From an optimization exercise on the open Yosys and OpenROAD flow, aimed at small area; shortcuts taken in it are not production practice.
In this exercise RTL edits were held to simulation tests only and were not proved equivalent to the original.
Some runs may be left out. An edit can pass the tests and still lose a function that they never use.
The clock cells of run 8 come from the design's own scripts or RTL, not from TritonCTS.
The flow treats the clock pin as an ideal source. Dropping or thinning the clock tree relies on that and would not hold on a real chip.
Power is estimated from default activity; no workload was simulated.

`flow/constraint.sdc`:
```
create_clock -name core_clock -period 10.0 [get_ports {clk}]
set_input_delay 2.0000 -clock core_clock [delete_from_list [all_inputs] [get_ports {clk}]]
set_output_delay 2.0000 -clock core_clock [all_outputs]
set_load 0.01 [all_outputs]
```
`flow/design.v`:
```
`timescale 1ns / 1ps
module counter10(en,clr,clk,q);
input en,clr,clk;
output [3:0] q;
reg [3:0] q;
always@(posedge clk)
begin
if(clr) q<=4'd0; 
else if(~en) q<=q; 
else if (q==4'b1001) q<=4'b0000;
else q<=q+1; 
end
endmodule
`timescale 1ns / 1ps
module counter6(en,clr,clk,q);
input en,clr,clk;
output [3:0] q;
reg [3:0] q;
always@(posedge clk)
begin
if(clr) q<=4'b0000; 
else if(~en) q<=q; 
else if(q==4'b0101) q<=4'b0000;
else q<=q+1'b1; 
end
endmodule
`timescale 1ns / 1ps
module counter10_h(en,clr,clk,q,p);
input en,clr,clk;
input [3:0]p;
output [3:0] q;
reg [3:0] q;
always@(posedge clk)
begin
if(clr) q<=4'd0; 
else if(~en) q<=q; 
else if(p==4'b0010&q==4'b0011) q<=4'b0000;
else if ((q==4'b1001)&~(p==4'b0010)) q<=4'b0000;
else q<=q+1; 
end
endmodule
`timescale 1ns / 1ps
module counter3(en,ncr,clk,q);
input en,ncr,clk;
output [3:0] q;
reg [3:0] q;
always@(posedge clk)
begin
if(ncr) q<=4'b0000; 
else if(en==0) q<=q; 
else if(q==4'd2) q<=4'b0000;
else q<=q+1'b1; 
end
endmodule
`timescale 1ns / 1ps
module in50MHz_out1Hz(in_50MHz,clr,out_1Hz,tick);
input in_50MHz;
input clr;
output out_1Hz;
output tick;
reg out_1Hz;
reg [31:0]cnt;  
assign tick = (cnt == 32'd49) & ~out_1Hz;
always@(posedge in_50MHz)
if(clr) begin
cnt <= 32'b0;
out_1Hz <= 1'b0;
end
else begin if(cnt != 32'd49)
begin
cnt <= cnt + 1'B1;
end
else begin cnt <= 32'b0;
out_1Hz <= ~out_1Hz;
end
end
endmodule
`timescale 1ns / 1ps
module in50MHz_out_8MHz(in_50MHz,clr,out_500hz,tick);
input in_50MHz;
input clr;
output out_500hz;
output tick;
reg out_500hz;
reg [31:0]cnt;  
assign tick = (cnt == 32'd4) & ~out_500hz;
always@(posedge in_50MHz)
if(clr) begin
cnt <= 32'b0;
out_500hz <= 1'b0;
end
else begin if(cnt != 32'd4)
begin
cnt <= cnt + 1'B1;
end
else begin cnt <= 32'b0;
out_500hz <= ~out_500hz;
end
end
endmodule
`timescale 1ns / 1ps
module clock(clk,clr,switch,ad,adj,o_seg,a);
input clk,clr,switch,ad;
input [3:0]adj;
output [6:0]o_seg; 
output [3:0]a; 
reg [6:0]segs;
reg [3:0]a;
reg [15:0] temp;
wire [23:0] cnt;
wire[23:0] cnt1;
wire en0,enp1,enp2,enp3,enp4,enp5,cp1hz,cp,out_500hz;
wire tick_1hz,tick_scan;
assign cp=cp1hz, 
en0=(~ad)|(switch&adj[0]),
enp1=~ad?(cnt[3:0]==4'd9):(adj[1]&switch),
enp2=~ad?(cnt[7:4]==4'd5)&(cnt[3:0]==4'd9):(adj[0]&switch==0),
enp3=~ad?(enp2&(cnt[11:8]==4'd9)):(adj[1]&switch==0),
enp4=~ad?(enp3&(cnt[15:12]==4'd5)):(adj[2]&switch==0),
enp5=~ad?(enp4&((cnt[19:16]==4'd9)|(cnt[23:20]==4'b0010&cnt[19:16]==4'd3))):(adj[3]&switch==0),
o_seg=segs;
in50MHz_out1Hz u0(clk,clr,cp1hz,tick_1hz); 
in50MHz_out_8MHz u7(clk,clr,out_500hz,tick_scan); 
counter10 u1(en0&tick_1hz,clr,clk,cnt[3:0]);  
counter6 u2(enp1&tick_1hz,clr,clk,cnt[7:4]); 
counter10 u3(enp2&tick_1hz,clr,clk,cnt[11:8]); 
counter6 u4(enp3&tick_1hz,clr,clk,cnt[15:12]); 
counter10_h u5(enp4&tick_1hz,clr,clk,cnt[19:16],cnt[23:20]); 
counter3 u6(enp5&tick_1hz,clr,clk,cnt[23:20]);  
always@(posedge clk)
begin
if(clr)
temp<=16'd0;
else if(switch==1'b0)
temp<=cnt[23:8];
else if(switch==1'b1)
temp<=cnt[15:0];
end
always@(posedge clk)
begin
if(clr)
a<=4'b1110;
else if(~tick_scan)
a<=a;
else if(a==4'b1110)
a<=4'b1101; 
else if(a==4'b1101)
a<=4'b1011; 
else if(a==4'b1011)
a<=4'b0111; 
else
a<=4'b1110; 
end
always@(posedge clk) 
if(clr)
segs <= 7'b1111111;
else if(switch==1'b0)
begin
if(a==4'b1110) 
begin
case(temp[3:0])
4'd0: segs <= 7'b1000000; 
4'd1: segs <= 7'b1111001; 
4'd2: segs <= 7'b0100100;
4'd3: segs <= 7'b0110000;
4'd4: segs <= 7'b0011001;
4'd5: segs <= 7'b0010010;
4'd6: segs <= 7'b0000010;
4'd7: segs <= 7'b1111000;
4'd8: segs <= 7'b0000000;
4'd9: segs <= 7'b0010000; 
default segs <= 7'b1111111;
endcase
end
else if(a==4'b1101) 
begin
case(temp[7:4])
4'd0: segs <= 7'b1000000;
4'd1: segs <= 7'b1111001;
4'd2: segs <= 7'b0100100;
4'd3: segs <= 7'b0110000;
4'd4: segs <= 7'b0011001;
4'd5: segs <= 7'b0010010;
default segs <= 7'b1111111;
endcase
end
else if(a==4'b1011)
begin
case(temp[11:8]) 
4'h0: segs <= 7'b1000000;
4'h1: segs <= 7'b1111001;
4'h2: segs <= 7'b0100100;
4'h3: segs <= 7'b0110000;
4'h4: segs <= 7'b0011001;
4'h5: segs <= 7'b0010010;
4'h6: segs <= 7'b0000010;
4'h7: segs <= 7'b1111000;
4'h8: segs <= 7'b0000000;
4'h9: segs <= 7'b0010000;
4'ha: segs <= 7'b0001000;
default segs <= 7'b1111111;
endcase
end
else if(a==4'b0111)
begin
case(temp[15:12]) 
4'h0: segs <= 7'b1000000;
4'h1: segs <= 7'b1111001;
default segs <= 7'b1111111;
endcase
end
end
else if(switch==1)
begin
if(a==4'b1110)
begin
case(temp[3:0])
4'd0: segs <= 7'b1000000;
4'd1: segs <= 7'b1111001;
4'd2: segs <= 7'b0100100;
4'd3: segs <= 7'b0110000;
4'd4: segs <= 7'b0011001;
4'd5: segs <= 7'b0010010;
4'd6: segs <= 7'b0000010;
4'd7: segs <= 7'b1111000;
4'd8: segs <= 7'b0000000;
4'd9: segs <= 7'b0010000;
default segs <= 7'b1111111;
endcase
end
else if(a==4'b1101)
begin
case(temp[7:4])
4'd0: segs <= 7'b1000000;
4'd1: segs <= 7'b1111001;
4'd2: segs <= 7'b0100100;
4'd3: segs <= 7'b0110000;
4'd4: segs <= 7'b0011001;
4'd5: segs <= 7'b0010010;
default segs <= 7'b1111111;
endcase
end
else if(a==4'b1011)
begin
case(temp[11:8])
4'd0: segs <= 7'b1000000;
4'd1: segs <= 7'b1111001;
4'd2: segs <= 7'b0100100;
4'd3: segs <= 7'b0110000;
4'd4: segs <= 7'b0011001;
4'd5: segs <= 7'b0010010;
4'd6: segs <= 7'b0000010;
4'd7: segs <= 7'b1111000;
4'd8: segs <= 7'b0000000;
4'd9: segs <= 7'b0010000;
default segs <= 7'b1111111;
endcase
end
else if(a==4'b0111)
begin
case(temp[15:12])
4'd0: segs <= 7'b1000000;
4'd1: segs <= 7'b1111001;
4'd2: segs <= 7'b0100100;
4'd3: segs <= 7'b0110000;
4'd4: segs <= 7'b0011001;
4'd5: segs <= 7'b0010010;
default segs <= 7'b1111111;
endcase
end
end
endmodule
```
`flow/config.mk`:
```
export PLATFORM = sky130hd
export DESIGN_NAME = clock
export DESIGN_NICKNAME = clock
export VERILOG_FILES = /design/flow/design.v
export SDC_FILE = /design/flow/constraint.sdc
export NUM_CORES = 4
export LEC_CHECK = 0
export CAP_MARGIN = 20
export CORE_MARGIN = 2
export CORE_UTILIZATION = 40
export SLEW_MARGIN = 20
```
`flow/run.sh`:
```
#!/bin/bash
# synth_recipe.tcl (not shown) runs the flow's synth.tcl, then flattens the netlist and writes it again
# the make line also repeats each setting of config.mk as NAME=value (left out here)
make -C /OpenROAD-flow-scripts/flow DESIGN_CONFIG=/design/flow/config.mk WORK_HOME=/design/flow/orfs CLKGATE_MAP_FILE= SYNTH_SCRIPT=/design/flow/synth_recipe.tcl finish
```
Fig. 1: run 1, flops by top-level scope
Other sequential cells in the stronger gray, the rest of the logic in the fainter gray.
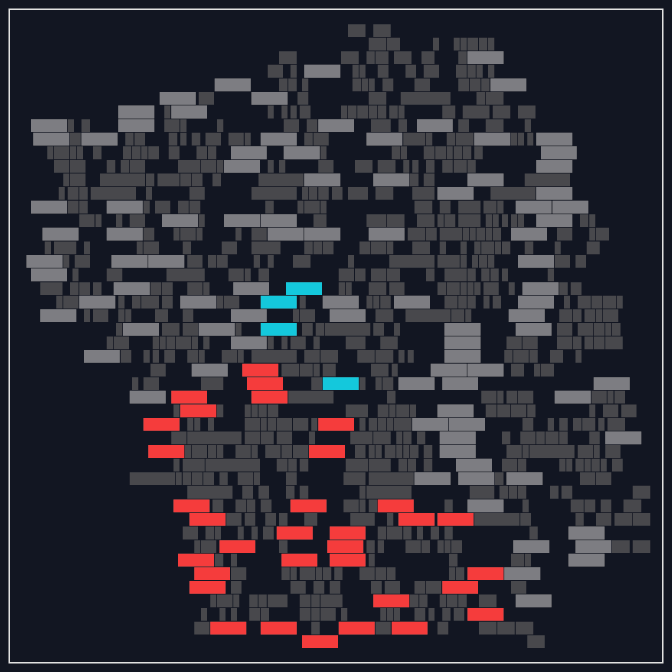
legend:
  `u1`:
    color: cyan
    placed_flops: 4
    where: middle
  `u7`:
    color: red
    placed_flops: 33
not colored: 92

Fig. 2: run 1, metal 1
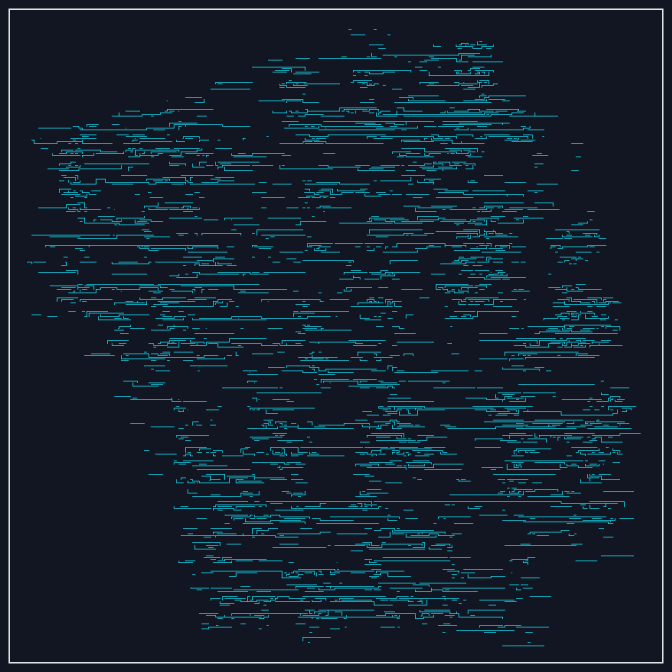
nets with wire on the layer: 740
main direction: horizontal
share of all routed wire: 47%
wire length on this layer: 6290 microns
longest straight run: 37.5 microns

==> results.sh, run 1 <==
export IMPL_clkLatencyLatePin_ps=410
export IMPL_r2r_start="u0.cnt[0]"
export IMPL_viasPerCell=5.27
export IMPL_crit_path_max_incr_delay_ps=450
export IMPL_reg2reg_depth=7
export IMPL_dr_pass1_iters=5
export IMPL_drive_gt1_share_pct=6.91
export IMPL_required_ps=10300
export IMPL_multi_input_area_share_pct=49.2
export IMPL_pwr_share_clk_pct=50.2
export IMPL_nNetsFinal=792
export IMPL_vdd_ir_drop_max_uv=117
export IMPL_io_pins=19
export IMPL_cts_root_buf="clkbuf_16"
export IMPL_path_max_fanout=33
export IMPL_gr_usage_met3_pct=4.97
export IMPL_synth_fa_ha_area_share_pct=3.12
export IMPL_numClockSinks=129
export IMPL_powerComb_uw=63.5
export IMPL_die_w_microns=131
export IMPL_synth_commonest_cells="dfxtp_1 (129), nor2_1 (116), nand2_1 (52)"
export IMPL_status="finished clean"
export IMPL_worst_slack_ps=6170
export IMPL_gp_congestion=0.815
export IMPL_core_area_sq_mm=0.0158
export IMPL_grt_max_degree=62
export IMPL_overflow=0
export IMPL_min_to="u0.cnt[0]"
export IMPL_p_seq_uw=531
export IMPL_fin_setup_tns_ps=0
export IMPL_cts_buffers=17
export IMPL_crit_chain="clkdlybuf4s50_1 > buf_4 > mux2i_1 > nor2_1 > inv_1 > ha_1 > nor2_1 > o21ai_0 > o21a_1"
export IMPL_grt_usage_pct=16.4
export IMPL_syn_area_per_cell_sq_um=8.39
export IMPL_die_area_sq_mm=0.0171
export IMPL_synth_top_family_by_area="simple AND/OR/NAND/NOR gates"
export IMPL_post_route_util_pct=46.4
export IMPL_num_fill_cells=1521
export IMPL_seq_share_pct=35.3
export IMPL_wl_met2_microns=6350
export IMPL_p_int_uw=929
export IMPL_clkbuf_count=22
export IMPL_inverters_excl_clock=26
export IMPL_powerDensity_mw_per_mm2=163
export IMPL_route_detailed_drc=0
export IMPL_synth_nets=788
export IMPL_fin_crit_ps=3830
export IMPL_arrival_ps=4130
export IMPL_p_leak_uw=0.00263
export IMPL_hp_start="u0.cnt[0]"
export IMPL_worstSetupPathType="input port to flop"
export IMPL_synth_top_area_share_pct=40.3
export IMPL_synth_area_leader_cell="dfxtp_1"
export IMPL_fin_area_sq_mm=0.00731
export IMPL_synth_compound_area_share_pct=12.2
export IMPL_ant_nets=0
export IMPL_hold_ws_ps=486
export IMPL_grt_busiest_layer="met2"
export IMPL_met3_wirelength_microns=370
export IMPL_fin_cells=997
export IMPL_seq_area_sq_mm=0.00258
export IMPL_worst_pin_slew_ps=966
export IMPL_critPathSlowestCell="clkdlybuf4s50_1"
export IMPL_placed_cell_area_sq_mm=0.00674
export IMPL_buf_share_pct=2.60
export IMPL_hold_violations=0
Fig. 3: run 1, met3 routing
Bar = 50 microns.
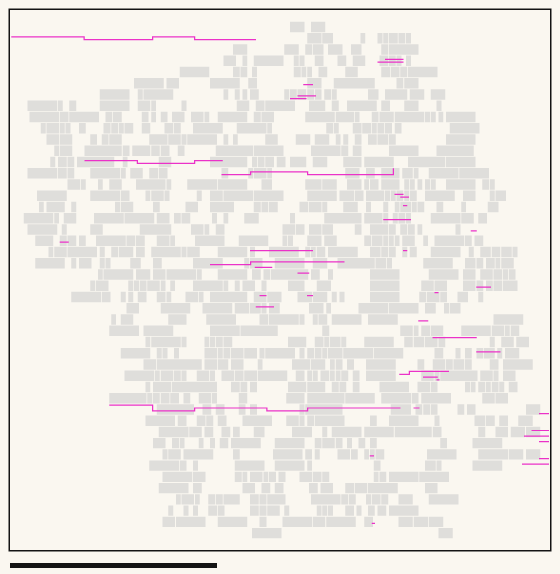
longest straight run: 22.5 microns
wire length on this layer: 370 microns
nets with wire on the layer: 27

Fig. 4: run 1, power grid
Pins as bars on the die edge.
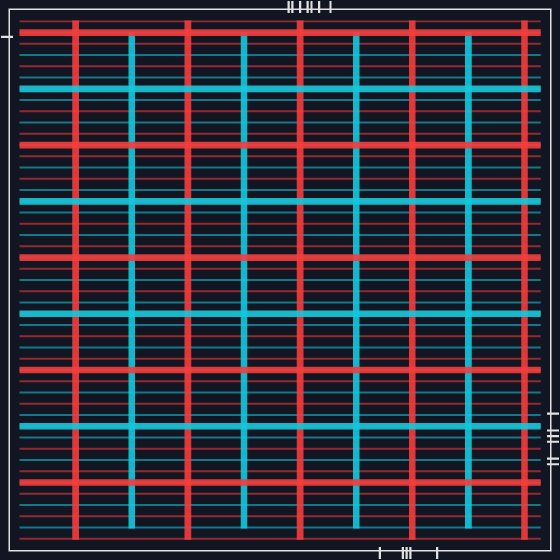

==> inputs of run 2 (changes only) <==
==> flow/design.v (replaced) <==
module clock(clk,clr,switch,ad,adj,o_seg,a);
input clk,clr,switch,ad;
input [3:0] adj;
output [6:0] o_seg;
output [3:0] a;
reg [3:0] f;
reg [2:0] b;
reg [1:0] s;
wire tick_scan = (f == 4'd4);
wire tick_s = (f == 4'd9) & (b == 3'd0) & s[0];
wire [1:0] s_nx = s + {1'b0, tick_scan};
always @(posedge clk)
if (clr) begin
  f <= 4'd0;
  b <= 3'd0;
  s <= 2'd0;
end else begin
  f <= (f == 4'd9) ? 4'd0 : f + 4'd1;
  if (tick_scan) b <= (b == 3'd4) ? 3'd0 : b + 3'd1;
  s <= s_nx;
end
reg [3:0] so;    
reg [2:0] st;    
reg [3:0] mo;    
reg [2:0] mt;    
reg [3:0] ho;    
reg [1:0] ht;    
wire so9 = so[3] & so[0];
wire st5 = st[2] & st[0];
wire mo9 = mo[3] & mo[0];
wire mt5 = mt[2] & mt[0];
wire ht2 = ht[1];
wire run = ~ad;
wire c1 = so9;
wire c2 = c1 & st5;
wire c3 = c2 & mo9;
wire c4 = c3 & mt5;
wire c5 = c4 & ((ho == 4'd9) | (ht2 & (ho == 4'd3)));
wire en_so = tick_s & (run | (switch & adj[0]));
wire en_st = tick_s & (run ? c1 : (switch & adj[1]));
wire en_mo = tick_s & (run ? c2 : (~switch & adj[0]));
wire en_mt = tick_s & (run ? c3 : (~switch & adj[1]));
wire en_ho = tick_s & (run ? c4 : (~switch & adj[2]));
wire en_ht = tick_s & (run ? c5 : (~switch & adj[3]));
always @(posedge clk)
if (clr) begin
  so <= 4'd0; st <= 3'd0; mo <= 4'd0; mt <= 3'd0; ho <= 4'd0; ht <= 2'd0;
end else begin
  if (en_so) so <= so9 ? 4'd0 : so + 4'd1;
  if (en_st) st <= st5 ? 3'd0 : st + 3'd1;
  if (en_mo) mo <= mo9 ? 4'd0 : mo + 4'd1;
  if (en_mt) mt <= mt5 ? 3'd0 : mt + 3'd1;
  if (en_ho) ho <= ((ht2 & (ho == 4'd3)) | (~ht2 & (ho == 4'd9))) ? 4'd0 : ho + 4'd1;
  if (en_ht) ht <= ht2 ? 2'd0 : ht + 2'd1;
end
reg [3:0] q;
reg [3:0] p;
reg [3:0] fld;
always @* begin
  case ({switch, s_nx})
    3'b000: fld = mo;
    3'b001: fld = {1'b0, mt};
    3'b010: fld = ho;
    3'b011: fld = {2'b00, ht};
    3'b100: fld = so;
    3'b101: fld = {1'b0, st};
    3'b110: fld = mo;
    default: fld = {1'b0, mt};
  endcase
end
reg vld;
always @* begin
  case (s)
    2'd2: vld = ~q[3] | (~q[2] & ~q[1]) | (~switch & ~q[2] & q[1] & ~q[0]);
    2'd3: vld = switch | (~q[2] & ~q[1]);
    default: vld = 1'b1;
  endcase
end
always @(posedge clk)
if (clr) begin
  q <= 4'd0;
  p <= 4'd15;
end else begin
  q <= fld;
  p <= vld ? q : 4'd15;
end
reg [6:0] seg;
always @* begin
  case (p)
    4'd0: seg = 7'b1000000;
    4'd1: seg = 7'b1111001;
    4'd2: seg = 7'b0100100;
    4'd3: seg = 7'b0110000;
    4'd4: seg = 7'b0011001;
    4'd5: seg = 7'b0010010;
    4'd6: seg = 7'b0000010;
    4'd7: seg = 7'b1111000;
    4'd8: seg = 7'b0000000;
    4'd9: seg = 7'b0010000;
    4'd10: seg = 7'b0001000;
    default: seg = 7'b1111111;
  endcase
end
assign o_seg = seg;
assign a = {~(s == 2'd3), ~(s == 2'd2), ~(s == 2'd1), ~(s == 2'd0)};
endmodule
Fig. 5: run 2, power grid
Pins as bars on the die edge.
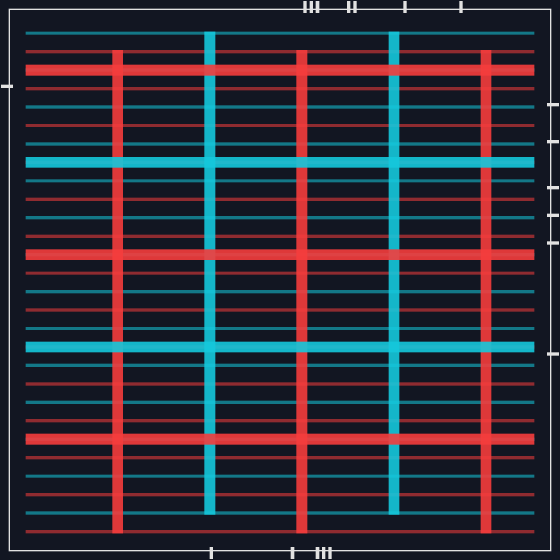
legend:
  VDD:
    color: cyan
  VSS:
    color: red
rows: 27
met4 straps: 5
met5 straps: 5
IR drop worst, VDD: 73.3 uV
floorplan core area: 0.00551 sq mm
die width: 79.6 microns
chip height: 79.6 microns

Fig. 6: run 2, finished layout with every layer on
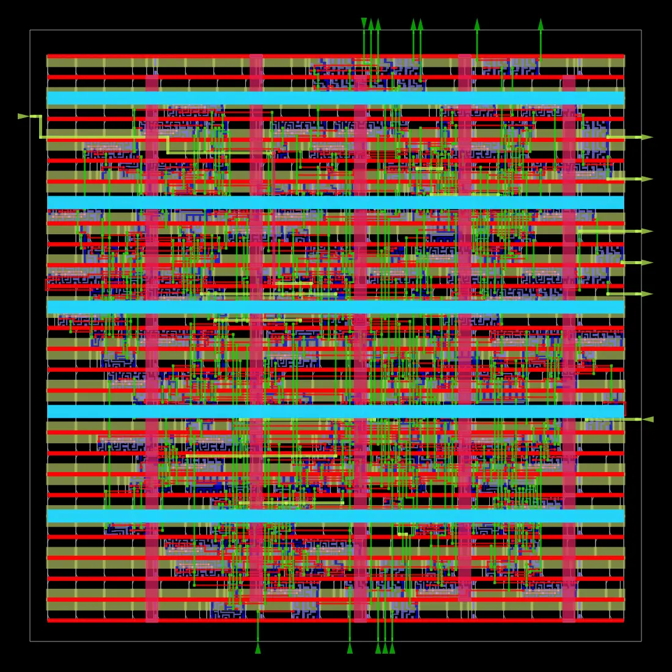
Final Instance Area: 0.00262 sq mm
die area: 0.00633 sq mm
# IOs: 19
Site Rows: 27

==> run 2 against run 1 <==
Total power shrank 72%. Synthesized area shrank 64%. Register-to-register slack gained 350 ps. Combinational power shrank 43%. Routed wire length shrank 63%. Largest cell class unchanged. Highest routed layer unchanged.
==> results.sh, run 2 <==
export IMPL_hold_violations=0
export IMPL_seq_area_frac_synth_pct=35.0
export IMPL_grt_antenna_before_repair=0
export IMPL_yosys_warnings=1
export IMPL_arrival_ps=4630
export IMPL_placed_cell_area_sq_mm=0.00251
export IMPL_antenna_cells=0
export IMPL_synth_top_family_by_area="simple AND/OR/NAND/NOR gates"
export IMPL_syn_area_sq_mm=0.00228
export IMPL_seq_share_pct=30.6
export IMPL_synthXorXnorAreaFrac_pct=1.75
export IMPL_grt_max_degree=40
export IMPL_rrSetupSlack_ps=7600
export IMPL_ctsHoldBuffers=0
export IMPL_crit_chain="clkdlybuf4s50_1 > a211o_1 > a21o_1 > a21oi_1 > nand2b_1 > ha_1 > nand2b_1 > o21a_1 > o22ai_1 > nand2_1"
export IMPL_synth_cells=270
export IMPL_non_clock_buffer_count=20
export IMPL_flops_and_latches=40
export IMPL_cp_common_cell="nand2b_1"
export IMPL_synth_edf_count=0
export IMPL_fin_setup_tns_ps=0
export IMPL_wl_met2_microns=2310
export IMPL_status="finished clean"
export IMPL_worstHoldPathCells=2
export IMPL_route_detailed_drc=0
export IMPL_routedWlPerCell_microns=13.6
export IMPL_viasPerCell=5.51
export IMPL_syn_area_per_cell_sq_um=8.46
export IMPL_grt_busiest_layer="met2"
export IMPL_worstSetupPathType="input port to flop"
export IMPL_gp_congestion=0.840
export IMPL_largest_reg_flops=7
export IMPL_hold_ws_ps=503
export IMPL_synth_commonest_cells="dfxtp_1 (40), a21oi_1 (25), nor2_1 (18), o21ai_0 (18), nand2_1 (17)"
export IMPL_reg2reg_depth=9
export IMPL_initial_core_util_pct=41.5
export IMPL_switching_power_uw=80.1
export IMPL_wl_microns=4870
export IMPL_inverters_excl_clock=11
export IMPL_numClockSinks=40
export IMPL_pwr_share_seq_pct=50.0
export IMPL_crit_cells=10
export IMPL_yosysUniqueCellTypes=51
export IMPL_cts_root_buf="clkbuf_8"
export IMPL_powerDensity_mw_per_mm2=129
export IMPL_grt_use_met1_pct=22.1
export IMPL_p_seq_uw=168
export IMPL_async_reset_ff_share_pct=0
export IMPL_synth_fa_ha_area_share_pct=7.12
export IMPL_clkbuf_count=6
export IMPL_switching_share_pct=23.8
export IMPL_top_layer="met4"
export IMPL_cts_buffer_depth=2
export IMPL_fin_crit_ps=4470
export IMPL_synth_mux_area_share_pct=2.79
export IMPL_ant_nets=0
export IMPL_synthFlopType="dfxtp_1"
export IMPL_vias=1974
export IMPL_p_clk_uw=132
export IMPL_gr_usage_met3_pct=3.39
export IMPL_worst_pin_slew_ps=641
export IMPL_num_fill_cells=531
export IMPL_initialDrtViolationCount=95
export IMPL_multi_input_area_share_pct=52.8
export IMPL_htree_levels=2
export IMPL_largest_cell_class="multi-input gates"
export IMPL_clock_fmax_ghz=0.224
export IMPL_layout_commonest_cell="dfxtp_1"
export IMPL_cp_buffers_inverters=1
export IMPL_multi_input_cells=207
export IMPL_synth_top_area_share_pct=35.0
export IMPL_crit_path_max_incr_delay_ps=670
export IMPL_buf_share_pct=7.46
export IMPL_ys_ff_latch=40
export IMPL_total_power_uw=336
export IMPL_nNetsFinal=306
export IMPL_fin_cells=358
export IMPL_relSlewSlack_pct=57.3
export IMPL_cts_buffers=5
export IMPL_p_int_uw=256
export IMPL_endpoint="o_seg[0]"
export IMPL_grt_pass1_vias=1770
export IMPL_r2r_start="s[0]"
export IMPL_fin_skew_ps=6.33
export IMPL_multi_input_area_sq_mm=0.00138
export IMPL_worstHoldPathType="flop to flop"
export IMPL_wl_met1_microns=2380
export IMPL_clk_pin_slew_ps=80
export IMPL_synth_area_leader_cell="dfxtp_1"
export IMPL_startpoint="switch"
export IMPL_layout_common_cells="dfxtp_1 (40), a21oi_1 (25), o21ai_0 (18), nor2_1 (18), clkdlybuf4s50_1 (18)"
export IMPL_area_growth_pct=14.5
export IMPL_period_share_pct=44.7
export IMPL_clk_share_pct=4.11
export IMPL_clkLatencyLatePin_ps=300
export IMPL_dp_hpwl_microns=3410
export IMPL_met3_wirelength_microns=166
export IMPL_yosys_area_share_simple_pct=27.6
export IMPL_setup_viol=0
export IMPL_overflow=0
export IMPL_yosys_cell_count_top_type="dfxtp_1"
export IMPL_netlist_top_cells_area="dfxtp_1 (35%), ha_1 (7.1%), a21oi_1 (5.5%)"
export IMPL_required_ps=10170
export IMPL_hp_start="so[1]"
export IMPL_power_frac_comb_pct=10.7
export IMPL_dr_pass1_iters=4
export IMPL_ctsResizeCount=0
export IMPL_grt_usage_pct=16.6
export IMPL_worst_slack_ps=5530
export IMPL_cp_top_family="compound AO/OA/AOI/OAI gates"
export IMPL_drive_gt1_share_pct=8.04
export IMPL_grt_pass1_wl_microns=8380
export IMPL_pre_cts_slack_ps=5290
export IMPL_powerComb_uw=35.9
export IMPL_post_route_util_pct=47.5
export IMPL_pwr_share_clk_pct=39.4
export IMPL_synth_nets=291
export IMPL_r2r_end="o_seg[0]"
export IMPL_start_kind="input port"
export IMPL_grt_met2_usage_pct=26.5
export IMPL_p_leak_uw=0.000962
export IMPL_numPortBuffers=18
export IMPL_post_cts_setup_buffer_count=0
export IMPL_power_top_group="registers"
export IMPL_report_final_slew_viol_count=0
export IMPL_synth_compound_area_share_pct=21.1
export IMPL_cts_tree="built"
export IMPL_grt_setup_unrepaired="false"
export IMPL_path_max_fanout=17
export IMPL_min_to="so[1]"
export IMPL_critPathSlowestCell="clkdlybuf4s50_1"
export IMPL_seq_area_sq_um=801
Fig. 7: run 2, met3 routing
Bar = 20 microns.
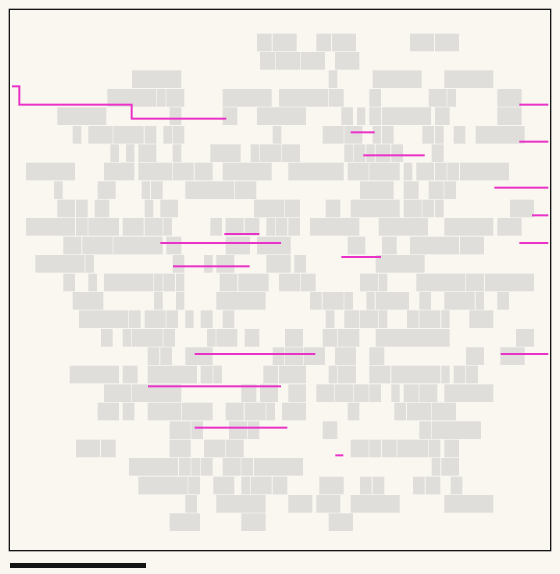

==> inputs of run 3 (changes only) <==
--- a/flow/design.v
+++ b/flow/design.v
@@ -44,12 +44,16 @@
 wire en_ht = tick_s & (run ? c5 : (~switch & adj[3]));
-always @(posedge clk)
-if (clr) begin
-  so <= 4'd0; st <= 3'd0; mo <= 4'd0; mt <= 3'd0; ho <= 4'd0; ht <= 2'd0;
-end else begin
-  if (en_so) so <= so9 ? 4'd0 : so + 4'd1;
-  if (en_st) st <= st5 ? 3'd0 : st + 3'd1;
-  if (en_mo) mo <= mo9 ? 4'd0 : mo + 4'd1;
-  if (en_mt) mt <= mt5 ? 3'd0 : mt + 3'd1;
-  if (en_ho) ho <= ((ht2 & (ho == 4'd3)) | (~ht2 & (ho == 4'd9))) ? 4'd0 : ho + 4'd1;
-  if (en_ht) ht <= ht2 ? 2'd0 : ht + 2'd1;
+wire [3:0] t_so = {so[0] & (so[3] | (so[2] & so[1])), so[1] & so[0], so[0] & ~so[3], 1'b1};
+wire [2:0] t_st = {st[0] & (st[1] | st[2]), st[0] & ~st[2], 1'b1};
+wire [3:0] t_mo = {mo[0] & (mo[3] | (mo[2] & mo[1])), mo[1] & mo[0], mo[0] & ~mo[3], 1'b1};
+wire [2:0] t_mt = {mt[0] & (mt[1] | mt[2]), mt[0] & ~mt[2], 1'b1};
+wire w3 = ht2 & (ho == 4'd3);
+wire w9 = ~ht2 & (ho == 4'd9);
+wire [3:0] t_ho = {(ho[0] & ho[1] & ho[2]) | w9, ho[0] & ho[1] & ~w3, ho[0] & ~w9, 1'b1};
+always @(posedge clk) begin
+  so <= {4{~clr}} & (so ^ ({4{en_so}} & t_so));
+  st <= {3{~clr}} & (st ^ ({3{en_st}} & t_st));
+  mo <= {4{~clr}} & (mo ^ ({4{en_mo}} & t_mo));
+  mt <= {3{~clr}} & (mt ^ ({3{en_mt}} & t_mt));
+  ho <= {4{~clr}} & (ho ^ ({4{en_ho}} & t_ho));
+  ht <= {2{~clr}} & (en_ht ? {ht[0], ~ht[1] & ~ht[0]} : ht);
 end
@@ -84,21 +88,12 @@
   q <= fld;
-  p <= vld ? q : 4'd15;
+  p <= q | {4{~vld}};
 end
-reg [6:0] seg;
-always @* begin
-  case (p)
-    4'd0: seg = 7'b1000000;
-    4'd1: seg = 7'b1111001;
-    4'd2: seg = 7'b0100100;
-    4'd3: seg = 7'b0110000;
-    4'd4: seg = 7'b0011001;
-    4'd5: seg = 7'b0010010;
-    4'd6: seg = 7'b0000010;
-    4'd7: seg = 7'b1111000;
-    4'd8: seg = 7'b0000000;
-    4'd9: seg = 7'b0010000;
-    4'd10: seg = 7'b0001000;
-    default: seg = 7'b1111111;
-  endcase
-end
+wire [6:0] seg;
+assign seg[0] = (~p[3] & ~p[2] & ~p[1] & p[0]) | (p[3] & p[2]) | (p[2] & ~p[1] & ~p[0]);
+assign seg[1] = (p[2] & p[1] & ~p[0]) | (p[3] & p[2]) | (p[2] & ~p[1] & p[0]);
+assign seg[2] = (~p[3] & ~p[2] & p[1] & ~p[0]) | (p[3] & p[2]);
+assign seg[3] = (p[3] & p[1]) | (p[2] & ~p[1] & ~p[0]) | (~p[3] & ~p[2] & ~p[1] & p[0]) | (p[2] & p[1] & p[0]);
+assign seg[4] = (p[2] & ~p[1]) | p[0];
+assign seg[5] = (p[1] & p[0]) | (~p[3] & ~p[2] & p[0]) | (~p[3] & ~p[2] & p[1]);
+assign seg[6] = (~p[3] & ~p[2] & ~p[1]) | (p[2] & p[1] & p[0]);
 assign o_seg = seg;
==> flow/flow/run.sh (new file) <==
#!/bin/bash
# Standard ORFS layout, with minimum-size port buffers and a small clock tree.
set -euo pipefail
export BUFFER_PORTS_ARGS="-buffer_cell sky130_fd_sc_hd__buf_1"
export CTS_ARGS="-buf_list sky130_fd_sc_hd__clkbuf_4 -root_buf sky130_fd_sc_hd__clkbuf_4 -dont_use_dummy_load -repair_clock_nets"
bash standard.sh > standard.log 2>&1
==> flow/standard.sh (new file) <==
#!/bin/bash
# synth_recipe.tcl (not shown) runs the flow's synth.tcl, then flattens the netlist and writes it again
# the make line also repeats each setting of config.mk as NAME=value (left out here)
make -C /OpenROAD-flow-scripts/flow DESIGN_CONFIG=/design/flow/config.mk WORK_HOME=/design/flow/orfs CLKGATE_MAP_FILE= SYNTH_SCRIPT=/design/flow/synth_recipe.tcl "${@:-finish}"
removed: flow/run.sh
Fig. 8: run 3, met3 routing
Bar = 20 microns.
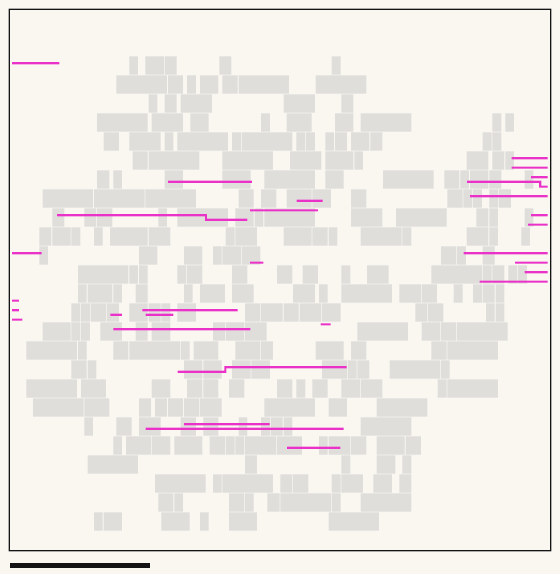
main direction: horizontal
share of all routed wire: 5.7%
wire length on this layer: 245 microns
longest straight run: 28.1 microns

Fig. 9: run 3, metal 1
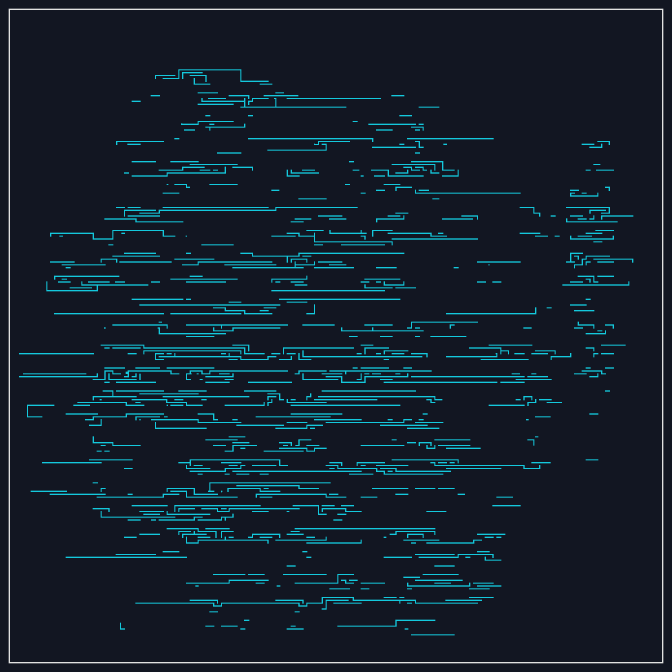
longest straight run: 16.6 microns
share of all routed wire: 49%

==> run 3 against run 2 <==
Largest cell class unchanged. Combinational power fell by 18%. Clock skew rose by 5.0 ps. Non-clock buffer count down 1. Clock-buffer cell count down 1. Register-to-register slack worse by 100 ps. Highest routed layer unchanged. Utilization down 2.8 points. Sequential share of layout area increased by 1.7 points. Still clean on timing, DRC and antenna.
==> results.sh, run 3 <==
export IMPL_fin_cells=341
export IMPL_grt_max_degree=38
export IMPL_worstHoldPathCells=2
export IMPL_drive_gt1_share_pct=7.38
export IMPL_met3_wirelength_microns=245
export IMPL_numClockSinks=37
export IMPL_synth_area_leader_cell="dfxtp_1"
export IMPL_synthXorXnorAreaFrac_pct=2.79
export IMPL_total_power_uw=253
export IMPL_cts_root_buf="clkbuf_4"
export IMPL_clk_share_pct=1.64
export IMPL_seq_share_pct=32.3
export IMPL_synth_top_family_by_area="simple AND/OR/NAND/NOR gates"
export IMPL_required_ps=10230
export IMPL_inverters_excl_clock=16
export IMPL_grt_setup_unrepaired="false"
export IMPL_grt_usage_pct=15.5
export IMPL_min_to="p[3]"
export IMPL_top_layer="met4"
export IMPL_hold_ws_ps=430
export IMPL_p_int_uw=186
export IMPL_grt_met2_usage_pct=24.5
export IMPL_pwr_share_clk_pct=27.0
export IMPL_buf_share_pct=3.27
export IMPL_cts_buffer_depth=2
export IMPL_synth_fa_ha_area_share_pct=3.49
export IMPL_cp_buffers_inverters=1
export IMPL_post_route_util_pct=44.6
export IMPL_pwr_share_seq_pct=61.3
export IMPL_die_area_sq_mm=0.00598
export IMPL_async_reset_ff_share_pct=0
export IMPL_fin_skew_ps=11.4
export IMPL_vias=1838
export IMPL_ctsHoldBuffers=0
export IMPL_fin_setup_tns_ps=0
export IMPL_cp_top_family="buffers and inverters"
export IMPL_syn_area_sq_mm=0.00215
export IMPL_switching_power_uw=66.8
export IMPL_viasPerCell=5.39
export IMPL_rows=26
export IMPL_area_growth_pct=6.75
export IMPL_grt_antenna_before_repair=0
export IMPL_synth_compound_area_share_pct=18.1
export IMPL_worst_pin_slew_ps=881
export IMPL_crit_path_max_incr_delay_ps=640
export IMPL_fin_crit_ps=3600
export IMPL_synth_mux_area_share_pct=7.80
export IMPL_switching_share_pct=26.4
export IMPL_largest_cell_class="multi-input gates"
export IMPL_ant_nets=0
export IMPL_start_kind="input port"
export IMPL_relSlewSlack_pct=41.3
export IMPL_crit_cells=5
export IMPL_reg2reg_depth=9
export IMPL_rrSetupSlack_ps=7500
export IMPL_layout_commonest_cell="dfxtp_1"
export IMPL_pre_cts_slack_ps=6080
export IMPL_dr_pass1_iters=6
export IMPL_wl_met1_microns=2100
export IMPL_p_clk_uw=68.3
export IMPL_num_fill_cells=548
export IMPL_seq_area_sq_um=741
export IMPL_initialDrtViolationCount=81
export IMPL_yosys_cell_count_top_type="dfxtp_1"
export IMPL_initial_core_util_pct=41.8
export IMPL_netlist_top_cells_area="dfxtp_1 (34%), mux2i_1 (4.7%), nand2_1 (4.5%)"
export IMPL_worstSetupPathType="input port to flop"
export IMPL_clkLatencyLatePin_ps=340
export IMPL_core_area_sq_mm=0.00514
export IMPL_r2r_start="f[0]"
export IMPL_synth_nets=273
export IMPL_critPathSlowestCell="buf_1"
export IMPL_endpoint="so[2]"
export IMPL_fin_area_sq_mm=0.00229
export IMPL_synthFlopType="dfxtp_1"
export IMPL_powerComb_uw=29.5
export IMPL_numPortBuffers=18
export IMPL_power_frac_comb_pct=11.7
export IMPL_nNetsFinal=287
export IMPL_die_h_microns=77.3
export IMPL_route_detailed_drc=0
export IMPL_placed_cell_area_sq_mm=0.00226
export IMPL_ys_ff_latch=37
export IMPL_worst_slack_ps=6400
export IMPL_worstHoldPathType="flop to flop"
export IMPL_grt_pass1_vias=1658
export IMPL_antenna_cells=0
export IMPL_flops_and_latches=37
export IMPL_overflow=0
export IMPL_setup_viol=0
export IMPL_yosysUniqueCellTypes=56
export IMPL_htree_levels=2
export IMPL_startpoint="switch"
export IMPL_post_cts_setup_buffer_count=0
export IMPL_grt_busiest_layer="met2"
export IMPL_clkbuf_count=5
export IMPL_crit_chain="buf_1 > nand2_1 > a211oi_1 > and3_1 > mux2_2"
export IMPL_status="finished clean"
export IMPL_arrival_ps=3830
export IMPL_gr_usage_met3_pct=4.12
export IMPL_seq_area_frac_synth_pct=34.5
export IMPL_hp_start="q[3]"
export IMPL_routedWlPerCell_microns=12.6
export IMPL_gp_congestion=0.790
export IMPL_power_top_group="registers"
export IMPL_multi_input_area_sq_mm=0.00129
export IMPL_period_share_pct=36.0
export IMPL_yosys_warnings=1
export IMPL_synth_cells=259
export IMPL_cts_tree="built"
export IMPL_wl_met2_microns=1900
export IMPL_multi_input_cells=194
export IMPL_die_w_microns=77.3
export IMPL_dp_hpwl_microns=3080
export IMPL_powerDensity_mw_per_mm2=110
export IMPL_grt_use_met1_pct=20.5
export IMPL_vdd_ir_drop_max_uv=52.2
export IMPL_layout_common_cells="dfxtp_1 (37), nand2_1 (26), nor2_1 (21), buf_1 (18), inv_1 (15)"
export IMPL_report_final_slew_viol_count=0
export IMPL_r2r_end="q[1]"
export IMPL_p_seq_uw=155
export IMPL_p_leak_uw=0.000866
export IMPL_synth_commonest_cells="dfxtp_1 (37), nand2_1 (26), nor2_1 (21)"
export IMPL_synth_top_area_share_pct=34.5
export IMPL_clk_pin_slew_ps=110
export IMPL_hold_violations=0
export IMPL_syn_area_per_cell_sq_um=8.30
Fig. 10: run 3, power grid
Pins as bars on the die edge.
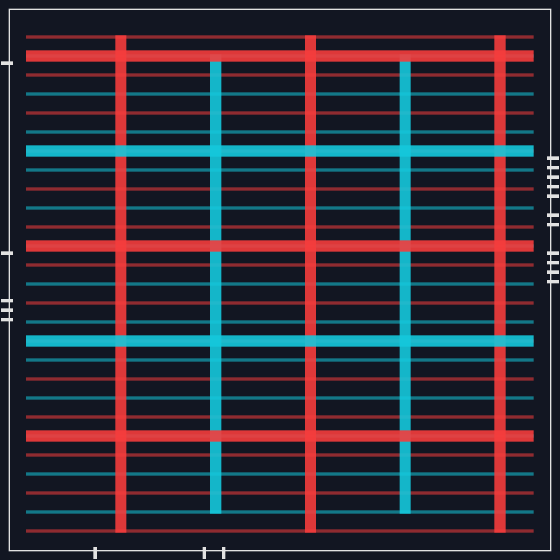

==> inputs of run 4 (changes only) <==
==> flow/flow/run.sh (replaced) <==
#!/bin/bash
# Standard ORFS layout with three changes: the synthesized netlist's
# combinational logic is re-mapped for area (registers untouched, proven
# equivalent), ports get minimum-size buffers, and the clock tree uses
# small buffers.
set -euo pipefail
W=$PWD
R=$W/orfs/results/sky130hd/clock/base
export BUFFER_PORTS_ARGS="-buffer_cell sky130_fd_sc_hd__buf_1"
export CTS_ARGS="-buf_list sky130_fd_sc_hd__clkbuf_8 -root_buf sky130_fd_sc_hd__clkbuf_8 -sink_clustering_enable -sink_clustering_size 40 -sink_clustering_max_diameter 300 -dont_use_dummy_load -repair_clock_nets"
bash standard.sh synth > synth.log 2>&1
cp $R/1_2_yosys.v $W/synth_std.v
if bash flow/reopt.sh $W/synth_std.v $W/synth_reopt.v > reopt.log 2>&1; then
  cp $W/synth_reopt.v $R/1_2_yosys.v
  rm -f $R/1_synth.odb $R/1_synth.sdc
  echo "re-mapped netlist in use" >> reopt.log
else
  echo "re-mapping failed or not proven; standard netlist kept" >> reopt.log
fi
bash standard.sh > layout.log 2>&1
==> flow/flow/deep.abc (new file) <==
strash
&get -n
&deepsyn -T 60
&put
dch -f
map -a
mfs2 -a
strash
dch -f
map -a
==> flow/flow/reopt.sh (new file) <==
#!/bin/bash
# reopt.sh IN.v OUT.v : re-map the combinational logic of a synthesized
# netlist for area with ABC; registers (instances, names, cell types) are kept.
set -euo pipefail
IN=$1; OUT=$2; HERE=$(cd "$(dirname "$0")" && pwd)
LIB=$FLOW_HOME/platforms/sky130hd/lib/sky130_fd_sc_hd__tt_025C_1v80.lib
DU=$(sed -n '/DONT_USE_CELLS/,/^#/p' $FLOW_HOME/platforms/sky130hd/config.mk | grep -o 'sky130_fd_sc_hd__[a-z0-9_]*' | sed 's/^/-dont_use /' | tr '\n' ' ')
cat > reopt.ys <<EOY
read_liberty -ignore_miss_func $LIB
read_verilog $IN
hierarchy -top clock
setattr -mod -set keep_hierarchy 1 sky130_fd_sc_hd__*df* sky130_fd_sc_hd__*dl*
flatten
delete t:\$scopeinfo
opt_clean
select -module clock
abc -liberty $LIB $DU -script $HERE/deep.abc
opt_clean
rename -hide w:*.*
opt_clean -purge
hilomap -singleton -hicell sky130_fd_sc_hd__conb_1 HI -locell sky130_fd_sc_hd__conb_1 LO
opt_clean -purge
write_verilog -noattr -nohex -nodec -selected $OUT
EOY
yosys -l reopt_yosys.log reopt.ys > /dev/null
# prove the new netlist equal to the old one, register by register
cat > reopt_eq.ys <<EOY
read_liberty -ignore_miss_func $LIB
read_verilog $IN
rename clock gold
read_verilog $OUT
rename clock gate
rename -hide gold/w:_* gate/w:_* gold/c:* gate/c:*
flatten gold gate
delete t:\$scopeinfo
opt_clean
equiv_make gold gate eq
hierarchy -top eq
equiv_simple -seq 2
equiv_induct -seq 2
equiv_status -assert
EOY
yosys -l reopt_eq.log reopt_eq.ys > /dev/null
Fig. 11: run 4, power grid
Pins as bars on the die edge.
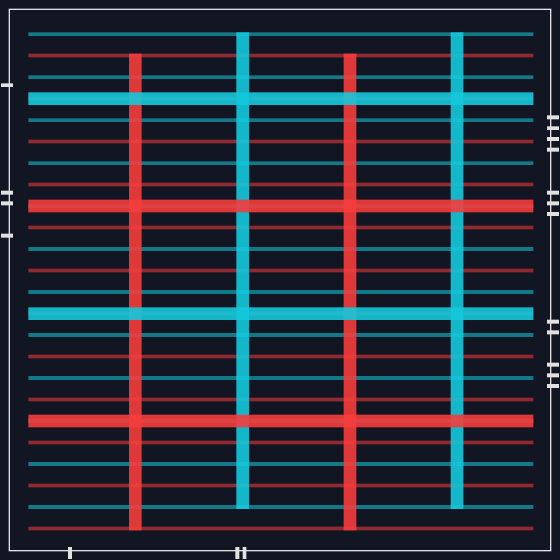
floorplan core area: 0.00400 sq mm
die width: 68.3 microns

==> run 4 against run 3 <==
Hold slack got worse by 2.1 ps. Design area decreased by 19%. Combinational power increased by about 10%. Die area decreased by 22%.
==> results.sh, run 4 <==
export IMPL_multi_input_cells=164
export IMPL_crit_path_max_incr_delay_ps=580
export IMPL_crit_chain="buf_1 > nor2_1 > nand3_1 > clkinv_1 > nor2_1 > nor2_1 > o32ai_1 > clkinv_1 > nor2_1 > clkinv_1 > nand2_1 > nor2_1 > a22oi_1 > nand3_1"
export IMPL_synth_nets=246
export IMPL_relSlewSlack_pct=37.0
export IMPL_clk_pin_slew_ps=60
export IMPL_cts_root_buf="clkbuf_8"
export IMPL_powerDensity_mw_per_mm2=151
export IMPL_rows=23
export IMPL_status="finished clean"
export IMPL_synth_cells=238
export IMPL_drive_gt1_share_pct=3.83
export IMPL_numPortBuffers=18
export IMPL_switching_share_pct=26.5
export IMPL_power_frac_comb_pct=11.6
export IMPL_pwr_share_clk_pct=33.0
export IMPL_grt_antenna_before_repair=0
export IMPL_wl_met2_microns=1570
export IMPL_layout_common_cells="nand2_1 (46), nor2_1 (43), clkinv_1 (37), dfxtp_1 (37), a21oi_1 (20)"
export IMPL_p_seq_uw=155
export IMPL_seq_share_pct=39.9
export IMPL_clkLatencyLatePin_ps=290
export IMPL_worstSetupPathType="input port to flop"
export IMPL_crit_cells=14
export IMPL_cp_buffers_inverters=4
export IMPL_initialDrtViolationCount=62
export IMPL_grt_use_met1_pct=22.2
export IMPL_powerComb_uw=32.5
export IMPL_fin_area_sq_mm=0.00185
export IMPL_seq_area_sq_um=741
export IMPL_period_share_pct=42.3
export IMPL_flops_and_latches=37
export IMPL_startpoint="clr"
export IMPL_arrival_ps=4390
export IMPL_worstHoldPathType="flop to flop"
export IMPL_report_final_slew_viol_count=0
export IMPL_gr_usage_met3_pct=5.76
export IMPL_power_top_group="registers"
export IMPL_reg2reg_depth=15
export IMPL_yosys_warnings=1
export IMPL_pwr_share_seq_pct=55.3
export IMPL_htree_levels=2
export IMPL_pre_cts_slack_ps=5480
export IMPL_area_growth_pct=12.0
export IMPL_ctsHoldBuffers=0
export IMPL_nNetsFinal=271
export IMPL_switching_power_uw=74.1
export IMPL_vias=1554
export IMPL_num_fill_cells=415
export IMPL_placed_cell_area_sq_mm=0.00179
export IMPL_top_layer="met4"
export IMPL_worst_slack_ps=5770
export IMPL_grt_setup_unrepaired="false"
export IMPL_buf_share_pct=3.64
export IMPL_r2r_end="ho[3]"
export IMPL_fin_skew_ps=7.63
export IMPL_fin_setup_tns_ps=0
export IMPL_syn_area_per_cell_sq_um=6.96
export IMPL_worst_pin_slew_ps=921
export IMPL_p_leak_uw=0.000683
export IMPL_vdd_ir_drop_max_uv=60.9
export IMPL_route_detailed_drc=0
Fig. 12: run 4, gate families picked out
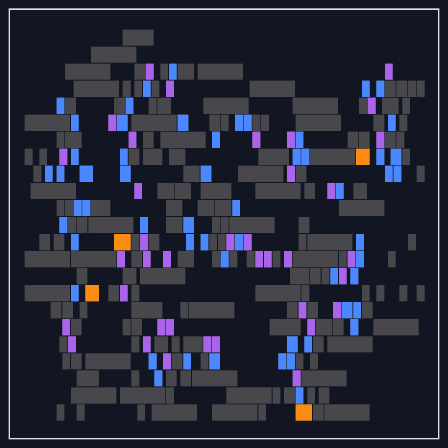
legend:
  and/or cells:
    color: orange
    cells: 4
  nand cells:
    color: blue
    cells: 56
  inv cells:
    color: purple
    cells: 37
most common cell after layout, fill and taps aside: nand2_1
multi-input combinational area share: 41.8%

Fig. 13: run 4, met3 routing
Bar = 20 microns.
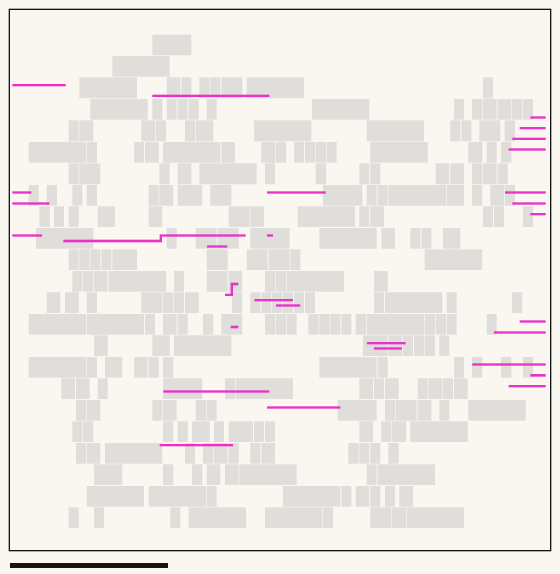

==> inputs of run 5 (changes only) <==
--- a/flow/flow/run.sh
+++ b/flow/flow/run.sh
@@ -9,3 +9,3 @@
 export BUFFER_PORTS_ARGS="-buffer_cell sky130_fd_sc_hd__buf_1"
-export CTS_ARGS="-buf_list sky130_fd_sc_hd__clkbuf_8 -root_buf sky130_fd_sc_hd__clkbuf_8 -sink_clustering_enable -sink_clustering_size 40 -sink_clustering_max_diameter 300 -dont_use_dummy_load -repair_clock_nets"
+export CTS_ARGS="-buf_list sky130_fd_sc_hd__clkbuf_2 -root_buf sky130_fd_sc_hd__clkbuf_4 -dont_use_dummy_load -repair_clock_nets"
 bash standard.sh synth > synth.log 2>&1
Fig. 14: run 5, met3 routing
Bar = 20 microns.
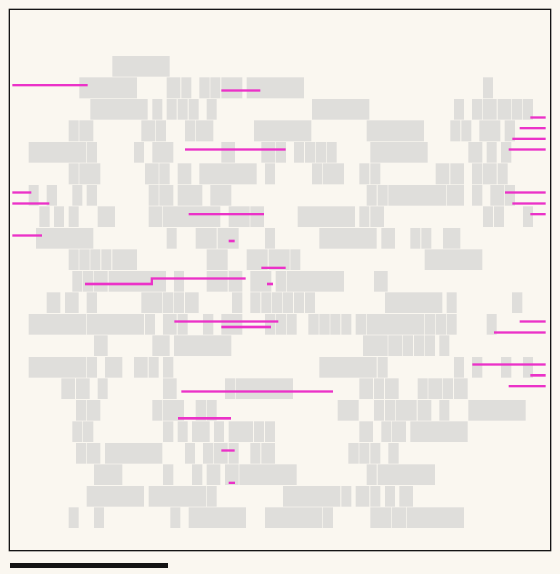
nets with wire on the layer: 25
longest straight run: 18.9 microns
main direction: horizontal
Vias: 1557
grt met3 use: 5.43%
DRT Wirelength: 3540 microns

==> run 5 against run 4 <==
Die area stayed put. Sequential share of layout area increased by 0.69 points. Design area is 1.7% lower. Clock skew grew 5.2 ps. Cell count unchanged. Clock power is 25% lower. Global-route usage fell by 0.10 points. Utilization fell by 0.78 points. Non-clock buffer count stayed put. Flip-flop and latch count did not move. Clock-buffer cell count unchanged. Critical endpoint unchanged. Largest cell class unchanged.
==> results.sh, run 5 <==
export IMPL_numClockSinks=37
export IMPL_relSlewSlack_pct=35.1
export IMPL_cp_common_cell="nor2_1"
export IMPL_placed_cell_area_sq_mm=0.00179
export IMPL_inverters_excl_clock=37
export IMPL_multi_input_area_share_pct=42.6
export IMPL_critPathSlowestCell="buf_1"
export IMPL_pre_cts_slack_ps=5480
export IMPL_drive_gt1_share_pct=3.83
export IMPL_route_detailed_drc=0
export IMPL_period_share_pct=41.6
export IMPL_endpoint="q[1]"
export IMPL_multi_input_cells=164
export IMPL_area_growth_pct=10.1
export IMPL_initialDrtViolationCount=90
export IMPL_synth_cells=238
export IMPL_dr_pass1_iters=4
export IMPL_setup_viol=0
export IMPL_pwr_share_seq_pct=60.4
export IMPL_drv_cap=0
export IMPL_r2r_start="s[0]"
export IMPL_arrival_ps=4380
export IMPL_startpoint="clr"
export IMPL_taps=50
export IMPL_layout_commonest_cell="nand2_1"
export IMPL_grt_antenna_before_repair=0
export IMPL_p_int_uw=184
export IMPL_syn_area_sq_mm=0.00166
export IMPL_worstSetupPathType="input port to flop"
export IMPL_cp_end_kind="flop"
export IMPL_worstHoldPathType="flop to flop"
export IMPL_initial_core_util_pct=41.4
export IMPL_antenna_cells=0
export IMPL_cts_tree="built"
export IMPL_switching_share_pct=28.0
export IMPL_cts_buffers=5
export IMPL_core_area_sq_mm=0.00400
export IMPL_routedWlPerCell_microns=11.4
export IMPL_worstHoldPathCells=2
export IMPL_clock_fmax_ghz=0.240
export IMPL_report_final_slew_viol_count=0
export IMPL_fin_cells=311
export IMPL_powerComb_uw=32.4
export IMPL_reg2reg_depth=15
export IMPL_cp_top_family="buffers and inverters"
export IMPL_fin_skew_ps=12.8
export IMPL_grt_pass1_wl_microns=6240
export IMPL_fin_crit_ps=4160
export IMPL_grt_setup_unrepaired="false"
export IMPL_pwr_share_clk_pct=26.9
export IMPL_hold_violations=0
export IMPL_num_fill_cells=419
export IMPL_cts_buffer_depth=2
export IMPL_power_top_group="registers"
export IMPL_grt_max_degree=17
export IMPL_worst_pin_slew_ps=949
export IMPL_crit_chain="buf_1 > nor2_1 > nand3_1 > clkinv_1 > nor2_1 > nor2_1 > o32ai_1 > clkinv_1 > nor2_1 > clkinv_1 > nand2_1 > nor2_1 > a22oi_1 > nand3_1"
export IMPL_clk_pin_slew_ps=100
export IMPL_io_pins=19
export IMPL_wl_met2_microns=1580
export IMPL_syn_area_per_cell_sq_um=6.96
export IMPL_wl_met1_microns=1710
export IMPL_start_kind="input port"
export IMPL_multi_input_area_sq_um=776
export IMPL_fin_setup_tns_ps=0
export IMPL_worst_slack_ps=5840
export IMPL_seq_area_sq_um=741
export IMPL_post_cts_setup_buffer_count=0
export IMPL_p_seq_uw=155
export IMPL_path_max_fanout=16
export IMPL_nNetsFinal=271
export IMPL_ctsResizeCount=0
export IMPL_clkLatencyLatePin_ps=340
export IMPL_htree_levels=2
export IMPL_synth_nets=246
export IMPL_required_ps=10220
export IMPL_p_leak_uw=0.000670
export IMPL_ctsHoldBuffers=0
export IMPL_viasPerCell=5.01
export IMPL_rrSetupSlack_ps=7010
export IMPL_overflow=0
export IMPL_total_power_uw=256
export IMPL_dp_hpwl_microns=2740
export IMPL_largest_cell_class="multi-input gates"
export IMPL_grt_usage_pct=18.2
export IMPL_non_clock_buffer_count=18
export IMPL_seq_share_pct=40.6
export IMPL_gp_congestion=0.891
export IMPL_crit_cells=14
export IMPL_ant_nets=0
export IMPL_met3_wirelength_microns=162
export IMPL_top_layer="met4"
export IMPL_powerDensity_mw_per_mm2=140
export IMPL_vdd_ir_drop_max_uv=64.4
export IMPL_hold_ws_ps=433
export IMPL_grt_use_met1_pct=22.1
export IMPL_cp_buffers_inverters=4
export IMPL_power_frac_comb_pct=12.6
export IMPL_numPortBuffers=18
export IMPL_rows=23
export IMPL_min_to="p[2]"
export IMPL_layout_common_cells="nand2_1 (46), nor2_1 (43), clkinv_1 (37), dfxtp_1 (37), a21oi_1 (20)"
export IMPL_status="finished clean"
export IMPL_grt_met2_usage_pct=29.9
export IMPL_cts_root_buf="clkbuf_4"
export IMPL_grt_busiest_layer="met2"
export IMPL_grt_pass1_vias=1437
export IMPL_p_clk_uw=69.0
export IMPL_buf_share_pct=3.71
export IMPL_crit_path_max_incr_delay_ps=570
export IMPL_switching_power_uw=71.8
export IMPL_dp_cells=306
export IMPL_hp_start="q[2]"
export IMPL_yosys_warnings=1
export IMPL_r2r_end="ho[3]"
export IMPL_clkbuf_count=5
export IMPL_die_w_microns=68.3
export IMPL_flops_and_latches=37
export IMPL_clk_share_pct=2.06
Fig. 15: run 5, finished layout with every layer on
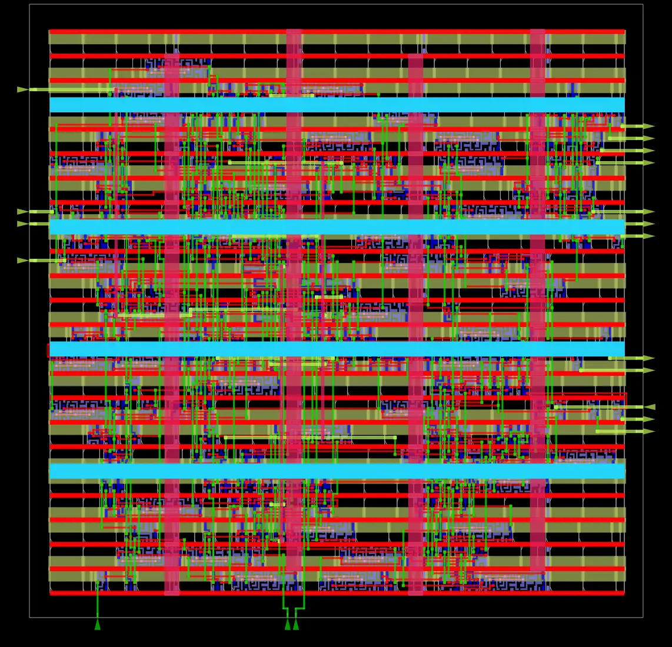
die area: 0.00467 sq mm
chip height: 68.3 microns
Final Instance Area: 0.00182 sq mm
post-layout util: 45.6%

==> inputs of run 6 (changes only) <==
--- a/flow/flow/run.sh
+++ b/flow/flow/run.sh
@@ -9,3 +9,3 @@
 export BUFFER_PORTS_ARGS="-buffer_cell sky130_fd_sc_hd__buf_1"
-export CTS_ARGS="-buf_list sky130_fd_sc_hd__clkbuf_2 -root_buf sky130_fd_sc_hd__clkbuf_4 -dont_use_dummy_load -repair_clock_nets"
+export CTS_ARGS="-buf_list sky130_fd_sc_hd__clkbuf_4 -root_buf sky130_fd_sc_hd__clkbuf_4 -dont_use_dummy_load -repair_clock_nets"
 bash standard.sh synth > synth.log 2>&1
Fig. 16: run 6, gate families picked out
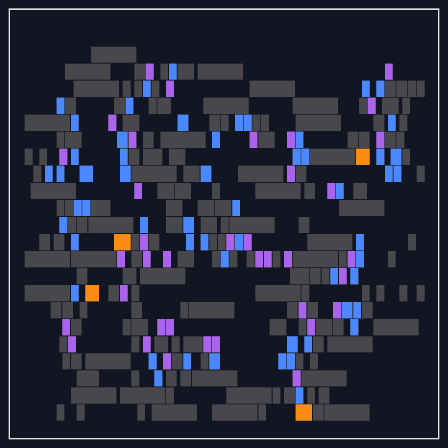
multi-input combinational area share: 42.6%
non-filler cells, final: 311

Fig. 17: run 6, metal 1
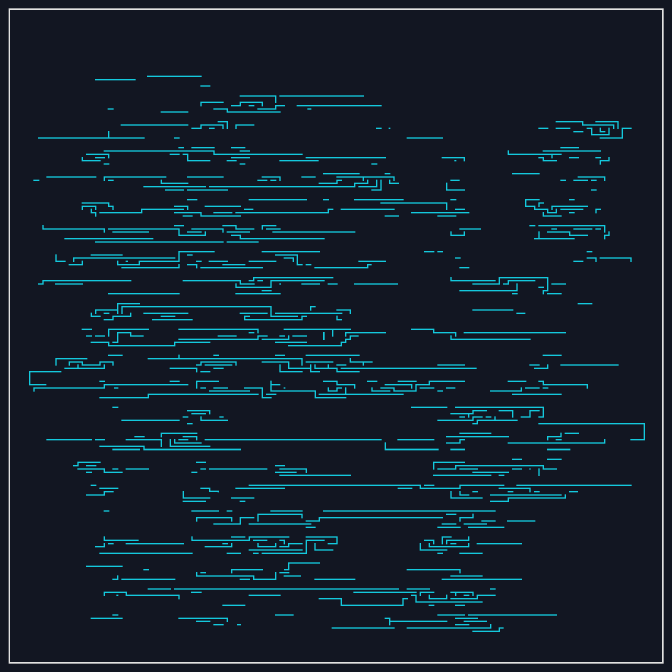
main direction: horizontal
wire length on this layer: 1710 microns
nets with wire on the layer: 246
longest straight run: 23.5 microns
share of all routed wire: 48%
GR Util met1: 22.1%

==> run 6 against run 5 <==
Synthesized cell count unchanged. Total power is the same. Combinational power about the same. Maximum frequency stayed put. Global-route usage is the same. Clock skew unchanged. Worst setup slack is the same. First-iteration DRC count did not move. Routed wire length unchanged. Sequential power is essentially flat.
==> results.sh, run 6 <==
export IMPL_status="finished clean"
export IMPL_cp_top_family="buffers and inverters"
export IMPL_die_h_microns=68.3
export IMPL_vias=1557
export IMPL_clkbuf_count=5
export IMPL_grt_pass1_wl_microns=6240
export IMPL_numClockSinks=37
export IMPL_grt_met2_usage_pct=29.9
export IMPL_routedWlPerCell_microns=11.4
export IMPL_initial_core_util_pct=41.4
export IMPL_synth_cells=238
export IMPL_wl_met2_microns=1580
export IMPL_r2r_start="s[0]"
export IMPL_switching_share_pct=28.0
export IMPL_die_area_sq_mm=0.00467
export IMPL_fin_crit_ps=4160
export IMPL_ant_nets=0
export IMPL_clock_fmax_ghz=0.240
export IMPL_period_share_pct=41.6
export IMPL_worst_pin_slew_ps=949
export IMPL_path_max_fanout=16
export IMPL_largest_cell_class="multi-input gates"
export IMPL_clk_share_pct=2.06
export IMPL_worstHoldPathType="flop to flop"
export IMPL_vdd_ir_drop_max_uv=64.4
export IMPL_core_area_sq_mm=0.00400
export IMPL_worstHoldPathCells=2
export IMPL_wl_microns=3540
export IMPL_die_w_microns=68.3
export IMPL_cts_buffers=5
export IMPL_powerDensity_mw_per_mm2=140
export IMPL_numPortBuffers=18
export IMPL_grt_setup_unrepaired="false"
export IMPL_reg2reg_depth=15
export IMPL_top_layer="met4"
export IMPL_fin_area_sq_mm=0.00182
export IMPL_cts_buffer_depth=2
export IMPL_rrSetupSlack_ps=7010
export IMPL_buf_share_pct=3.71
export IMPL_num_fill_cells=419
export IMPL_route_detailed_drc=0
export IMPL_crit_path_max_incr_delay_ps=570
export IMPL_hold_ws_ps=433
export IMPL_drive_gt1_share_pct=3.83
export IMPL_required_ps=10220
export IMPL_rows=23
export IMPL_wl_met1_microns=1710
export IMPL_relSlewSlack_pct=35.1
export IMPL_grt_busiest_layer="met2"
export IMPL_setup_viol=0
export IMPL_clk_pin_slew_ps=100
export IMPL_taps=50
export IMPL_crit_chain="buf_1 > nor2_1 > nand3_1 > clkinv_1 > nor2_1 > nor2_1 > o32ai_1 > clkinv_1 > nor2_1 > clkinv_1 > nand2_1 > nor2_1 > a22oi_1 > nand3_1"
export IMPL_area_growth_pct=10.1
export IMPL_worstSetupPathType="input port to flop"
export IMPL_cp_common_cell="nor2_1"
export IMPL_inverters_excl_clock=37
export IMPL_powerComb_uw=32.4
export IMPL_gp_congestion=0.891
export IMPL_report_final_slew_viol_count=0
export IMPL_multi_input_area_sq_um=776
export IMPL_flops_and_latches=37
export IMPL_placed_cell_area_sq_mm=0.00179
export IMPL_pwr_share_seq_pct=60.4
export IMPL_worst_slack_ps=5840
export IMPL_dp_hpwl_microns=2740
export IMPL_fin_setup_tns_ps=0
export IMPL_arrival_ps=4380
export IMPL_power_top_group="registers"
export IMPL_htree_levels=2
export IMPL_ctsHoldBuffers=0
export IMPL_ctsResizeCount=0
export IMPL_non_clock_buffer_count=18
export IMPL_post_route_util_pct=45.6
export IMPL_cp_buffers_inverters=4
export IMPL_yosys_warnings=1
export IMPL_crit_cells=14
export IMPL_dr_pass1_iters=4
export IMPL_hp_start="q[2]"
export IMPL_total_power_uw=256
export IMPL_viasPerCell=5.01
export IMPL_grt_pass1_vias=1437
export IMPL_start_kind="input port"
export IMPL_min_to="p[2]"
export IMPL_syn_area_per_cell_sq_um=6.96
export IMPL_drv_cap=0
export IMPL_grt_usage_pct=18.2
export IMPL_layout_common_cells="nand2_1 (46), nor2_1 (43), clkinv_1 (37), dfxtp_1 (37), a21oi_1 (20)"
export IMPL_pre_cts_slack_ps=5480
export IMPL_post_cts_setup_buffer_count=0
export IMPL_p_leak_uw=0.000670
export IMPL_layout_commonest_cell="nand2_1"
export IMPL_gr_usage_met3_pct=5.43
export IMPL_overflow=0
export IMPL_cts_tree="built"
export IMPL_dp_cells=306
export IMPL_grt_max_degree=17
export IMPL_pwr_share_clk_pct=26.9
export IMPL_met3_wirelength_microns=162
export IMPL_critPathSlowestCell="buf_1"
export IMPL_cp_end_kind="flop"
export IMPL_startpoint="clr"
export IMPL_fin_skew_ps=12.8
export IMPL_p_int_uw=184
export IMPL_grt_antenna_before_repair=0
export IMPL_clkLatencyLatePin_ps=340
export IMPL_seq_share_pct=40.6
export IMPL_endpoint="q[1]"
export IMPL_multi_input_cells=164
export IMPL_initialDrtViolationCount=90
export IMPL_p_seq_uw=155
export IMPL_seq_area_sq_um=741
export IMPL_switching_power_uw=71.8
export IMPL_synth_nets=246
export IMPL_syn_area_sq_mm=0.00166
export IMPL_p_clk_uw=69.0
export IMPL_io_pins=19
export IMPL_power_frac_comb_pct=12.6
export IMPL_hold_violations=0
export IMPL_antenna_cells=0
export IMPL_r2r_end="ho[3]"
export IMPL_nNetsFinal=271
export IMPL_cts_root_buf="clkbuf_4"
==> inputs of run 7 (changes only) <==
--- a/flow/flow/run.sh
+++ b/flow/flow/run.sh
@@ -9,3 +9,3 @@
 export BUFFER_PORTS_ARGS="-buffer_cell sky130_fd_sc_hd__buf_1"
-export CTS_ARGS="-buf_list sky130_fd_sc_hd__clkbuf_4 -root_buf sky130_fd_sc_hd__clkbuf_4 -dont_use_dummy_load -repair_clock_nets"
+export CTS_ARGS="-buf_list sky130_fd_sc_hd__clkbuf_4 -root_buf sky130_fd_sc_hd__clkbuf_4 -sink_clustering_enable -sink_clustering_size 20 -sink_clustering_max_diameter 300 -dont_use_dummy_load -repair_clock_nets"
 bash standard.sh synth > synth.log 2>&1
==> run 7 against run 6 <==
Still clean on timing, DRC and antenna. Die area unchanged. Cell count stayed put. Synthesized area did not move. Clock skew unchanged. Synthesized cell count is the same. Design area is the same. Maximum frequency unchanged. Non-clock buffer count unchanged. Largest power group unchanged.
==> results.sh, run 7 <==
export IMPL_critPathSlowestCell="buf_1"
export IMPL_worstHoldPathCells=2
export IMPL_dr_pass1_iters=4
export IMPL_reg2reg_depth=15
export IMPL_arrival_ps=4380
export IMPL_inverters_excl_clock=37
export IMPL_relSlewSlack_pct=35.1
export IMPL_dp_hpwl_microns=2740
export IMPL_grt_pass1_vias=1437
export IMPL_num_fill_cells=419
export IMPL_nNetsFinal=271
export IMPL_pwr_share_seq_pct=60.4
export IMPL_cp_end_kind="flop"
export IMPL_vdd_ir_drop_max_uv=64.4
export IMPL_syn_area_sq_mm=0.00166
export IMPL_worstSetupPathType="input port to flop"
export IMPL_synth_nets=246
export IMPL_switching_share_pct=28.0
export IMPL_overflow=0
export IMPL_crit_path_max_incr_delay_ps=570
export IMPL_fin_setup_tns_ps=0
export IMPL_pre_cts_slack_ps=5480
export IMPL_p_int_uw=184
export IMPL_die_h_microns=68.3
export IMPL_antenna_cells=0
export IMPL_io_pins=19
export IMPL_multi_input_area_sq_um=776
export IMPL_gr_usage_met3_pct=5.43
export IMPL_grt_use_met1_pct=22.1
export IMPL_pwr_share_clk_pct=26.9
export IMPL_rrSetupSlack_ps=7010
export IMPL_drive_gt1_share_pct=3.83
export IMPL_crit_cells=14
export IMPL_clock_fmax_ghz=0.240
export IMPL_clk_share_pct=2.06
export IMPL_routedWlPerCell_microns=11.4
export IMPL_endpoint="q[1]"
export IMPL_fin_crit_ps=4160
export IMPL_multi_input_cells=164
export IMPL_cp_common_cell="nor2_1"
export IMPL_power_top_group="registers"
export IMPL_placed_cell_area_sq_mm=0.00179
export IMPL_gp_congestion=0.891
export IMPL_die_w_microns=68.3
export IMPL_cts_root_buf="clkbuf_4"
export IMPL_start_kind="input port"
export IMPL_post_route_util_pct=45.6
export IMPL_syn_area_per_cell_sq_um=6.96
export IMPL_grt_antenna_before_repair=0
export IMPL_cts_buffers=5
export IMPL_rows=23
export IMPL_p_clk_uw=69.0
export IMPL_powerDensity_mw_per_mm2=140
export IMPL_fin_skew_ps=12.8
export IMPL_p_seq_uw=155
export IMPL_largest_cell_class="multi-input gates"
export IMPL_yosys_warnings=1
export IMPL_taps=50
export IMPL_status="finished clean"
export IMPL_hp_start="q[2]"
export IMPL_hold_ws_ps=433
export IMPL_numPortBuffers=18
==> inputs of run 8 (changes only) <==
--- a/flow/flow/run.sh
+++ b/flow/flow/run.sh
@@ -9,3 +9,5 @@
 export BUFFER_PORTS_ARGS="-buffer_cell sky130_fd_sc_hd__buf_1"
-export CTS_ARGS="-buf_list sky130_fd_sc_hd__clkbuf_4 -root_buf sky130_fd_sc_hd__clkbuf_4 -sink_clustering_enable -sink_clustering_size 20 -sink_clustering_max_diameter 300 -dont_use_dummy_load -repair_clock_nets"
+export CTS_ARGS="-buf_list sky130_fd_sc_hd__clkbuf_4 -root_buf sky130_fd_sc_hd__clkbuf_4 -dont_use_dummy_load -repair_clock_nets"
+export POST_CTS_TCL=$W/flow/post_cts.tcl
+export CLOCK_ROOT_BUF=sky130_fd_sc_hd__clkbuf_16
 bash standard.sh synth > synth.log 2>&1
==> flow/flow/post_cts.tcl (new file) <==
# After CTS: fold the leaf clock buffers into the root buffer, so one
# buffer drives every register clock pin, and size that buffer.
set db [ord::get_db]
set block [ord::get_db_block]
set clk_net [[$block findBTerm clk] getNet]
set root ""
foreach it [$clk_net getITerms] {
  set inst [$it getInst]
  if {[string match "sky130_fd_sc_hd__clkbuf_*" [[$inst getMaster] getName]]} { set root $inst }
}
if {$root ne ""} {
  set root_out [[$root findITerm X] getNet]
  set leaves {}
  foreach it [$root_out getITerms] {
    set inst [$it getInst]
    if {$inst ne $root && [string match "sky130_fd_sc_hd__clkbuf_*" [[$inst getMaster] getName]]} { lappend leaves $inst }
  }
  foreach leaf $leaves {
    set out [[$leaf findITerm X] getNet]
    foreach it [$out getITerms] {
      if {[$it getInst] eq $leaf} { continue }
      $it disconnect
      $it connect $root_out
    }
    puts "removed clock buffer [$leaf getName]"
    odb::dbInst_destroy $leaf
    odb::dbNet_destroy $out
  }
  $root swapMaster [$db findMaster $::env(CLOCK_ROOT_BUF)]
  puts "clock root [$root getName] is $::env(CLOCK_ROOT_BUF)"
  detailed_placement
  estimate_parasitics -placement
  report_clock_min_period
  report_check_types -max_slew -max_capacitance
}
--- a/flow/config.mk
+++ b/flow/config.mk
@@ -9,3 +9,3 @@
 export CORE_MARGIN = 2
-export CORE_UTILIZATION = 40
+export CORE_UTILIZATION = 55
 export SLEW_MARGIN = 20
Fig. 18: run 8, metal 1
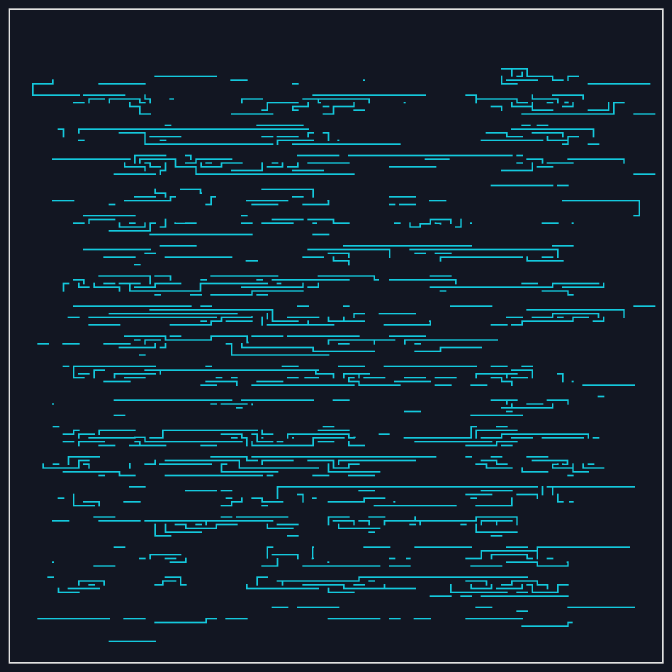
longest straight run: 23.5 microns
main direction: horizontal
share of all routed wire: 49%
nets with wire on the layer: 246
GR Util met1: 31.7%
DRT Wirelength: 3200 microns
Vias: 1506

Fig. 19: run 8, gate families picked out
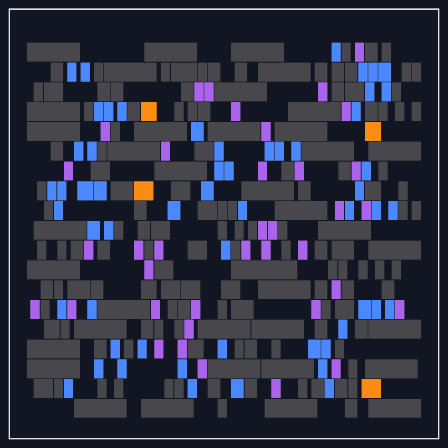
non-filler cells, final: 289
multi-input combinational area share: 43.2%

==> run 8 against run 7 <==
Combinational power is essentially flat. Register-to-register slack improved by 20 ps. Non-clock buffer count rose by 1. Design area shrank 1.6%. Sequential power is essentially flat. Critical path type unchanged. Synthesized area unchanged. Global-route usage grew 4.9 points. Sequential share of layout area up 0.65 points.
==> results.sh, run 8 <==
export IMPL_status="finished clean"
export IMPL_drive_gt1_share_pct=2.71
export IMPL_pre_cts_slack_ps=5920
export IMPL_die_w_microns=58.9
export IMPL_clock_fmax_ghz=0.257
export IMPL_gr_usage_met3_pct=3.08
export IMPL_nNetsFinal=268
export IMPL_worst_pin_slew_ps=845
export IMPL_p_clk_uw=54.5
export IMPL_pwr_share_clk_pct=22.5
export IMPL_crit_cells=14
export IMPL_hold_ws_ps=433
export IMPL_hp_start="q[2]"
export IMPL_io_pins=19
export IMPL_dr_pass1_iters=16
export IMPL_yosys_warnings=1
export IMPL_grt_busiest_layer="met2"
export IMPL_cp_top_family="simple AND/OR/NAND/NOR gates"
export IMPL_fin_crit_ps=3890
export IMPL_grt_setup_unrepaired="false"
export IMPL_seq_share_pct=41.3
export IMPL_gp_congestion=0.858
export IMPL_fin_area_sq_mm=0.00179
export IMPL_r2r_end="ho[3]"
export IMPL_powerDensity_mw_per_mm2=135
export IMPL_cp_buffers_inverters=5
export IMPL_routedWlPerCell_microns=11.1
export IMPL_syn_area_per_cell_sq_um=6.96
export IMPL_multi_input_area_sq_um=776
export IMPL_switching_power_uw=61.9
export IMPL_die_h_microns=58.9
export IMPL_taps=31
export IMPL_fin_setup_tns_ps=0
export IMPL_grt_pass1_wl_microns=5330
export IMPL_fin_skew_ps=5.45
export IMPL_post_route_util_pct=64.0
export IMPL_numClockSinks=37
export IMPL_rrSetupSlack_ps=7030
export IMPL_clk_share_pct=1.39
export IMPL_reg2reg_depth=15
export IMPL_viasPerCell=5.21
export IMPL_relSlewSlack_pct=42.2
export IMPL_grt_antenna_before_repair=0
export IMPL_start_kind="input port"
export IMPL_rows=19
export IMPL_p_seq_uw=155
export IMPL_pwr_share_seq_pct=64.0
export IMPL_p_int_uw=180
export IMPL_inverters_excl_clock=37
export IMPL_cp_end_kind="flop"
export IMPL_arrival_ps=4020
export IMPL_dp_hpwl_microns=2510
export IMPL_vdd_ir_drop_max_uv=84.6
export IMPL_required_ps=10130
export IMPL_multi_input_cells=164
export IMPL_cp_common_cell="nor2_1"
export IMPL_power_top_group="registers"
export IMPL_p_leak_uw=0.000665
export IMPL_largest_cell_class="multi-input gates"
export IMPL_antenna_cells=0
export IMPL_seq_area_sq_um=741
export IMPL_placed_cell_area_sq_mm=0.00177
export IMPL_report_final_slew_viol_count=0
export IMPL_overflow=0
export IMPL_crit_path_max_incr_delay_ps=370
export IMPL_worstSetupPathType="input port to flop"
export IMPL_critPathSlowestCell="o32ai_1"
export IMPL_num_fill_cells=288
export IMPL_numPortBuffers=18
export IMPL_syn_area_sq_mm=0.00166
export IMPL_crit_chain="buf_1 > buf_4 > nor2_1 > nand3_1 > clkinv_1 > nor2_1 > nor2_1 > o32ai_1 > clkinv_1 > nor2_1 > clkinv_1 > nor2_1 > a22oi_1 > nand3_1"
export IMPL_worstHoldPathCells=2
export IMPL_wl_met1_microns=1560
export IMPL_endpoint="q[1]"
export IMPL_flops_and_latches=37
export IMPL_grt_pass1_vias=1250
export IMPL_switching_share_pct=25.6
export IMPL_synth_nets=246
Fig. 20: run 8, met3 routing
Bar = 20 microns.
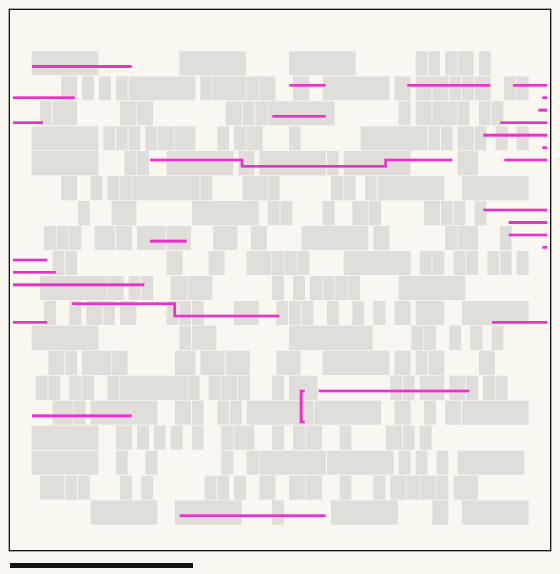

--- run 9 (changed files replaced; the others as in run 8) ---
removed: flow/flow/deep.abc
removed: flow/flow/post_cts.tcl
==> flow/design.v <==
module clock(clk,clr,switch,ad,adj,o_seg,a);
input clk,clr,switch,ad;
input [3:0] adj;
output [6:0] o_seg;
output [3:0] a;
reg ph;
reg [2:0] c5;
reg [2:0] b;
reg [1:0] s;
wire c54 = c5[2];                        
wire tick_scan = c54 & ~ph;
wire tick_s = c54 & ph & ~b[2] & ~b[1] & ~b[0] & s[0];
wire [1:0] s_nx = {s[1] ^ (s[0] & tick_scan), s[0] ^ tick_scan};
wire [2:0] t_c5 = {c5[2] | (c5[1] & c5[0]), c5[0], ~c5[2]};
wire [2:0] t_b = {b[2] | (b[1] & b[0]), b[0], ~b[2]};
always @(posedge clk) begin
  ph <= ~clr & ~ph;
  c5 <= {3{~clr}} & (c5 ^ t_c5);
  b <= {3{~clr}} & (b ^ ({3{tick_scan}} & t_b));
  s <= {2{~clr}} & s_nx;
end
reg [3:0] so;    
reg [2:0] st;    
reg [3:0] mo;    
reg [2:0] mt;    
reg [3:0] ho;    
reg [1:0] ht;    
wire so9 = so[3] & so[0];
wire st5 = st[2] & st[0];
wire mo9 = mo[3] & mo[0];
wire mt5 = mt[2] & mt[0];
wire ht2 = ht[1];
wire run = ~ad;
wire k1 = so9;
wire k2 = k1 & st5;
wire k3 = k2 & mo9;
wire k4 = k3 & mt5;
wire k5 = k4 & ((ho == 4'd9) | (ht2 & (ho == 4'd3)));
wire en_so = tick_s & (run | (switch & adj[0]));
wire en_st = tick_s & (run ? k1 : (switch & adj[1]));
wire en_mo = tick_s & (run ? k2 : (~switch & adj[0]));
wire en_mt = tick_s & (run ? k3 : (~switch & adj[1]));
wire en_ho = tick_s & (run ? k4 : (~switch & adj[2]));
wire en_ht = tick_s & (run ? k5 : (~switch & adj[3]));
wire [3:0] t_so = {so[0] & (so[3] | (so[2] & so[1])), so[1] & so[0], so[0] & ~so[3], 1'b1};
wire [2:0] t_st = {st[0] & (st[1] | st[2]), st[0] & ~st[2], 1'b1};
wire [3:0] t_mo = {mo[0] & (mo[3] | (mo[2] & mo[1])), mo[1] & mo[0], mo[0] & ~mo[3], 1'b1};
wire [2:0] t_mt = {mt[0] & (mt[1] | mt[2]), mt[0] & ~mt[2], 1'b1};
wire w3 = ht2 & (ho == 4'd3);
wire w9 = ~ht2 & (ho == 4'd9);
wire [3:0] t_ho = {(ho[0] & ho[1] & ho[2]) | w9, ho[0] & ho[1] & ~w3, ho[0] & ~w9, 1'b1};
always @(posedge clk) begin
  so <= {4{~clr}} & (so ^ ({4{en_so}} & t_so));
  st <= {3{~clr}} & (st ^ ({3{en_st}} & t_st));
  mo <= {4{~clr}} & (mo ^ ({4{en_mo}} & t_mo));
  mt <= {3{~clr}} & (mt ^ ({3{en_mt}} & t_mt));
  ho <= {4{~clr}} & (ho ^ ({4{en_ho}} & t_ho));
  ht <= {2{~clr}} & (en_ht ? {ht[0], ~ht[1] & ~ht[0]} : ht);
end
reg [3:0] q;
reg [3:0] p;
reg [3:0] fld;
always @* begin
  case ({switch, s_nx})
    3'b000: fld = mo;
    3'b001: fld = {1'b0, mt};
    3'b010: fld = ho;
    3'b011: fld = {2'b00, ht};
    3'b100: fld = so;
    3'b101: fld = {1'b0, st};
    3'b110: fld = mo;
    default: fld = {1'b0, mt};
  endcase
end
reg vld;
always @* begin
  case (s)
    2'd2: vld = ~q[3] | (~q[2] & ~q[1]) | (~switch & ~q[2] & q[1] & ~q[0]);
    2'd3: vld = switch | (~q[2] & ~q[1]);
    default: vld = 1'b1;
  endcase
end
always @(posedge clk)
if (clr) begin
  q <= 4'd0;
  p <= 4'd15;
end else begin
  q <= fld;
  p <= q | {4{~vld}};
end
wire [6:0] seg;
assign seg[0] = (~p[3] & ~p[2] & ~p[1] & p[0]) | (p[3] & p[2]) | (p[2] & ~p[1] & ~p[0]);
assign seg[1] = (p[2] & p[1] & ~p[0]) | (p[3] & p[2]) | (p[2] & ~p[1] & p[0]);
assign seg[2] = (~p[3] & ~p[2] & p[1] & ~p[0]) | (p[3] & p[2]);
assign seg[3] = (p[3] & p[1]) | (p[2] & ~p[1] & ~p[0]) | (~p[3] & ~p[2] & ~p[1] & p[0]) | (p[2] & p[1] & p[0]);
assign seg[4] = (p[2] & ~p[1]) | p[0];
assign seg[5] = (p[1] & p[0]) | (~p[3] & ~p[2] & p[0]) | (~p[3] & ~p[2] & p[1]);
assign seg[6] = (~p[3] & ~p[2] & ~p[1]) | (p[2] & p[1] & p[0]);
assign o_seg = seg;
assign a = {~(s == 2'd3), ~(s == 2'd2), ~(s == 2'd1), ~(s == 2'd0)};
endmodule
==> flow/flow/run.sh <==
#!/bin/bash
# Standard ORFS layout with three changes: the synthesized netlist's
# combinational logic is re-mapped for area (registers untouched, proven
# equivalent), ports get minimum-size buffers, and the clock tree uses
# small buffers.
set -euo pipefail
W=$PWD
R=$W/orfs/results/sky130hd/clock/base
export BUFFER_PORTS_ARGS="-buffer_cell sky130_fd_sc_hd__buf_1"
export CTS_ARGS="-buf_list sky130_fd_sc_hd__clkbuf_4 -root_buf sky130_fd_sc_hd__clkbuf_4 -dont_use_dummy_load -repair_clock_nets"
bash standard.sh synth > synth.log 2>&1
cp $R/1_2_yosys.v $W/synth_std.v
if bash flow/reopt.sh $W/synth_std.v $W/synth_reopt.v > reopt.log 2>&1; then
  cp $W/synth_reopt.v $R/1_2_yosys.v
  rm -f $R/1_synth.odb $R/1_synth.sdc
  echo "re-mapped netlist in use" >> reopt.log
else
  echo "re-mapping failed or not proven; standard netlist kept" >> reopt.log
fi
bash standard.sh > layout.log 2>&1
==> flow/flow/reopt.sh <==
#!/bin/bash
# reopt.sh IN.v OUT.v : re-map the combinational logic of a synthesized
# netlist for area with ABC; registers (instances, names, cell types) are
# kept. Several ABC seeds are tried; the smallest result that yosys proves
# equivalent to IN.v (register by register) is written to OUT.v.
set -uo pipefail
IN=$(readlink -f $1); OUT=$2
SEEDS=${REOPT_SEEDS:-"0 1 2 3 4 5 6 7 8 9 10 11"}
JOBS=${NUM_CORES:-4}
LIB=$FLOW_HOME/platforms/sky130hd/lib/sky130_fd_sc_hd__tt_025C_1v80.lib
DU=$(sed -n '/DONT_USE_CELLS/,/^#/p' $FLOW_HOME/platforms/sky130hd/config.mk | grep -o 'sky130_fd_sc_hd__[a-z0-9_]*' | sed 's/^/-dont_use /' | tr '\n' ' ')
mkdir -p reopt
one() {
  local S=$1 D=reopt/s$1
  mkdir -p $D
  cat > $D/deep.abc <<EOA
strash
&get -n
&deepsyn -T 60 -S $S
&put
&get -n
&nf -R 1000
&put
EOA
  cat > $D/map.ys <<EOY
read_liberty -ignore_miss_func $LIB
read_verilog $IN
hierarchy -top clock
setattr -mod -set keep_hierarchy 1 sky130_fd_sc_hd__*df* sky130_fd_sc_hd__*dl*
flatten
delete t:\$scopeinfo
opt_clean
select -module clock
abc -liberty $LIB $DU -script $D/deep.abc
opt_clean
rename -hide w:*.*
opt_clean -purge
hilomap -singleton -hicell sky130_fd_sc_hd__conb_1 HI -locell sky130_fd_sc_hd__conb_1 LO
opt_clean -purge
write_verilog -noattr -nohex -nodec -selected $D/out.v
select -clear
EOY
  cat > $D/eq.ys <<EOY
read_liberty -ignore_miss_func $LIB
read_verilog $IN
rename clock gold
read_verilog $D/out.v
rename clock gate
rename -hide gold/w:_* gate/w:_* gold/c:* gate/c:*
flatten gold gate
delete t:\$scopeinfo
opt_clean
equiv_make gold gate eq
hierarchy -top eq
equiv_simple -seq 2
equiv_induct -seq 2
equiv_status -assert
EOY
  cat > $D/area.ys <<EOY
read_liberty -lib $LIB
read_verilog $D/out.v
hierarchy -top clock
tee -o $D/area.txt stat -liberty $LIB
EOY
  yosys -l $D/map.log $D/map.ys > /dev/null 2>&1 || { echo "seed $S: mapping failed"; return; }
  yosys -l $D/eq.log $D/eq.ys > /dev/null 2>&1 || { echo "seed $S: not proven"; return; }
  yosys -l $D/area.log $D/area.ys > /dev/null 2>&1 || { echo "seed $S: no area"; return; }
  echo "seed $S: proven, area $(grep 'Chip area' $D/area.txt | awk '{print $NF}')"
  grep 'Chip area' $D/area.txt | awk '{print $NF}' > $D/ok
}
n=0
for S in $SEEDS; do
  one $S &
  n=$((n+1)); if [ $n -ge $JOBS ]; then wait -n; n=$((n-1)); fi
done
wait
best=""; barea=""
for S in $SEEDS; do
  f=reopt/s$S/ok; [ -f $f ] || continue
  a=$(cat $f)
  if [ -z "$best" ] || awk "BEGIN{exit !($a < $barea)}"; then best=$S; barea=$a; fi
done
[ -n "$best" ] || { echo "no proven result"; exit 1; }
echo "best: seed $best, area $barea"
cp reopt/s$best/out.v $OUT
==> flow/config.mk <==
export PLATFORM = sky130hd
export DESIGN_NAME = clock
export DESIGN_NICKNAME = clock
export VERILOG_FILES = /design/flow/design.v
export SDC_FILE = /design/flow/constraint.sdc
export NUM_CORES = 4
export LEC_CHECK = 0
export CAP_MARGIN = 0
export CORE_MARGIN = 2
export CORE_UTILIZATION = 40
export SLEW_MARGIN = 0
Fig. 21: run 9, met3 routing
Bar = 20 microns.
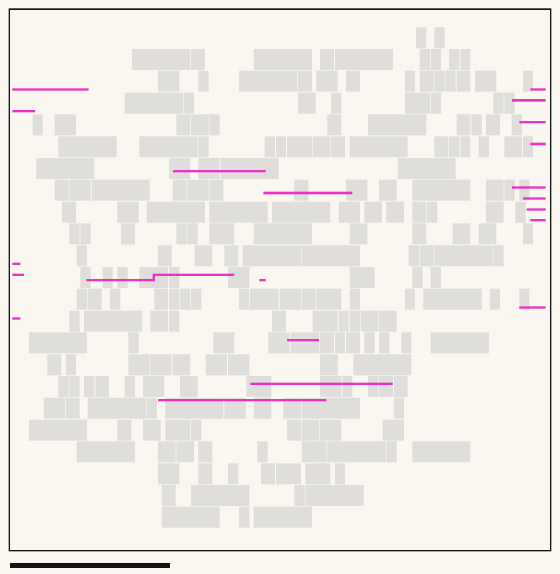
nets with wire on the layer: 17
longest straight run: 20.7 microns
share of all routed wire: 3.9%
wire length on this layer: 121 microns
DRT Wirelength: 3130 microns
Vias: 1413
grt met3 use: 5.50%

==> run 9 against run 8 <==
Maximum frequency increased by 13%. Non-clock buffer count unchanged. Register-to-register slack improved by 330 ps. Utilization decreased by 19 points. Critical endpoint is now ho[3]. Flip-flop and latch count unchanged. Global-route usage decreased by 7.9 points. Synthesized area decreased by 2.9%. Sequential power about the same. Combinational power decreased by 53%. Largest power group unchanged. First-iteration DRC count decreased by 56%. Highest routed layer unchanged. Clock power increased by 22%. Clock skew increased by 14 ps.
==> results.sh, run 9 <==
export IMPL_report_final_slew_viol_count=0
export IMPL_drv_cap=0
export IMPL_synth_cells=198
export IMPL_dp_hpwl_microns=2390
export IMPL_die_w_microns=67.4
export IMPL_largest_cell_class="multi-input gates"
export IMPL_reg2reg_depth=12
export IMPL_syn_area_sq_mm=0.00161
export IMPL_grt_use_met1_pct=19.8
export IMPL_hold_violations=0
export IMPL_antenna_cells=0
export IMPL_initial_core_util_pct=40.7
export IMPL_placed_cell_area_sq_mm=0.00174
export IMPL_gp_congestion=0.776
export IMPL_pwr_share_clk_pct=28.5
export IMPL_layout_common_cells="dfxtp_1 (37), nor2_1 (29), a21oi_1 (21), nand2_1 (21), buf_1 (18)"
export IMPL_dp_cells=267
export IMPL_top_layer="met4"
export IMPL_non_clock_buffer_count=19
export IMPL_status="finished clean"
export IMPL_die_area_sq_mm=0.00454
export IMPL_power_frac_comb_pct=6.5
export IMPL_endpoint="ho[3]"
export IMPL_cts_buffer_depth=2
export IMPL_nNetsFinal=232
export IMPL_multi_input_area_share_pct=46.1
export IMPL_clk_share_pct=2.11
export IMPL_rows=23
export IMPL_grt_busiest_layer="met2"
export IMPL_clkbuf_count=5
export IMPL_grt_pass1_vias=1211
export IMPL_relSlewSlack_pct=65.7
export IMPL_drive_gt1_share_pct=2.70
export IMPL_clkLatencyLatePin_ps=340
export IMPL_min_to="p[3]"
export IMPL_fin_cells=272
export IMPL_grt_antenna_before_repair=0
export IMPL_numClockSinks=37
export IMPL_buf_share_pct=4.21
export IMPL_switching_power_uw=55.1
export IMPL_wl_met2_microns=1330
export IMPL_worstHoldPathType="flop to flop"
export IMPL_crit_path_max_incr_delay_ps=260
export IMPL_io_pins=19
export IMPL_initialDrtViolationCount=52
export IMPL_arrival_ps=3680
export IMPL_period_share_pct=34.5
export IMPL_power_top_group="registers"
export IMPL_overflow=0
export IMPL_switching_share_pct=23.6
export IMPL_synth_nets=206
export IMPL_multi_input_cells=149
export IMPL_inverters_excl_clock=12
export IMPL_pwr_share_seq_pct=65.0
export IMPL_cts_buffers=5
export IMPL_viasPerCell=5.19
export IMPL_setup_viol=0
export IMPL_vdd_ir_drop_max_uv=83.2
export IMPL_hold_ws_ps=429
export IMPL_wl_met1_microns=1630
export IMPL_post_route_util_pct=45.2
export IMPL_cts_tree="built"
export IMPL_cp_end_kind="flop"
export IMPL_seq_area_sq_um=741
export IMPL_core_area_sq_mm=0.00394
export IMPL_critPathSlowestCell="and2_0"
export IMPL_r2r_end="ho[3]"
export IMPL_worstHoldPathCells=2
export IMPL_grt_pass1_wl_microns=5180
export IMPL_worstSetupPathType="input port to flop"
export IMPL_crit_chain="buf_1 > nor3_1 > and3_1 > and3_1 > and3_1 > a21o_1 > and2_0 > and3_1 > xnor2_1 > nor2_1"
export IMPL_powerComb_uw=15.2
export IMPL_cp_common_cell="and3_1"
export IMPL_numPortBuffers=18
export IMPL_layout_commonest_cell="dfxtp_1"
export IMPL_grt_setup_unrepaired="false"
export IMPL_ctsResizeCount=0
export IMPL_worst_pin_slew_ps=512
export IMPL_grt_met2_usage_pct=23.1
export IMPL_area_growth_pct=10.9
export IMPL_crit_cells=10
export IMPL_r2r_start="c5[2]"
export IMPL_syn_area_per_cell_sq_um=8.11
export IMPL_route_detailed_drc=0
export IMPL_cp_buffers_inverters=1
export IMPL_ctsHoldBuffers=0
export IMPL_seq_share_pct=41.6
export IMPL_worst_slack_ps=6550
export IMPL_yosys_warnings=1
export IMPL_clock_fmax_ghz=0.290
export IMPL_p_seq_uw=152
export IMPL_required_ps=10220
export IMPL_p_leak_uw=0.000712
export IMPL_startpoint="ad"
export IMPL_cp_top_family="simple AND/OR/NAND/NOR gates"
export IMPL_hp_start="q[3]"
export IMPL_path_max_fanout=5
export IMPL_fin_area_sq_mm=0.00178
export IMPL_fin_setup_tns_ps=0
export IMPL_p_clk_uw=66.6
export IMPL_htree_levels=2
export IMPL_taps=50
export IMPL_total_power_uw=234
export IMPL_powerDensity_mw_per_mm2=131
export IMPL_clk_pin_slew_ps=100
export IMPL_rrSetupSlack_ps=7360
export IMPL_grt_usage_pct=15.3
export IMPL_num_fill_cells=410
export IMPL_die_h_microns=67.4
export IMPL_p_int_uw=179
export IMPL_pre_cts_slack_ps=6210
export IMPL_ant_nets=0
export IMPL_cts_root_buf="clkbuf_4"
export IMPL_flops_and_latches=37
export IMPL_fin_crit_ps=3450
export IMPL_routedWlPerCell_microns=11.5
export IMPL_grt_max_degree=31
export IMPL_start_kind="input port"
export IMPL_dr_pass1_iters=5
export IMPL_multi_input_area_sq_um=821
export IMPL_fin_skew_ps=19.9
export IMPL_post_cts_setup_buffer_count=0
export IMPL_met3_wirelength_microns=120
Fig. 22: run 9, power grid
Pins as bars on the die edge.
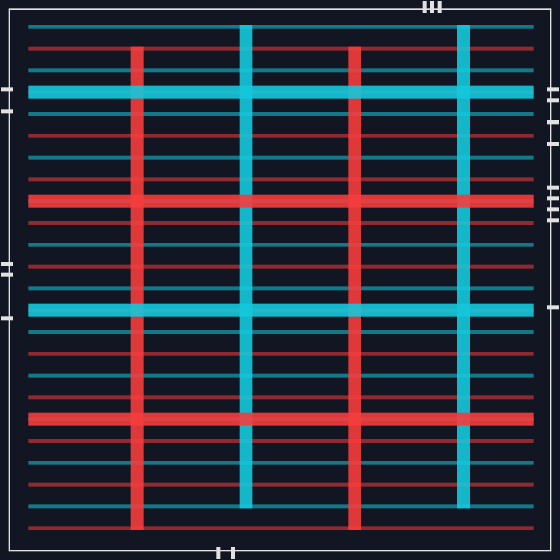
legend:
  VSS:
    color: red
  VDD:
    color: cyan
met1 rails: 24
met4 straps: 4
signal pins: 19
rows: 23

Fig. 23: run 9, gate families picked out
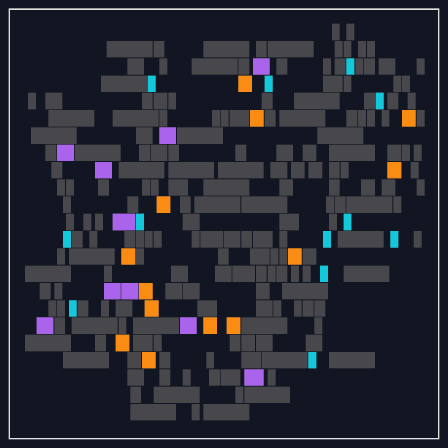

==> inputs of run 10 (changes only) <==
--- a/flow/flow/reopt.sh
+++ b/flow/flow/reopt.sh
@@ -7,3 +7,3 @@
 IN=$(readlink -f $1); OUT=$2
-SEEDS=${REOPT_SEEDS:-"0 1 2 3 4 5 6 7 8 9 10 11"}
+SEEDS=${REOPT_SEEDS:-"0 1 2 3 4 5 6 7"}
 JOBS=${NUM_CORES:-4}
--- a/flow/config.mk
+++ b/flow/config.mk
@@ -10,2 +10,3 @@
 export CORE_UTILIZATION = 40
+export GPL_TIMING_DRIVEN = 0
 export SLEW_MARGIN = 0
Fig. 24: run 10, gate families picked out
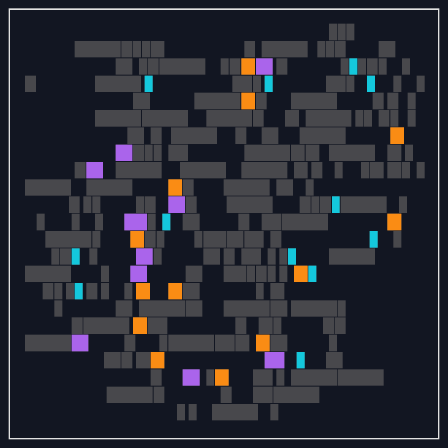
most common cell after layout, fill and taps aside: dfxtp_1
multi-input combinational area share: 46.2%

Fig. 25: run 10, metal 1
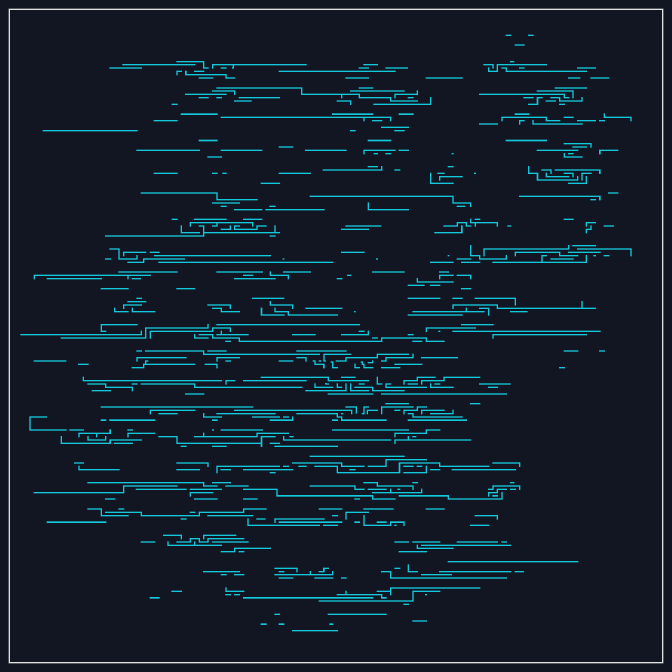
share of all routed wire: 50%
main direction: horizontal
DRT Wirelength: 3300 microns
GR Util met1: 21.2%

==> run 10 against run 9 <==
Still clean on timing, DRC and antenna. Die area unchanged. Clock-buffer cell count stayed put. First-iteration DRC count increased by 96%. Routed wire length increased by 5.4%. Combinational power about the same. Flip-flop and latch count unchanged. Via count did not move. Design area decreased by 0.35%. Sequential power hardly changed. Synthesized area unchanged. Maximum frequency is 0.26% lower. Clock power increased by 2%.
==> results.sh, run 10 <==
export IMPL_total_power_uw=235
export IMPL_die_area_sq_mm=0.00454
export IMPL_fin_area_sq_mm=0.00178
export IMPL_numClockSinks=37
export IMPL_clock_fmax_ghz=0.289
export IMPL_grt_pass1_wl_microns=5350
export IMPL_initial_core_util_pct=40.7
export IMPL_startpoint="ad"
export IMPL_dr_pass1_iters=5
export IMPL_ctsHoldBuffers=0
export IMPL_p_seq_uw=152
export IMPL_grt_max_degree=31
export IMPL_setup_viol=0
export IMPL_met3_wirelength_microns=148
export IMPL_route_detailed_drc=0
export IMPL_post_cts_setup_buffer_count=0
export IMPL_die_h_microns=67.4
export IMPL_clk_pin_slew_ps=120
export IMPL_multi_input_area_sq_um=821
export IMPL_report_final_slew_viol_count=0
export IMPL_cts_buffer_depth=2
export IMPL_path_max_fanout=5
export IMPL_switching_power_uw=56.6
export IMPL_drive_gt1_share_pct=2.71
export IMPL_synth_cells=198
export IMPL_pwr_share_clk_pct=28.9
export IMPL_placed_cell_area_sq_mm=0.00174
export IMPL_wl_met1_microns=1660
export IMPL_overflow=0
export IMPL_relSlewSlack_pct=59.2
export IMPL_clkLatencyLatePin_ps=350
export IMPL_vdd_ir_drop_max_uv=68.7
export IMPL_htree_levels=2
export IMPL_cp_end_kind="flop"
export IMPL_taps=50
export IMPL_cp_top_family="simple AND/OR/NAND/NOR gates"
export IMPL_fin_cells=271
export IMPL_power_top_group="registers"
export IMPL_io_pins=19
export IMPL_area_growth_pct=10.5
export IMPL_grt_busiest_layer="met2"
export IMPL_drv_cap=0
export IMPL_seq_area_sq_um=741
export IMPL_ctsResizeCount=0
export IMPL_crit_chain="buf_1 > nor3_1 > and3_1 > and3_1 > and3_1 > a21o_1 > and2_0 > and3_1 > xnor2_1 > nor2_1"
export IMPL_initialDrtViolationCount=102
export IMPL_powerDensity_mw_per_mm2=132
export IMPL_cp_common_cell="and3_1"
export IMPL_synth_nets=206
export IMPL_die_w_microns=67.4
export IMPL_grt_setup_unrepaired="false"
export IMPL_non_clock_buffer_count=18
export IMPL_status="finished clean"
export IMPL_rows=23
export IMPL_dp_cells=266
export IMPL_pre_cts_slack_ps=5830
export IMPL_top_layer="met4"
export IMPL_worst_pin_slew_ps=612
export IMPL_start_kind="input port"
export IMPL_grt_usage_pct=16.2
export IMPL_hp_start="q[3]"
export IMPL_r2r_end="ho[3]"
export IMPL_cts_tree="built"
export IMPL_min_to="p[3]"
export IMPL_num_fill_cells=417
export IMPL_vias=1413
export IMPL_cp_buffers_inverters=1
export IMPL_clk_share_pct=2.11
export IMPL_layout_common_cells="dfxtp_1 (37), nor2_1 (29), a21oi_1 (21), nand2_1 (21), buf_1 (17)"
export IMPL_endpoint="ho[3]"
export IMPL_arrival_ps=3700
export IMPL_powerComb_uw=15.0
export IMPL_syn_area_per_cell_sq_um=8.11
export IMPL_power_frac_comb_pct=6.4
export IMPL_worstHoldPathCells=2
export IMPL_grt_met2_usage_pct=24.8
export IMPL_seq_share_pct=41.7
export IMPL_crit_path_max_incr_delay_ps=260
export IMPL_ant_nets=0
export IMPL_buf_share_pct=3.88
export IMPL_gr_usage_met3_pct=5.50
export IMPL_cts_root_buf="clkbuf_4"
export IMPL_p_leak_uw=0.000710
export IMPL_routedWlPerCell_microns=12.2
export IMPL_critPathSlowestCell="and2_0"
export IMPL_worstSetupPathType="input port to flop"
export IMPL_switching_share_pct=24.1
export IMPL_pwr_share_seq_pct=64.7
export IMPL_numPortBuffers=18
export IMPL_hold_ws_ps=415
export IMPL_viasPerCell=5.21
export IMPL_syn_area_sq_mm=0.00161
export IMPL_p_clk_uw=67.9
export IMPL_crit_cells=10
export IMPL_cts_buffers=5
export IMPL_wl_met2_microns=1440
export IMPL_fin_skew_ps=34.9
export IMPL_grt_pass1_vias=1152
export IMPL_antenna_cells=0
export IMPL_p_int_uw=178
export IMPL_r2r_start="c5[2]"
export IMPL_yosys_warnings=1
export IMPL_fin_crit_ps=3460
export IMPL_period_share_pct=34.6
export IMPL_multi_input_cells=149
export IMPL_worstHoldPathType="flop to flop"
export IMPL_grt_antenna_before_repair=0
export IMPL_rrSetupSlack_ps=7340
export IMPL_post_route_util_pct=45.0
export IMPL_hold_violations=0
export IMPL_worst_slack_ps=6540
export IMPL_dp_hpwl_microns=2400
export IMPL_nNetsFinal=231
export IMPL_reg2reg_depth=12
export IMPL_required_ps=10240
export IMPL_fin_setup_tns_ps=0
export IMPL_largest_cell_class="multi-input gates"
export IMPL_core_area_sq_mm=0.00394
export IMPL_clkbuf_count=5
export IMPL_gp_congestion=0.731
Fig. 26: run 10, finished layout with every layer on
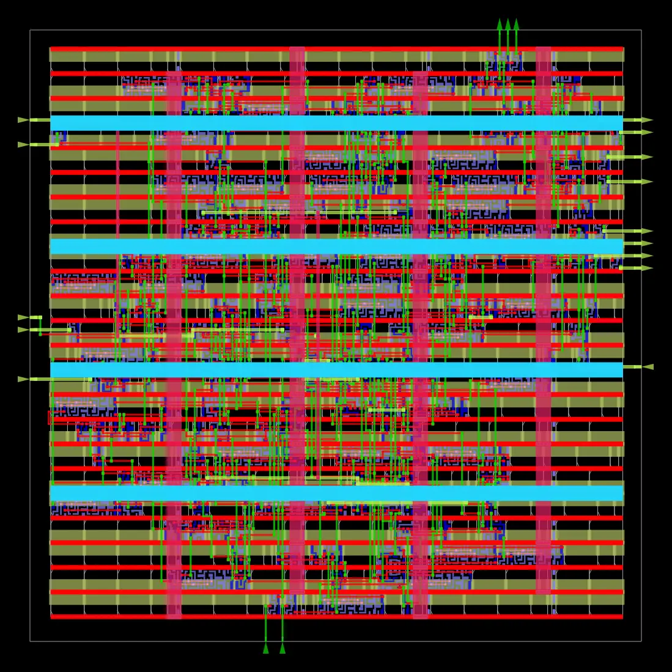

==> inputs of run 11 (changes only) <==
--- a/flow/config.mk
+++ b/flow/config.mk
@@ -7,6 +7,5 @@
 export LEC_CHECK = 0
-export CAP_MARGIN = 0
+export CAP_MARGIN = 20
 export CORE_MARGIN = 2
 export CORE_UTILIZATION = 40
-export GPL_TIMING_DRIVEN = 0
-export SLEW_MARGIN = 0
+export SLEW_MARGIN = 20
Fig. 27: run 11, finished layout with every layer on
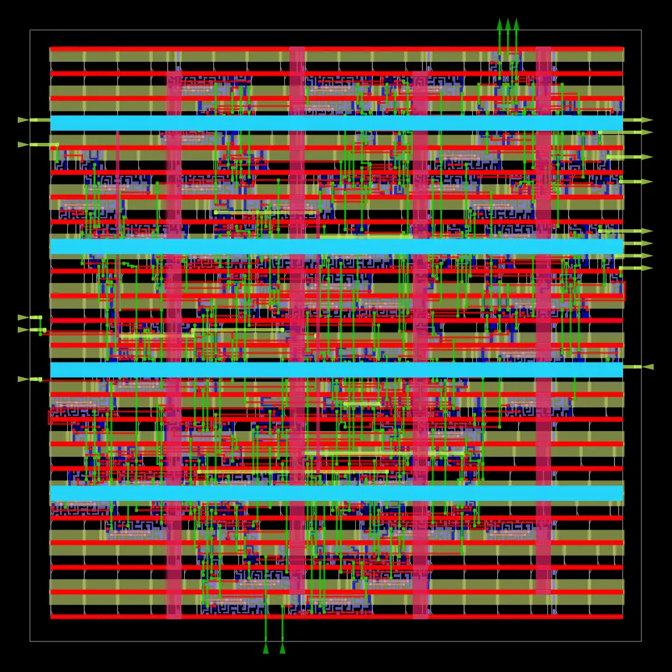
die area: 0.00454 sq mm
Final Instance Area: 0.00178 sq mm
DRT Wirelength: 3130 microns
Site Rows: 23
die width: 67.4 microns

Fig. 28: run 11, metal 1
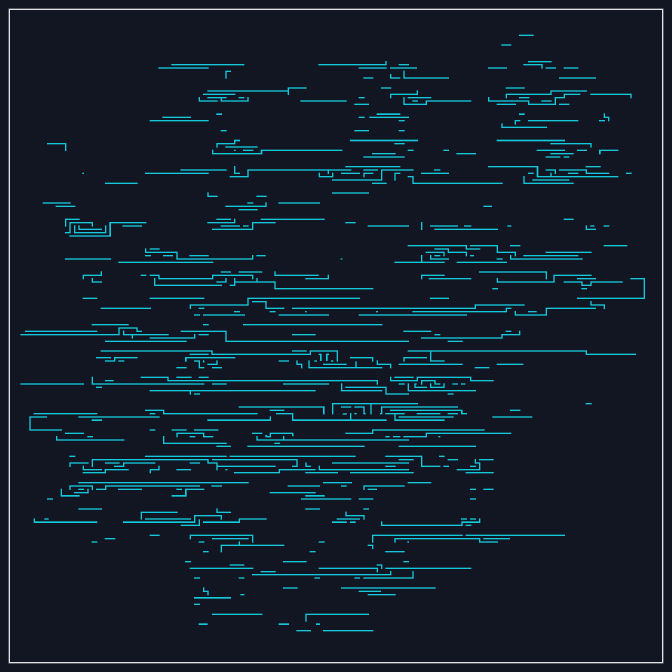
GR Util met1: 19.8%

==> run 11 against run 10 <==
Worst setup slack better by 8.9 ps. Design area up 0.35%. Routed wire length down 5.1%. Still clean. Largest power group unchanged. Register-to-register slack better by 20 ps. Critical endpoint unchanged. Hold slack better by 15 ps. Clock power down 2%. Critical path depth unchanged.
==> results.sh, run 11 <==
export IMPL_cts_tree="built"
export IMPL_buf_share_pct=4.21
export IMPL_rrSetupSlack_ps=7360
export IMPL_clkbuf_count=5
export IMPL_p_seq_uw=152
export IMPL_pwr_share_seq_pct=65.0
export IMPL_wl_met1_microns=1630
export IMPL_largest_cell_class="multi-input gates"
export IMPL_fin_crit_ps=3450
export IMPL_report_final_slew_viol_count=0
export IMPL_syn_area_per_cell_sq_um=8.11
export IMPL_min_to="p[3]"
export IMPL_drive_gt1_share_pct=2.70
export IMPL_antenna_cells=0
export IMPL_critPathSlowestCell="and2_0"
export IMPL_p_clk_uw=66.6
export IMPL_dp_hpwl_microns=2390
export IMPL_cp_top_family="simple AND/OR/NAND/NOR gates"
export IMPL_cp_buffers_inverters=1
export IMPL_io_pins=19
export IMPL_viasPerCell=5.19
export IMPL_r2r_start="c5[2]"
export IMPL_seq_area_sq_um=741
export IMPL_required_ps=10220
export IMPL_grt_pass1_vias=1211
export IMPL_multi_input_area_sq_um=821
export IMPL_period_share_pct=34.5
export IMPL_vdd_ir_drop_max_uv=83.2
export IMPL_fin_cells=272
export IMPL_dr_pass1_iters=5
export IMPL_powerComb_uw=15.2
export IMPL_arrival_ps=3680
export IMPL_vias=1413
export IMPL_ctsHoldBuffers=0
export IMPL_endpoint="ho[3]"
export IMPL_non_clock_buffer_count=19
export IMPL_worstHoldPathCells=2
export IMPL_grt_usage_pct=15.3
export IMPL_overflow=0
export IMPL_worstSetupPathType="input port to flop"
export IMPL_post_cts_setup_buffer_count=0
export IMPL_grt_pass1_wl_microns=5180
export IMPL_worst_slack_ps=6550
export IMPL_synth_cells=198
export IMPL_fin_skew_ps=19.9
export IMPL_p_leak_uw=0.000712
export IMPL_top_layer="met4"
export IMPL_reg2reg_depth=12
export IMPL_syn_area_sq_mm=0.00161
export IMPL_initialDrtViolationCount=52
export IMPL_ctsResizeCount=0
export IMPL_crit_path_max_incr_delay_ps=260
export IMPL_initial_core_util_pct=40.7
export IMPL_yosys_warnings=1
export IMPL_numClockSinks=37
export IMPL_total_power_uw=234
export IMPL_path_max_fanout=5
export IMPL_area_growth_pct=10.9
export IMPL_clk_share_pct=2.11
export IMPL_pre_cts_slack_ps=6210
export IMPL_start_kind="input port"
export IMPL_fin_setup_tns_ps=0
export IMPL_grt_max_degree=31
export IMPL_numPortBuffers=18
export IMPL_grt_antenna_before_repair=0
export IMPL_powerDensity_mw_per_mm2=131
export IMPL_cts_buffers=5
export IMPL_gr_usage_met3_pct=5.50
export IMPL_htree_levels=2
export IMPL_wl_met2_microns=1330
export IMPL_power_top_group="registers"
export IMPL_hold_violations=0
export IMPL_hold_ws_ps=429
export IMPL_drv_cap=0
export IMPL_cts_buffer_depth=2
export IMPL_routedWlPerCell_microns=11.5
export IMPL_crit_cells=10
export IMPL_grt_setup_unrepaired="false"
export IMPL_cp_common_cell="and3_1"
export IMPL_ant_nets=0
export IMPL_relSlewSlack_pct=65.7
export IMPL_num_fill_cells=410
export IMPL_status="finished clean"
export IMPL_r2r_end="ho[3]"
export IMPL_pwr_share_clk_pct=28.5
export IMPL_setup_viol=0
export IMPL_worst_pin_slew_ps=512
export IMPL_taps=50
export IMPL_startpoint="ad"
export IMPL_clkLatencyLatePin_ps=340
export IMPL_nNetsFinal=232
export IMPL_cp_end_kind="flop"
export IMPL_power_frac_comb_pct=6.5
export IMPL_switching_power_uw=55.1
export IMPL_placed_cell_area_sq_mm=0.00174
export IMPL_switching_share_pct=23.6
export IMPL_crit_chain="buf_1 > nor3_1 > and3_1 > and3_1 > and3_1 > a21o_1 > and2_0 > and3_1 > xnor2_1 > nor2_1"
==> inputs of run 12 (changes only) <==
--- a/flow/design.v
+++ b/flow/design.v
@@ -9,12 +9,11 @@
 reg [1:0] s;
-wire c54 = c5[2];                        
-wire tick_scan = c54 & ~ph;
-wire tick_s = c54 & ph & ~b[2] & ~b[1] & ~b[0] & s[0];
+wire c5_last = c5[2] & ~c5[0];           
+wire b_first = ~b[1] & ~b[0];            
+wire tick_scan = c5_last & ~ph;
+wire tick_s = c5_last & ph & b_first & s[0];
 wire [1:0] s_nx = {s[1] ^ (s[0] & tick_scan), s[0] ^ tick_scan};
-wire [2:0] t_c5 = {c5[2] | (c5[1] & c5[0]), c5[0], ~c5[2]};
-wire [2:0] t_b = {b[2] | (b[1] & b[0]), b[0], ~b[2]};
 always @(posedge clk) begin
   ph <= ~clr & ~ph;
-  c5 <= {3{~clr}} & (c5 ^ t_c5);
-  b <= {3{~clr}} & (b ^ ({3{tick_scan}} & t_b));
+  c5 <= {3{~clr}} & {c5[1] & c5[0], c5[0], ~c5[2]};
+  b <= {3{~clr}} & (tick_scan ? {b[1] & b[0], b[0], ~b[2]} : b);
   s <= {2{~clr}} & s_nx;
Fig. 29: run 12, metal 1
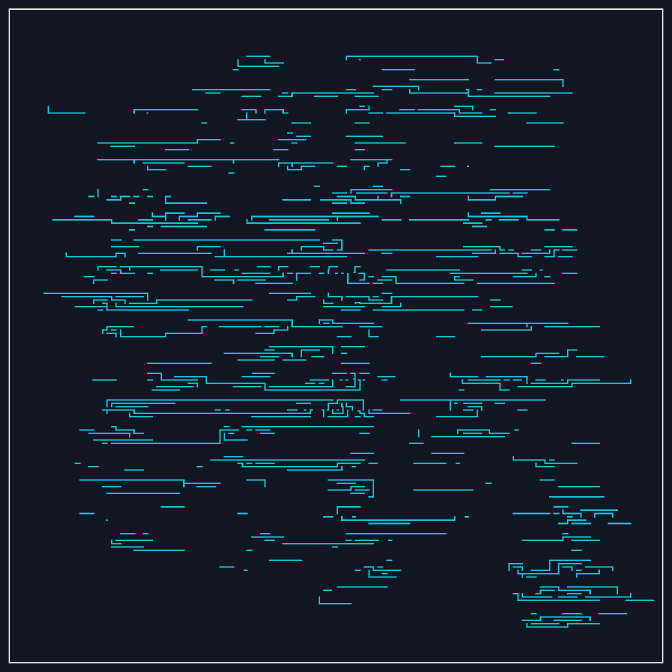
nets with wire on the layer: 197
wire length on this layer: 1500 microns
longest straight run: 23.0 microns
share of all routed wire: 46%
main direction: horizontal
GR Util met1: 19.5%
DRT Wirelength: 3290 microns
Vias: 1393

==> run 12 against run 11 <==
Design area fell by 2.8%. Clock-buffer cell count did not move. Sequential power barely moved. Register-to-register slack improved by 20 ps. Clock power rose by 0.8%. Flip-flop and latch count did not move. First-iteration DRC count rose by 79%. Combinational power rose by 64%. Global-route usage rose by 2.3 points. Via count fell by 1.4%. Routed wire length rose by 5.0%. Synthesized area fell by 3.0%.
==> results.sh, run 12 <==
export IMPL_power_frac_comb_pct=10.1
export IMPL_overflow=0
export IMPL_dp_hpwl_microns=2460
export IMPL_pre_cts_slack_ps=5610
export IMPL_grt_setup_unrepaired="false"
export IMPL_grt_max_degree=28
export IMPL_reg2reg_depth=11
export IMPL_die_area_sq_mm=0.00441
export IMPL_ant_nets=0
export IMPL_p_clk_uw=67.1
export IMPL_synth_cells=185
export IMPL_vdd_ir_drop_max_uv=58.7
export IMPL_total_power_uw=247
export IMPL_placed_cell_area_sq_mm=0.00169
export IMPL_r2r_end="ho[3]"
export IMPL_pwr_share_clk_pct=27.1
export IMPL_clk_share_pct=2.17
export IMPL_wl_met2_microns=1540
export IMPL_start_kind="input port"
export IMPL_startpoint="clr"
export IMPL_required_ps=10200
export IMPL_cts_buffer_depth=2
export IMPL_num_fill_cells=398
export IMPL_hold_ws_ps=430
export IMPL_taps=48
export IMPL_p_leak_uw=0.000666
export IMPL_die_w_microns=66.4
export IMPL_top_layer="met4"
export IMPL_fin_setup_tns_ps=0
export IMPL_numClockSinks=37
export IMPL_endpoint="q[2]"
export IMPL_powerDensity_mw_per_mm2=143
export IMPL_crit_cells=9
export IMPL_crit_chain="buf_1 > buf_4 > nor3_1 > o21ai_0 > a31oi_1 > and2_0 > nor4_1 > a222oi_1 > o21ai_0"
export IMPL_ctsHoldBuffers=0
export IMPL_arrival_ps=4270
export IMPL_grt_pass1_vias=1325
export IMPL_worst_pin_slew_ps=591
export IMPL_cp_buffers_inverters=2
export IMPL_ctsResizeCount=0
export IMPL_dr_pass1_iters=5
export IMPL_switching_power_uw=64.7
export IMPL_power_top_group="registers"
export IMPL_status="finished clean"
export IMPL_io_pins=19
export IMPL_routedWlPerCell_microns=12.8
export IMPL_non_clock_buffer_count=19
export IMPL_pwr_share_seq_pct=62.8
export IMPL_fin_cells=257
export IMPL_p_seq_uw=155
export IMPL_wl_met1_microns=1500
export IMPL_post_cts_setup_buffer_count=0
export IMPL_drive_gt1_share_pct=2.87
export IMPL_worstSetupPathType="input port to flop"
export IMPL_grt_antenna_before_repair=0
export IMPL_drv_cap=0
export IMPL_cts_buffers=5
export IMPL_period_share_pct=40.7
export IMPL_seq_area_sq_um=741
export IMPL_cp_common_cell="o21ai_0"
export IMPL_report_final_slew_viol_count=0
export IMPL_fin_skew_ps=20.4
export IMPL_setup_viol=0
Fig. 30: run 12, met3 routing
Bar = 20 microns.
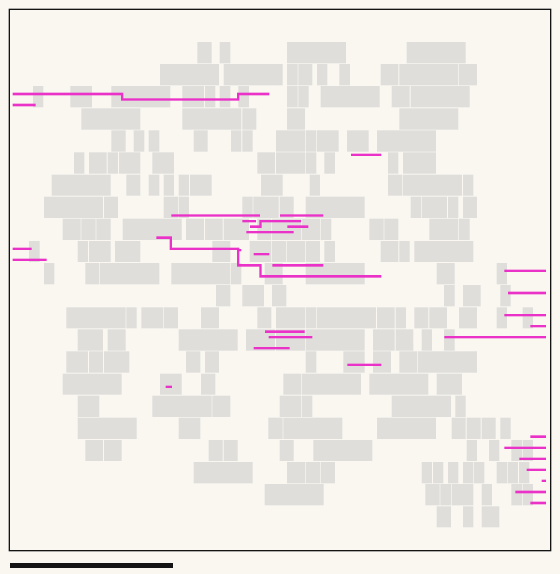
grt met3 use: 4.26%


==> gallery <==
Finished layout with every layer on.
Plate I
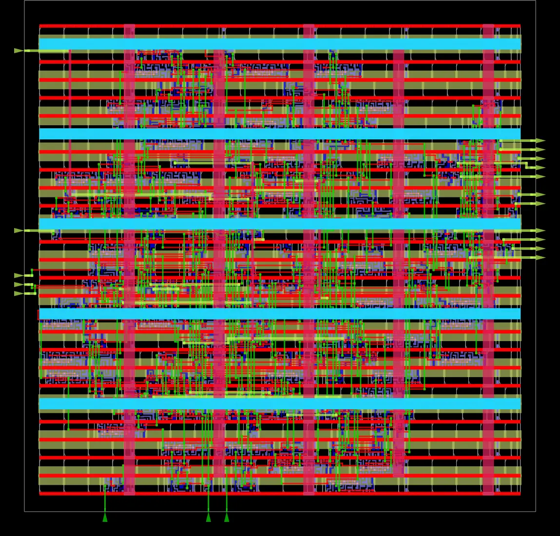
Plate II
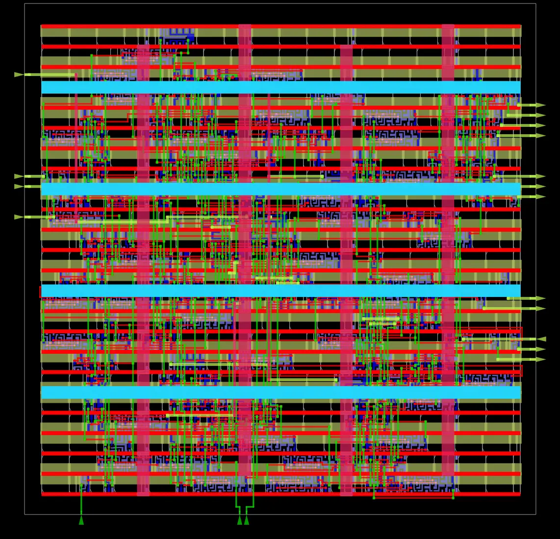
Plate III
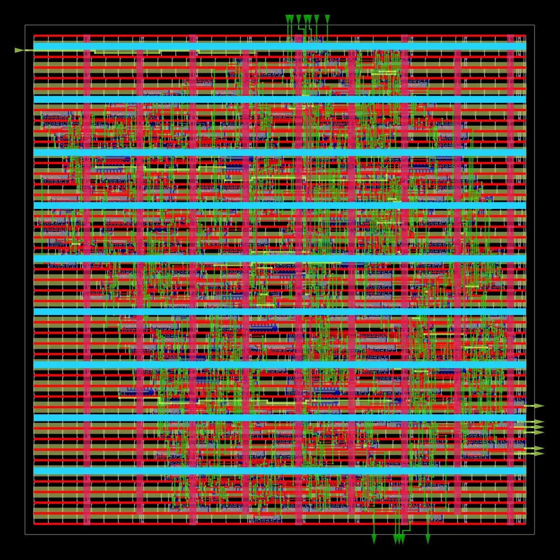
Plate IV
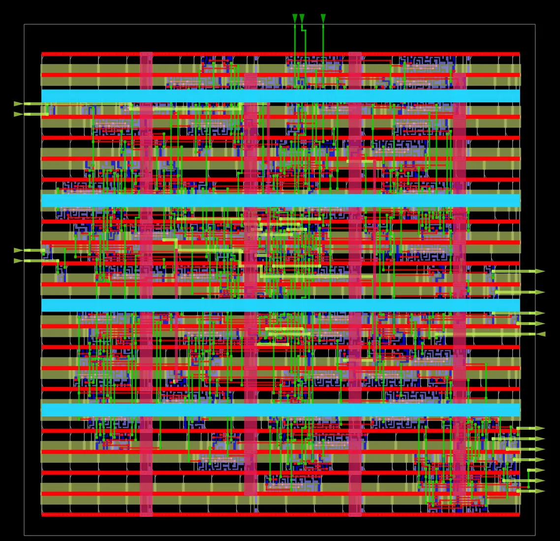
The one with the most wire is Plate III.
Plate I -> run 3
Plate II -> run 4
Plate IV -> run 12
Plate III -> run 1

-- static timing again, ports no longer ideal --
How much do the figures lean on ideal ports? The routed layouts below were timed once more, with nothing changed but the port constraints. Step 1 sets driving cells, clkbuf_16 on the clock port and buf_2 on the other inputs (assumed; they add their load-dependent delay and slew). Step 2 times the ports against the registers' clock, not the clock port: input delays grow and output delays shrink by t, the midpoint of the rising clock arrivals with the driver on. Slacks: ideal / step 1 / step 2; pairs: ideal / step 1.
| run | t, ns | setup slack, ns | hold slack, ns |
|---|---|---|---|
| run 1 | 0.453 | 6.170 / 6.190 / 5.738 | 0.486 / 0.486 / 0.486 |
| run 2 | 0.320 | 5.532 / 5.534 / 5.214 | 0.503 / 0.503 / 0.503 |
| run 3 | 0.357 | 6.398 / 6.390 / 6.033 | 0.430 / 0.430 / 0.430 |
| run 4 | 0.308 | 5.773 / 5.774 / 5.466 | 0.428 / 0.428 / 0.428 |
| run 5 | 0.354 | 5.838 / 5.839 / 5.485 | 0.433 / 0.433 / 0.433 |
| run 6 | 0.354 | 5.838 / 5.839 / 5.485 | 0.433 / 0.433 / 0.433 |
| run 7 | 0.354 | 5.838 / 5.839 / 5.485 | 0.433 / 0.433 / 0.433 |
| run 8 | 0.212 | 6.111 / 6.121 / 5.909 | 0.433 / 0.433 / 0.433 |
| run 9 | 0.354 | 6.548 / 6.542 / 6.188 | 0.429 / 0.429 / 0.429 |
| run 10 | 0.357 | 6.539 / 6.533 / 6.177 | 0.415 / 0.415 / 0.415 |
| run 11 | 0.354 | 6.548 / 6.542 / 6.188 | 0.429 / 0.429 / 0.429 |
| run 12 | 0.357 | 5.934 / 5.939 / 5.581 | 0.430 / 0.430 / 0.430 |
After both steps every run listed still meets setup and hold. For run 1, which loses most, drivers alone change the setup slack by +0.020 ns; drivers and shift together by -0.432 ns.
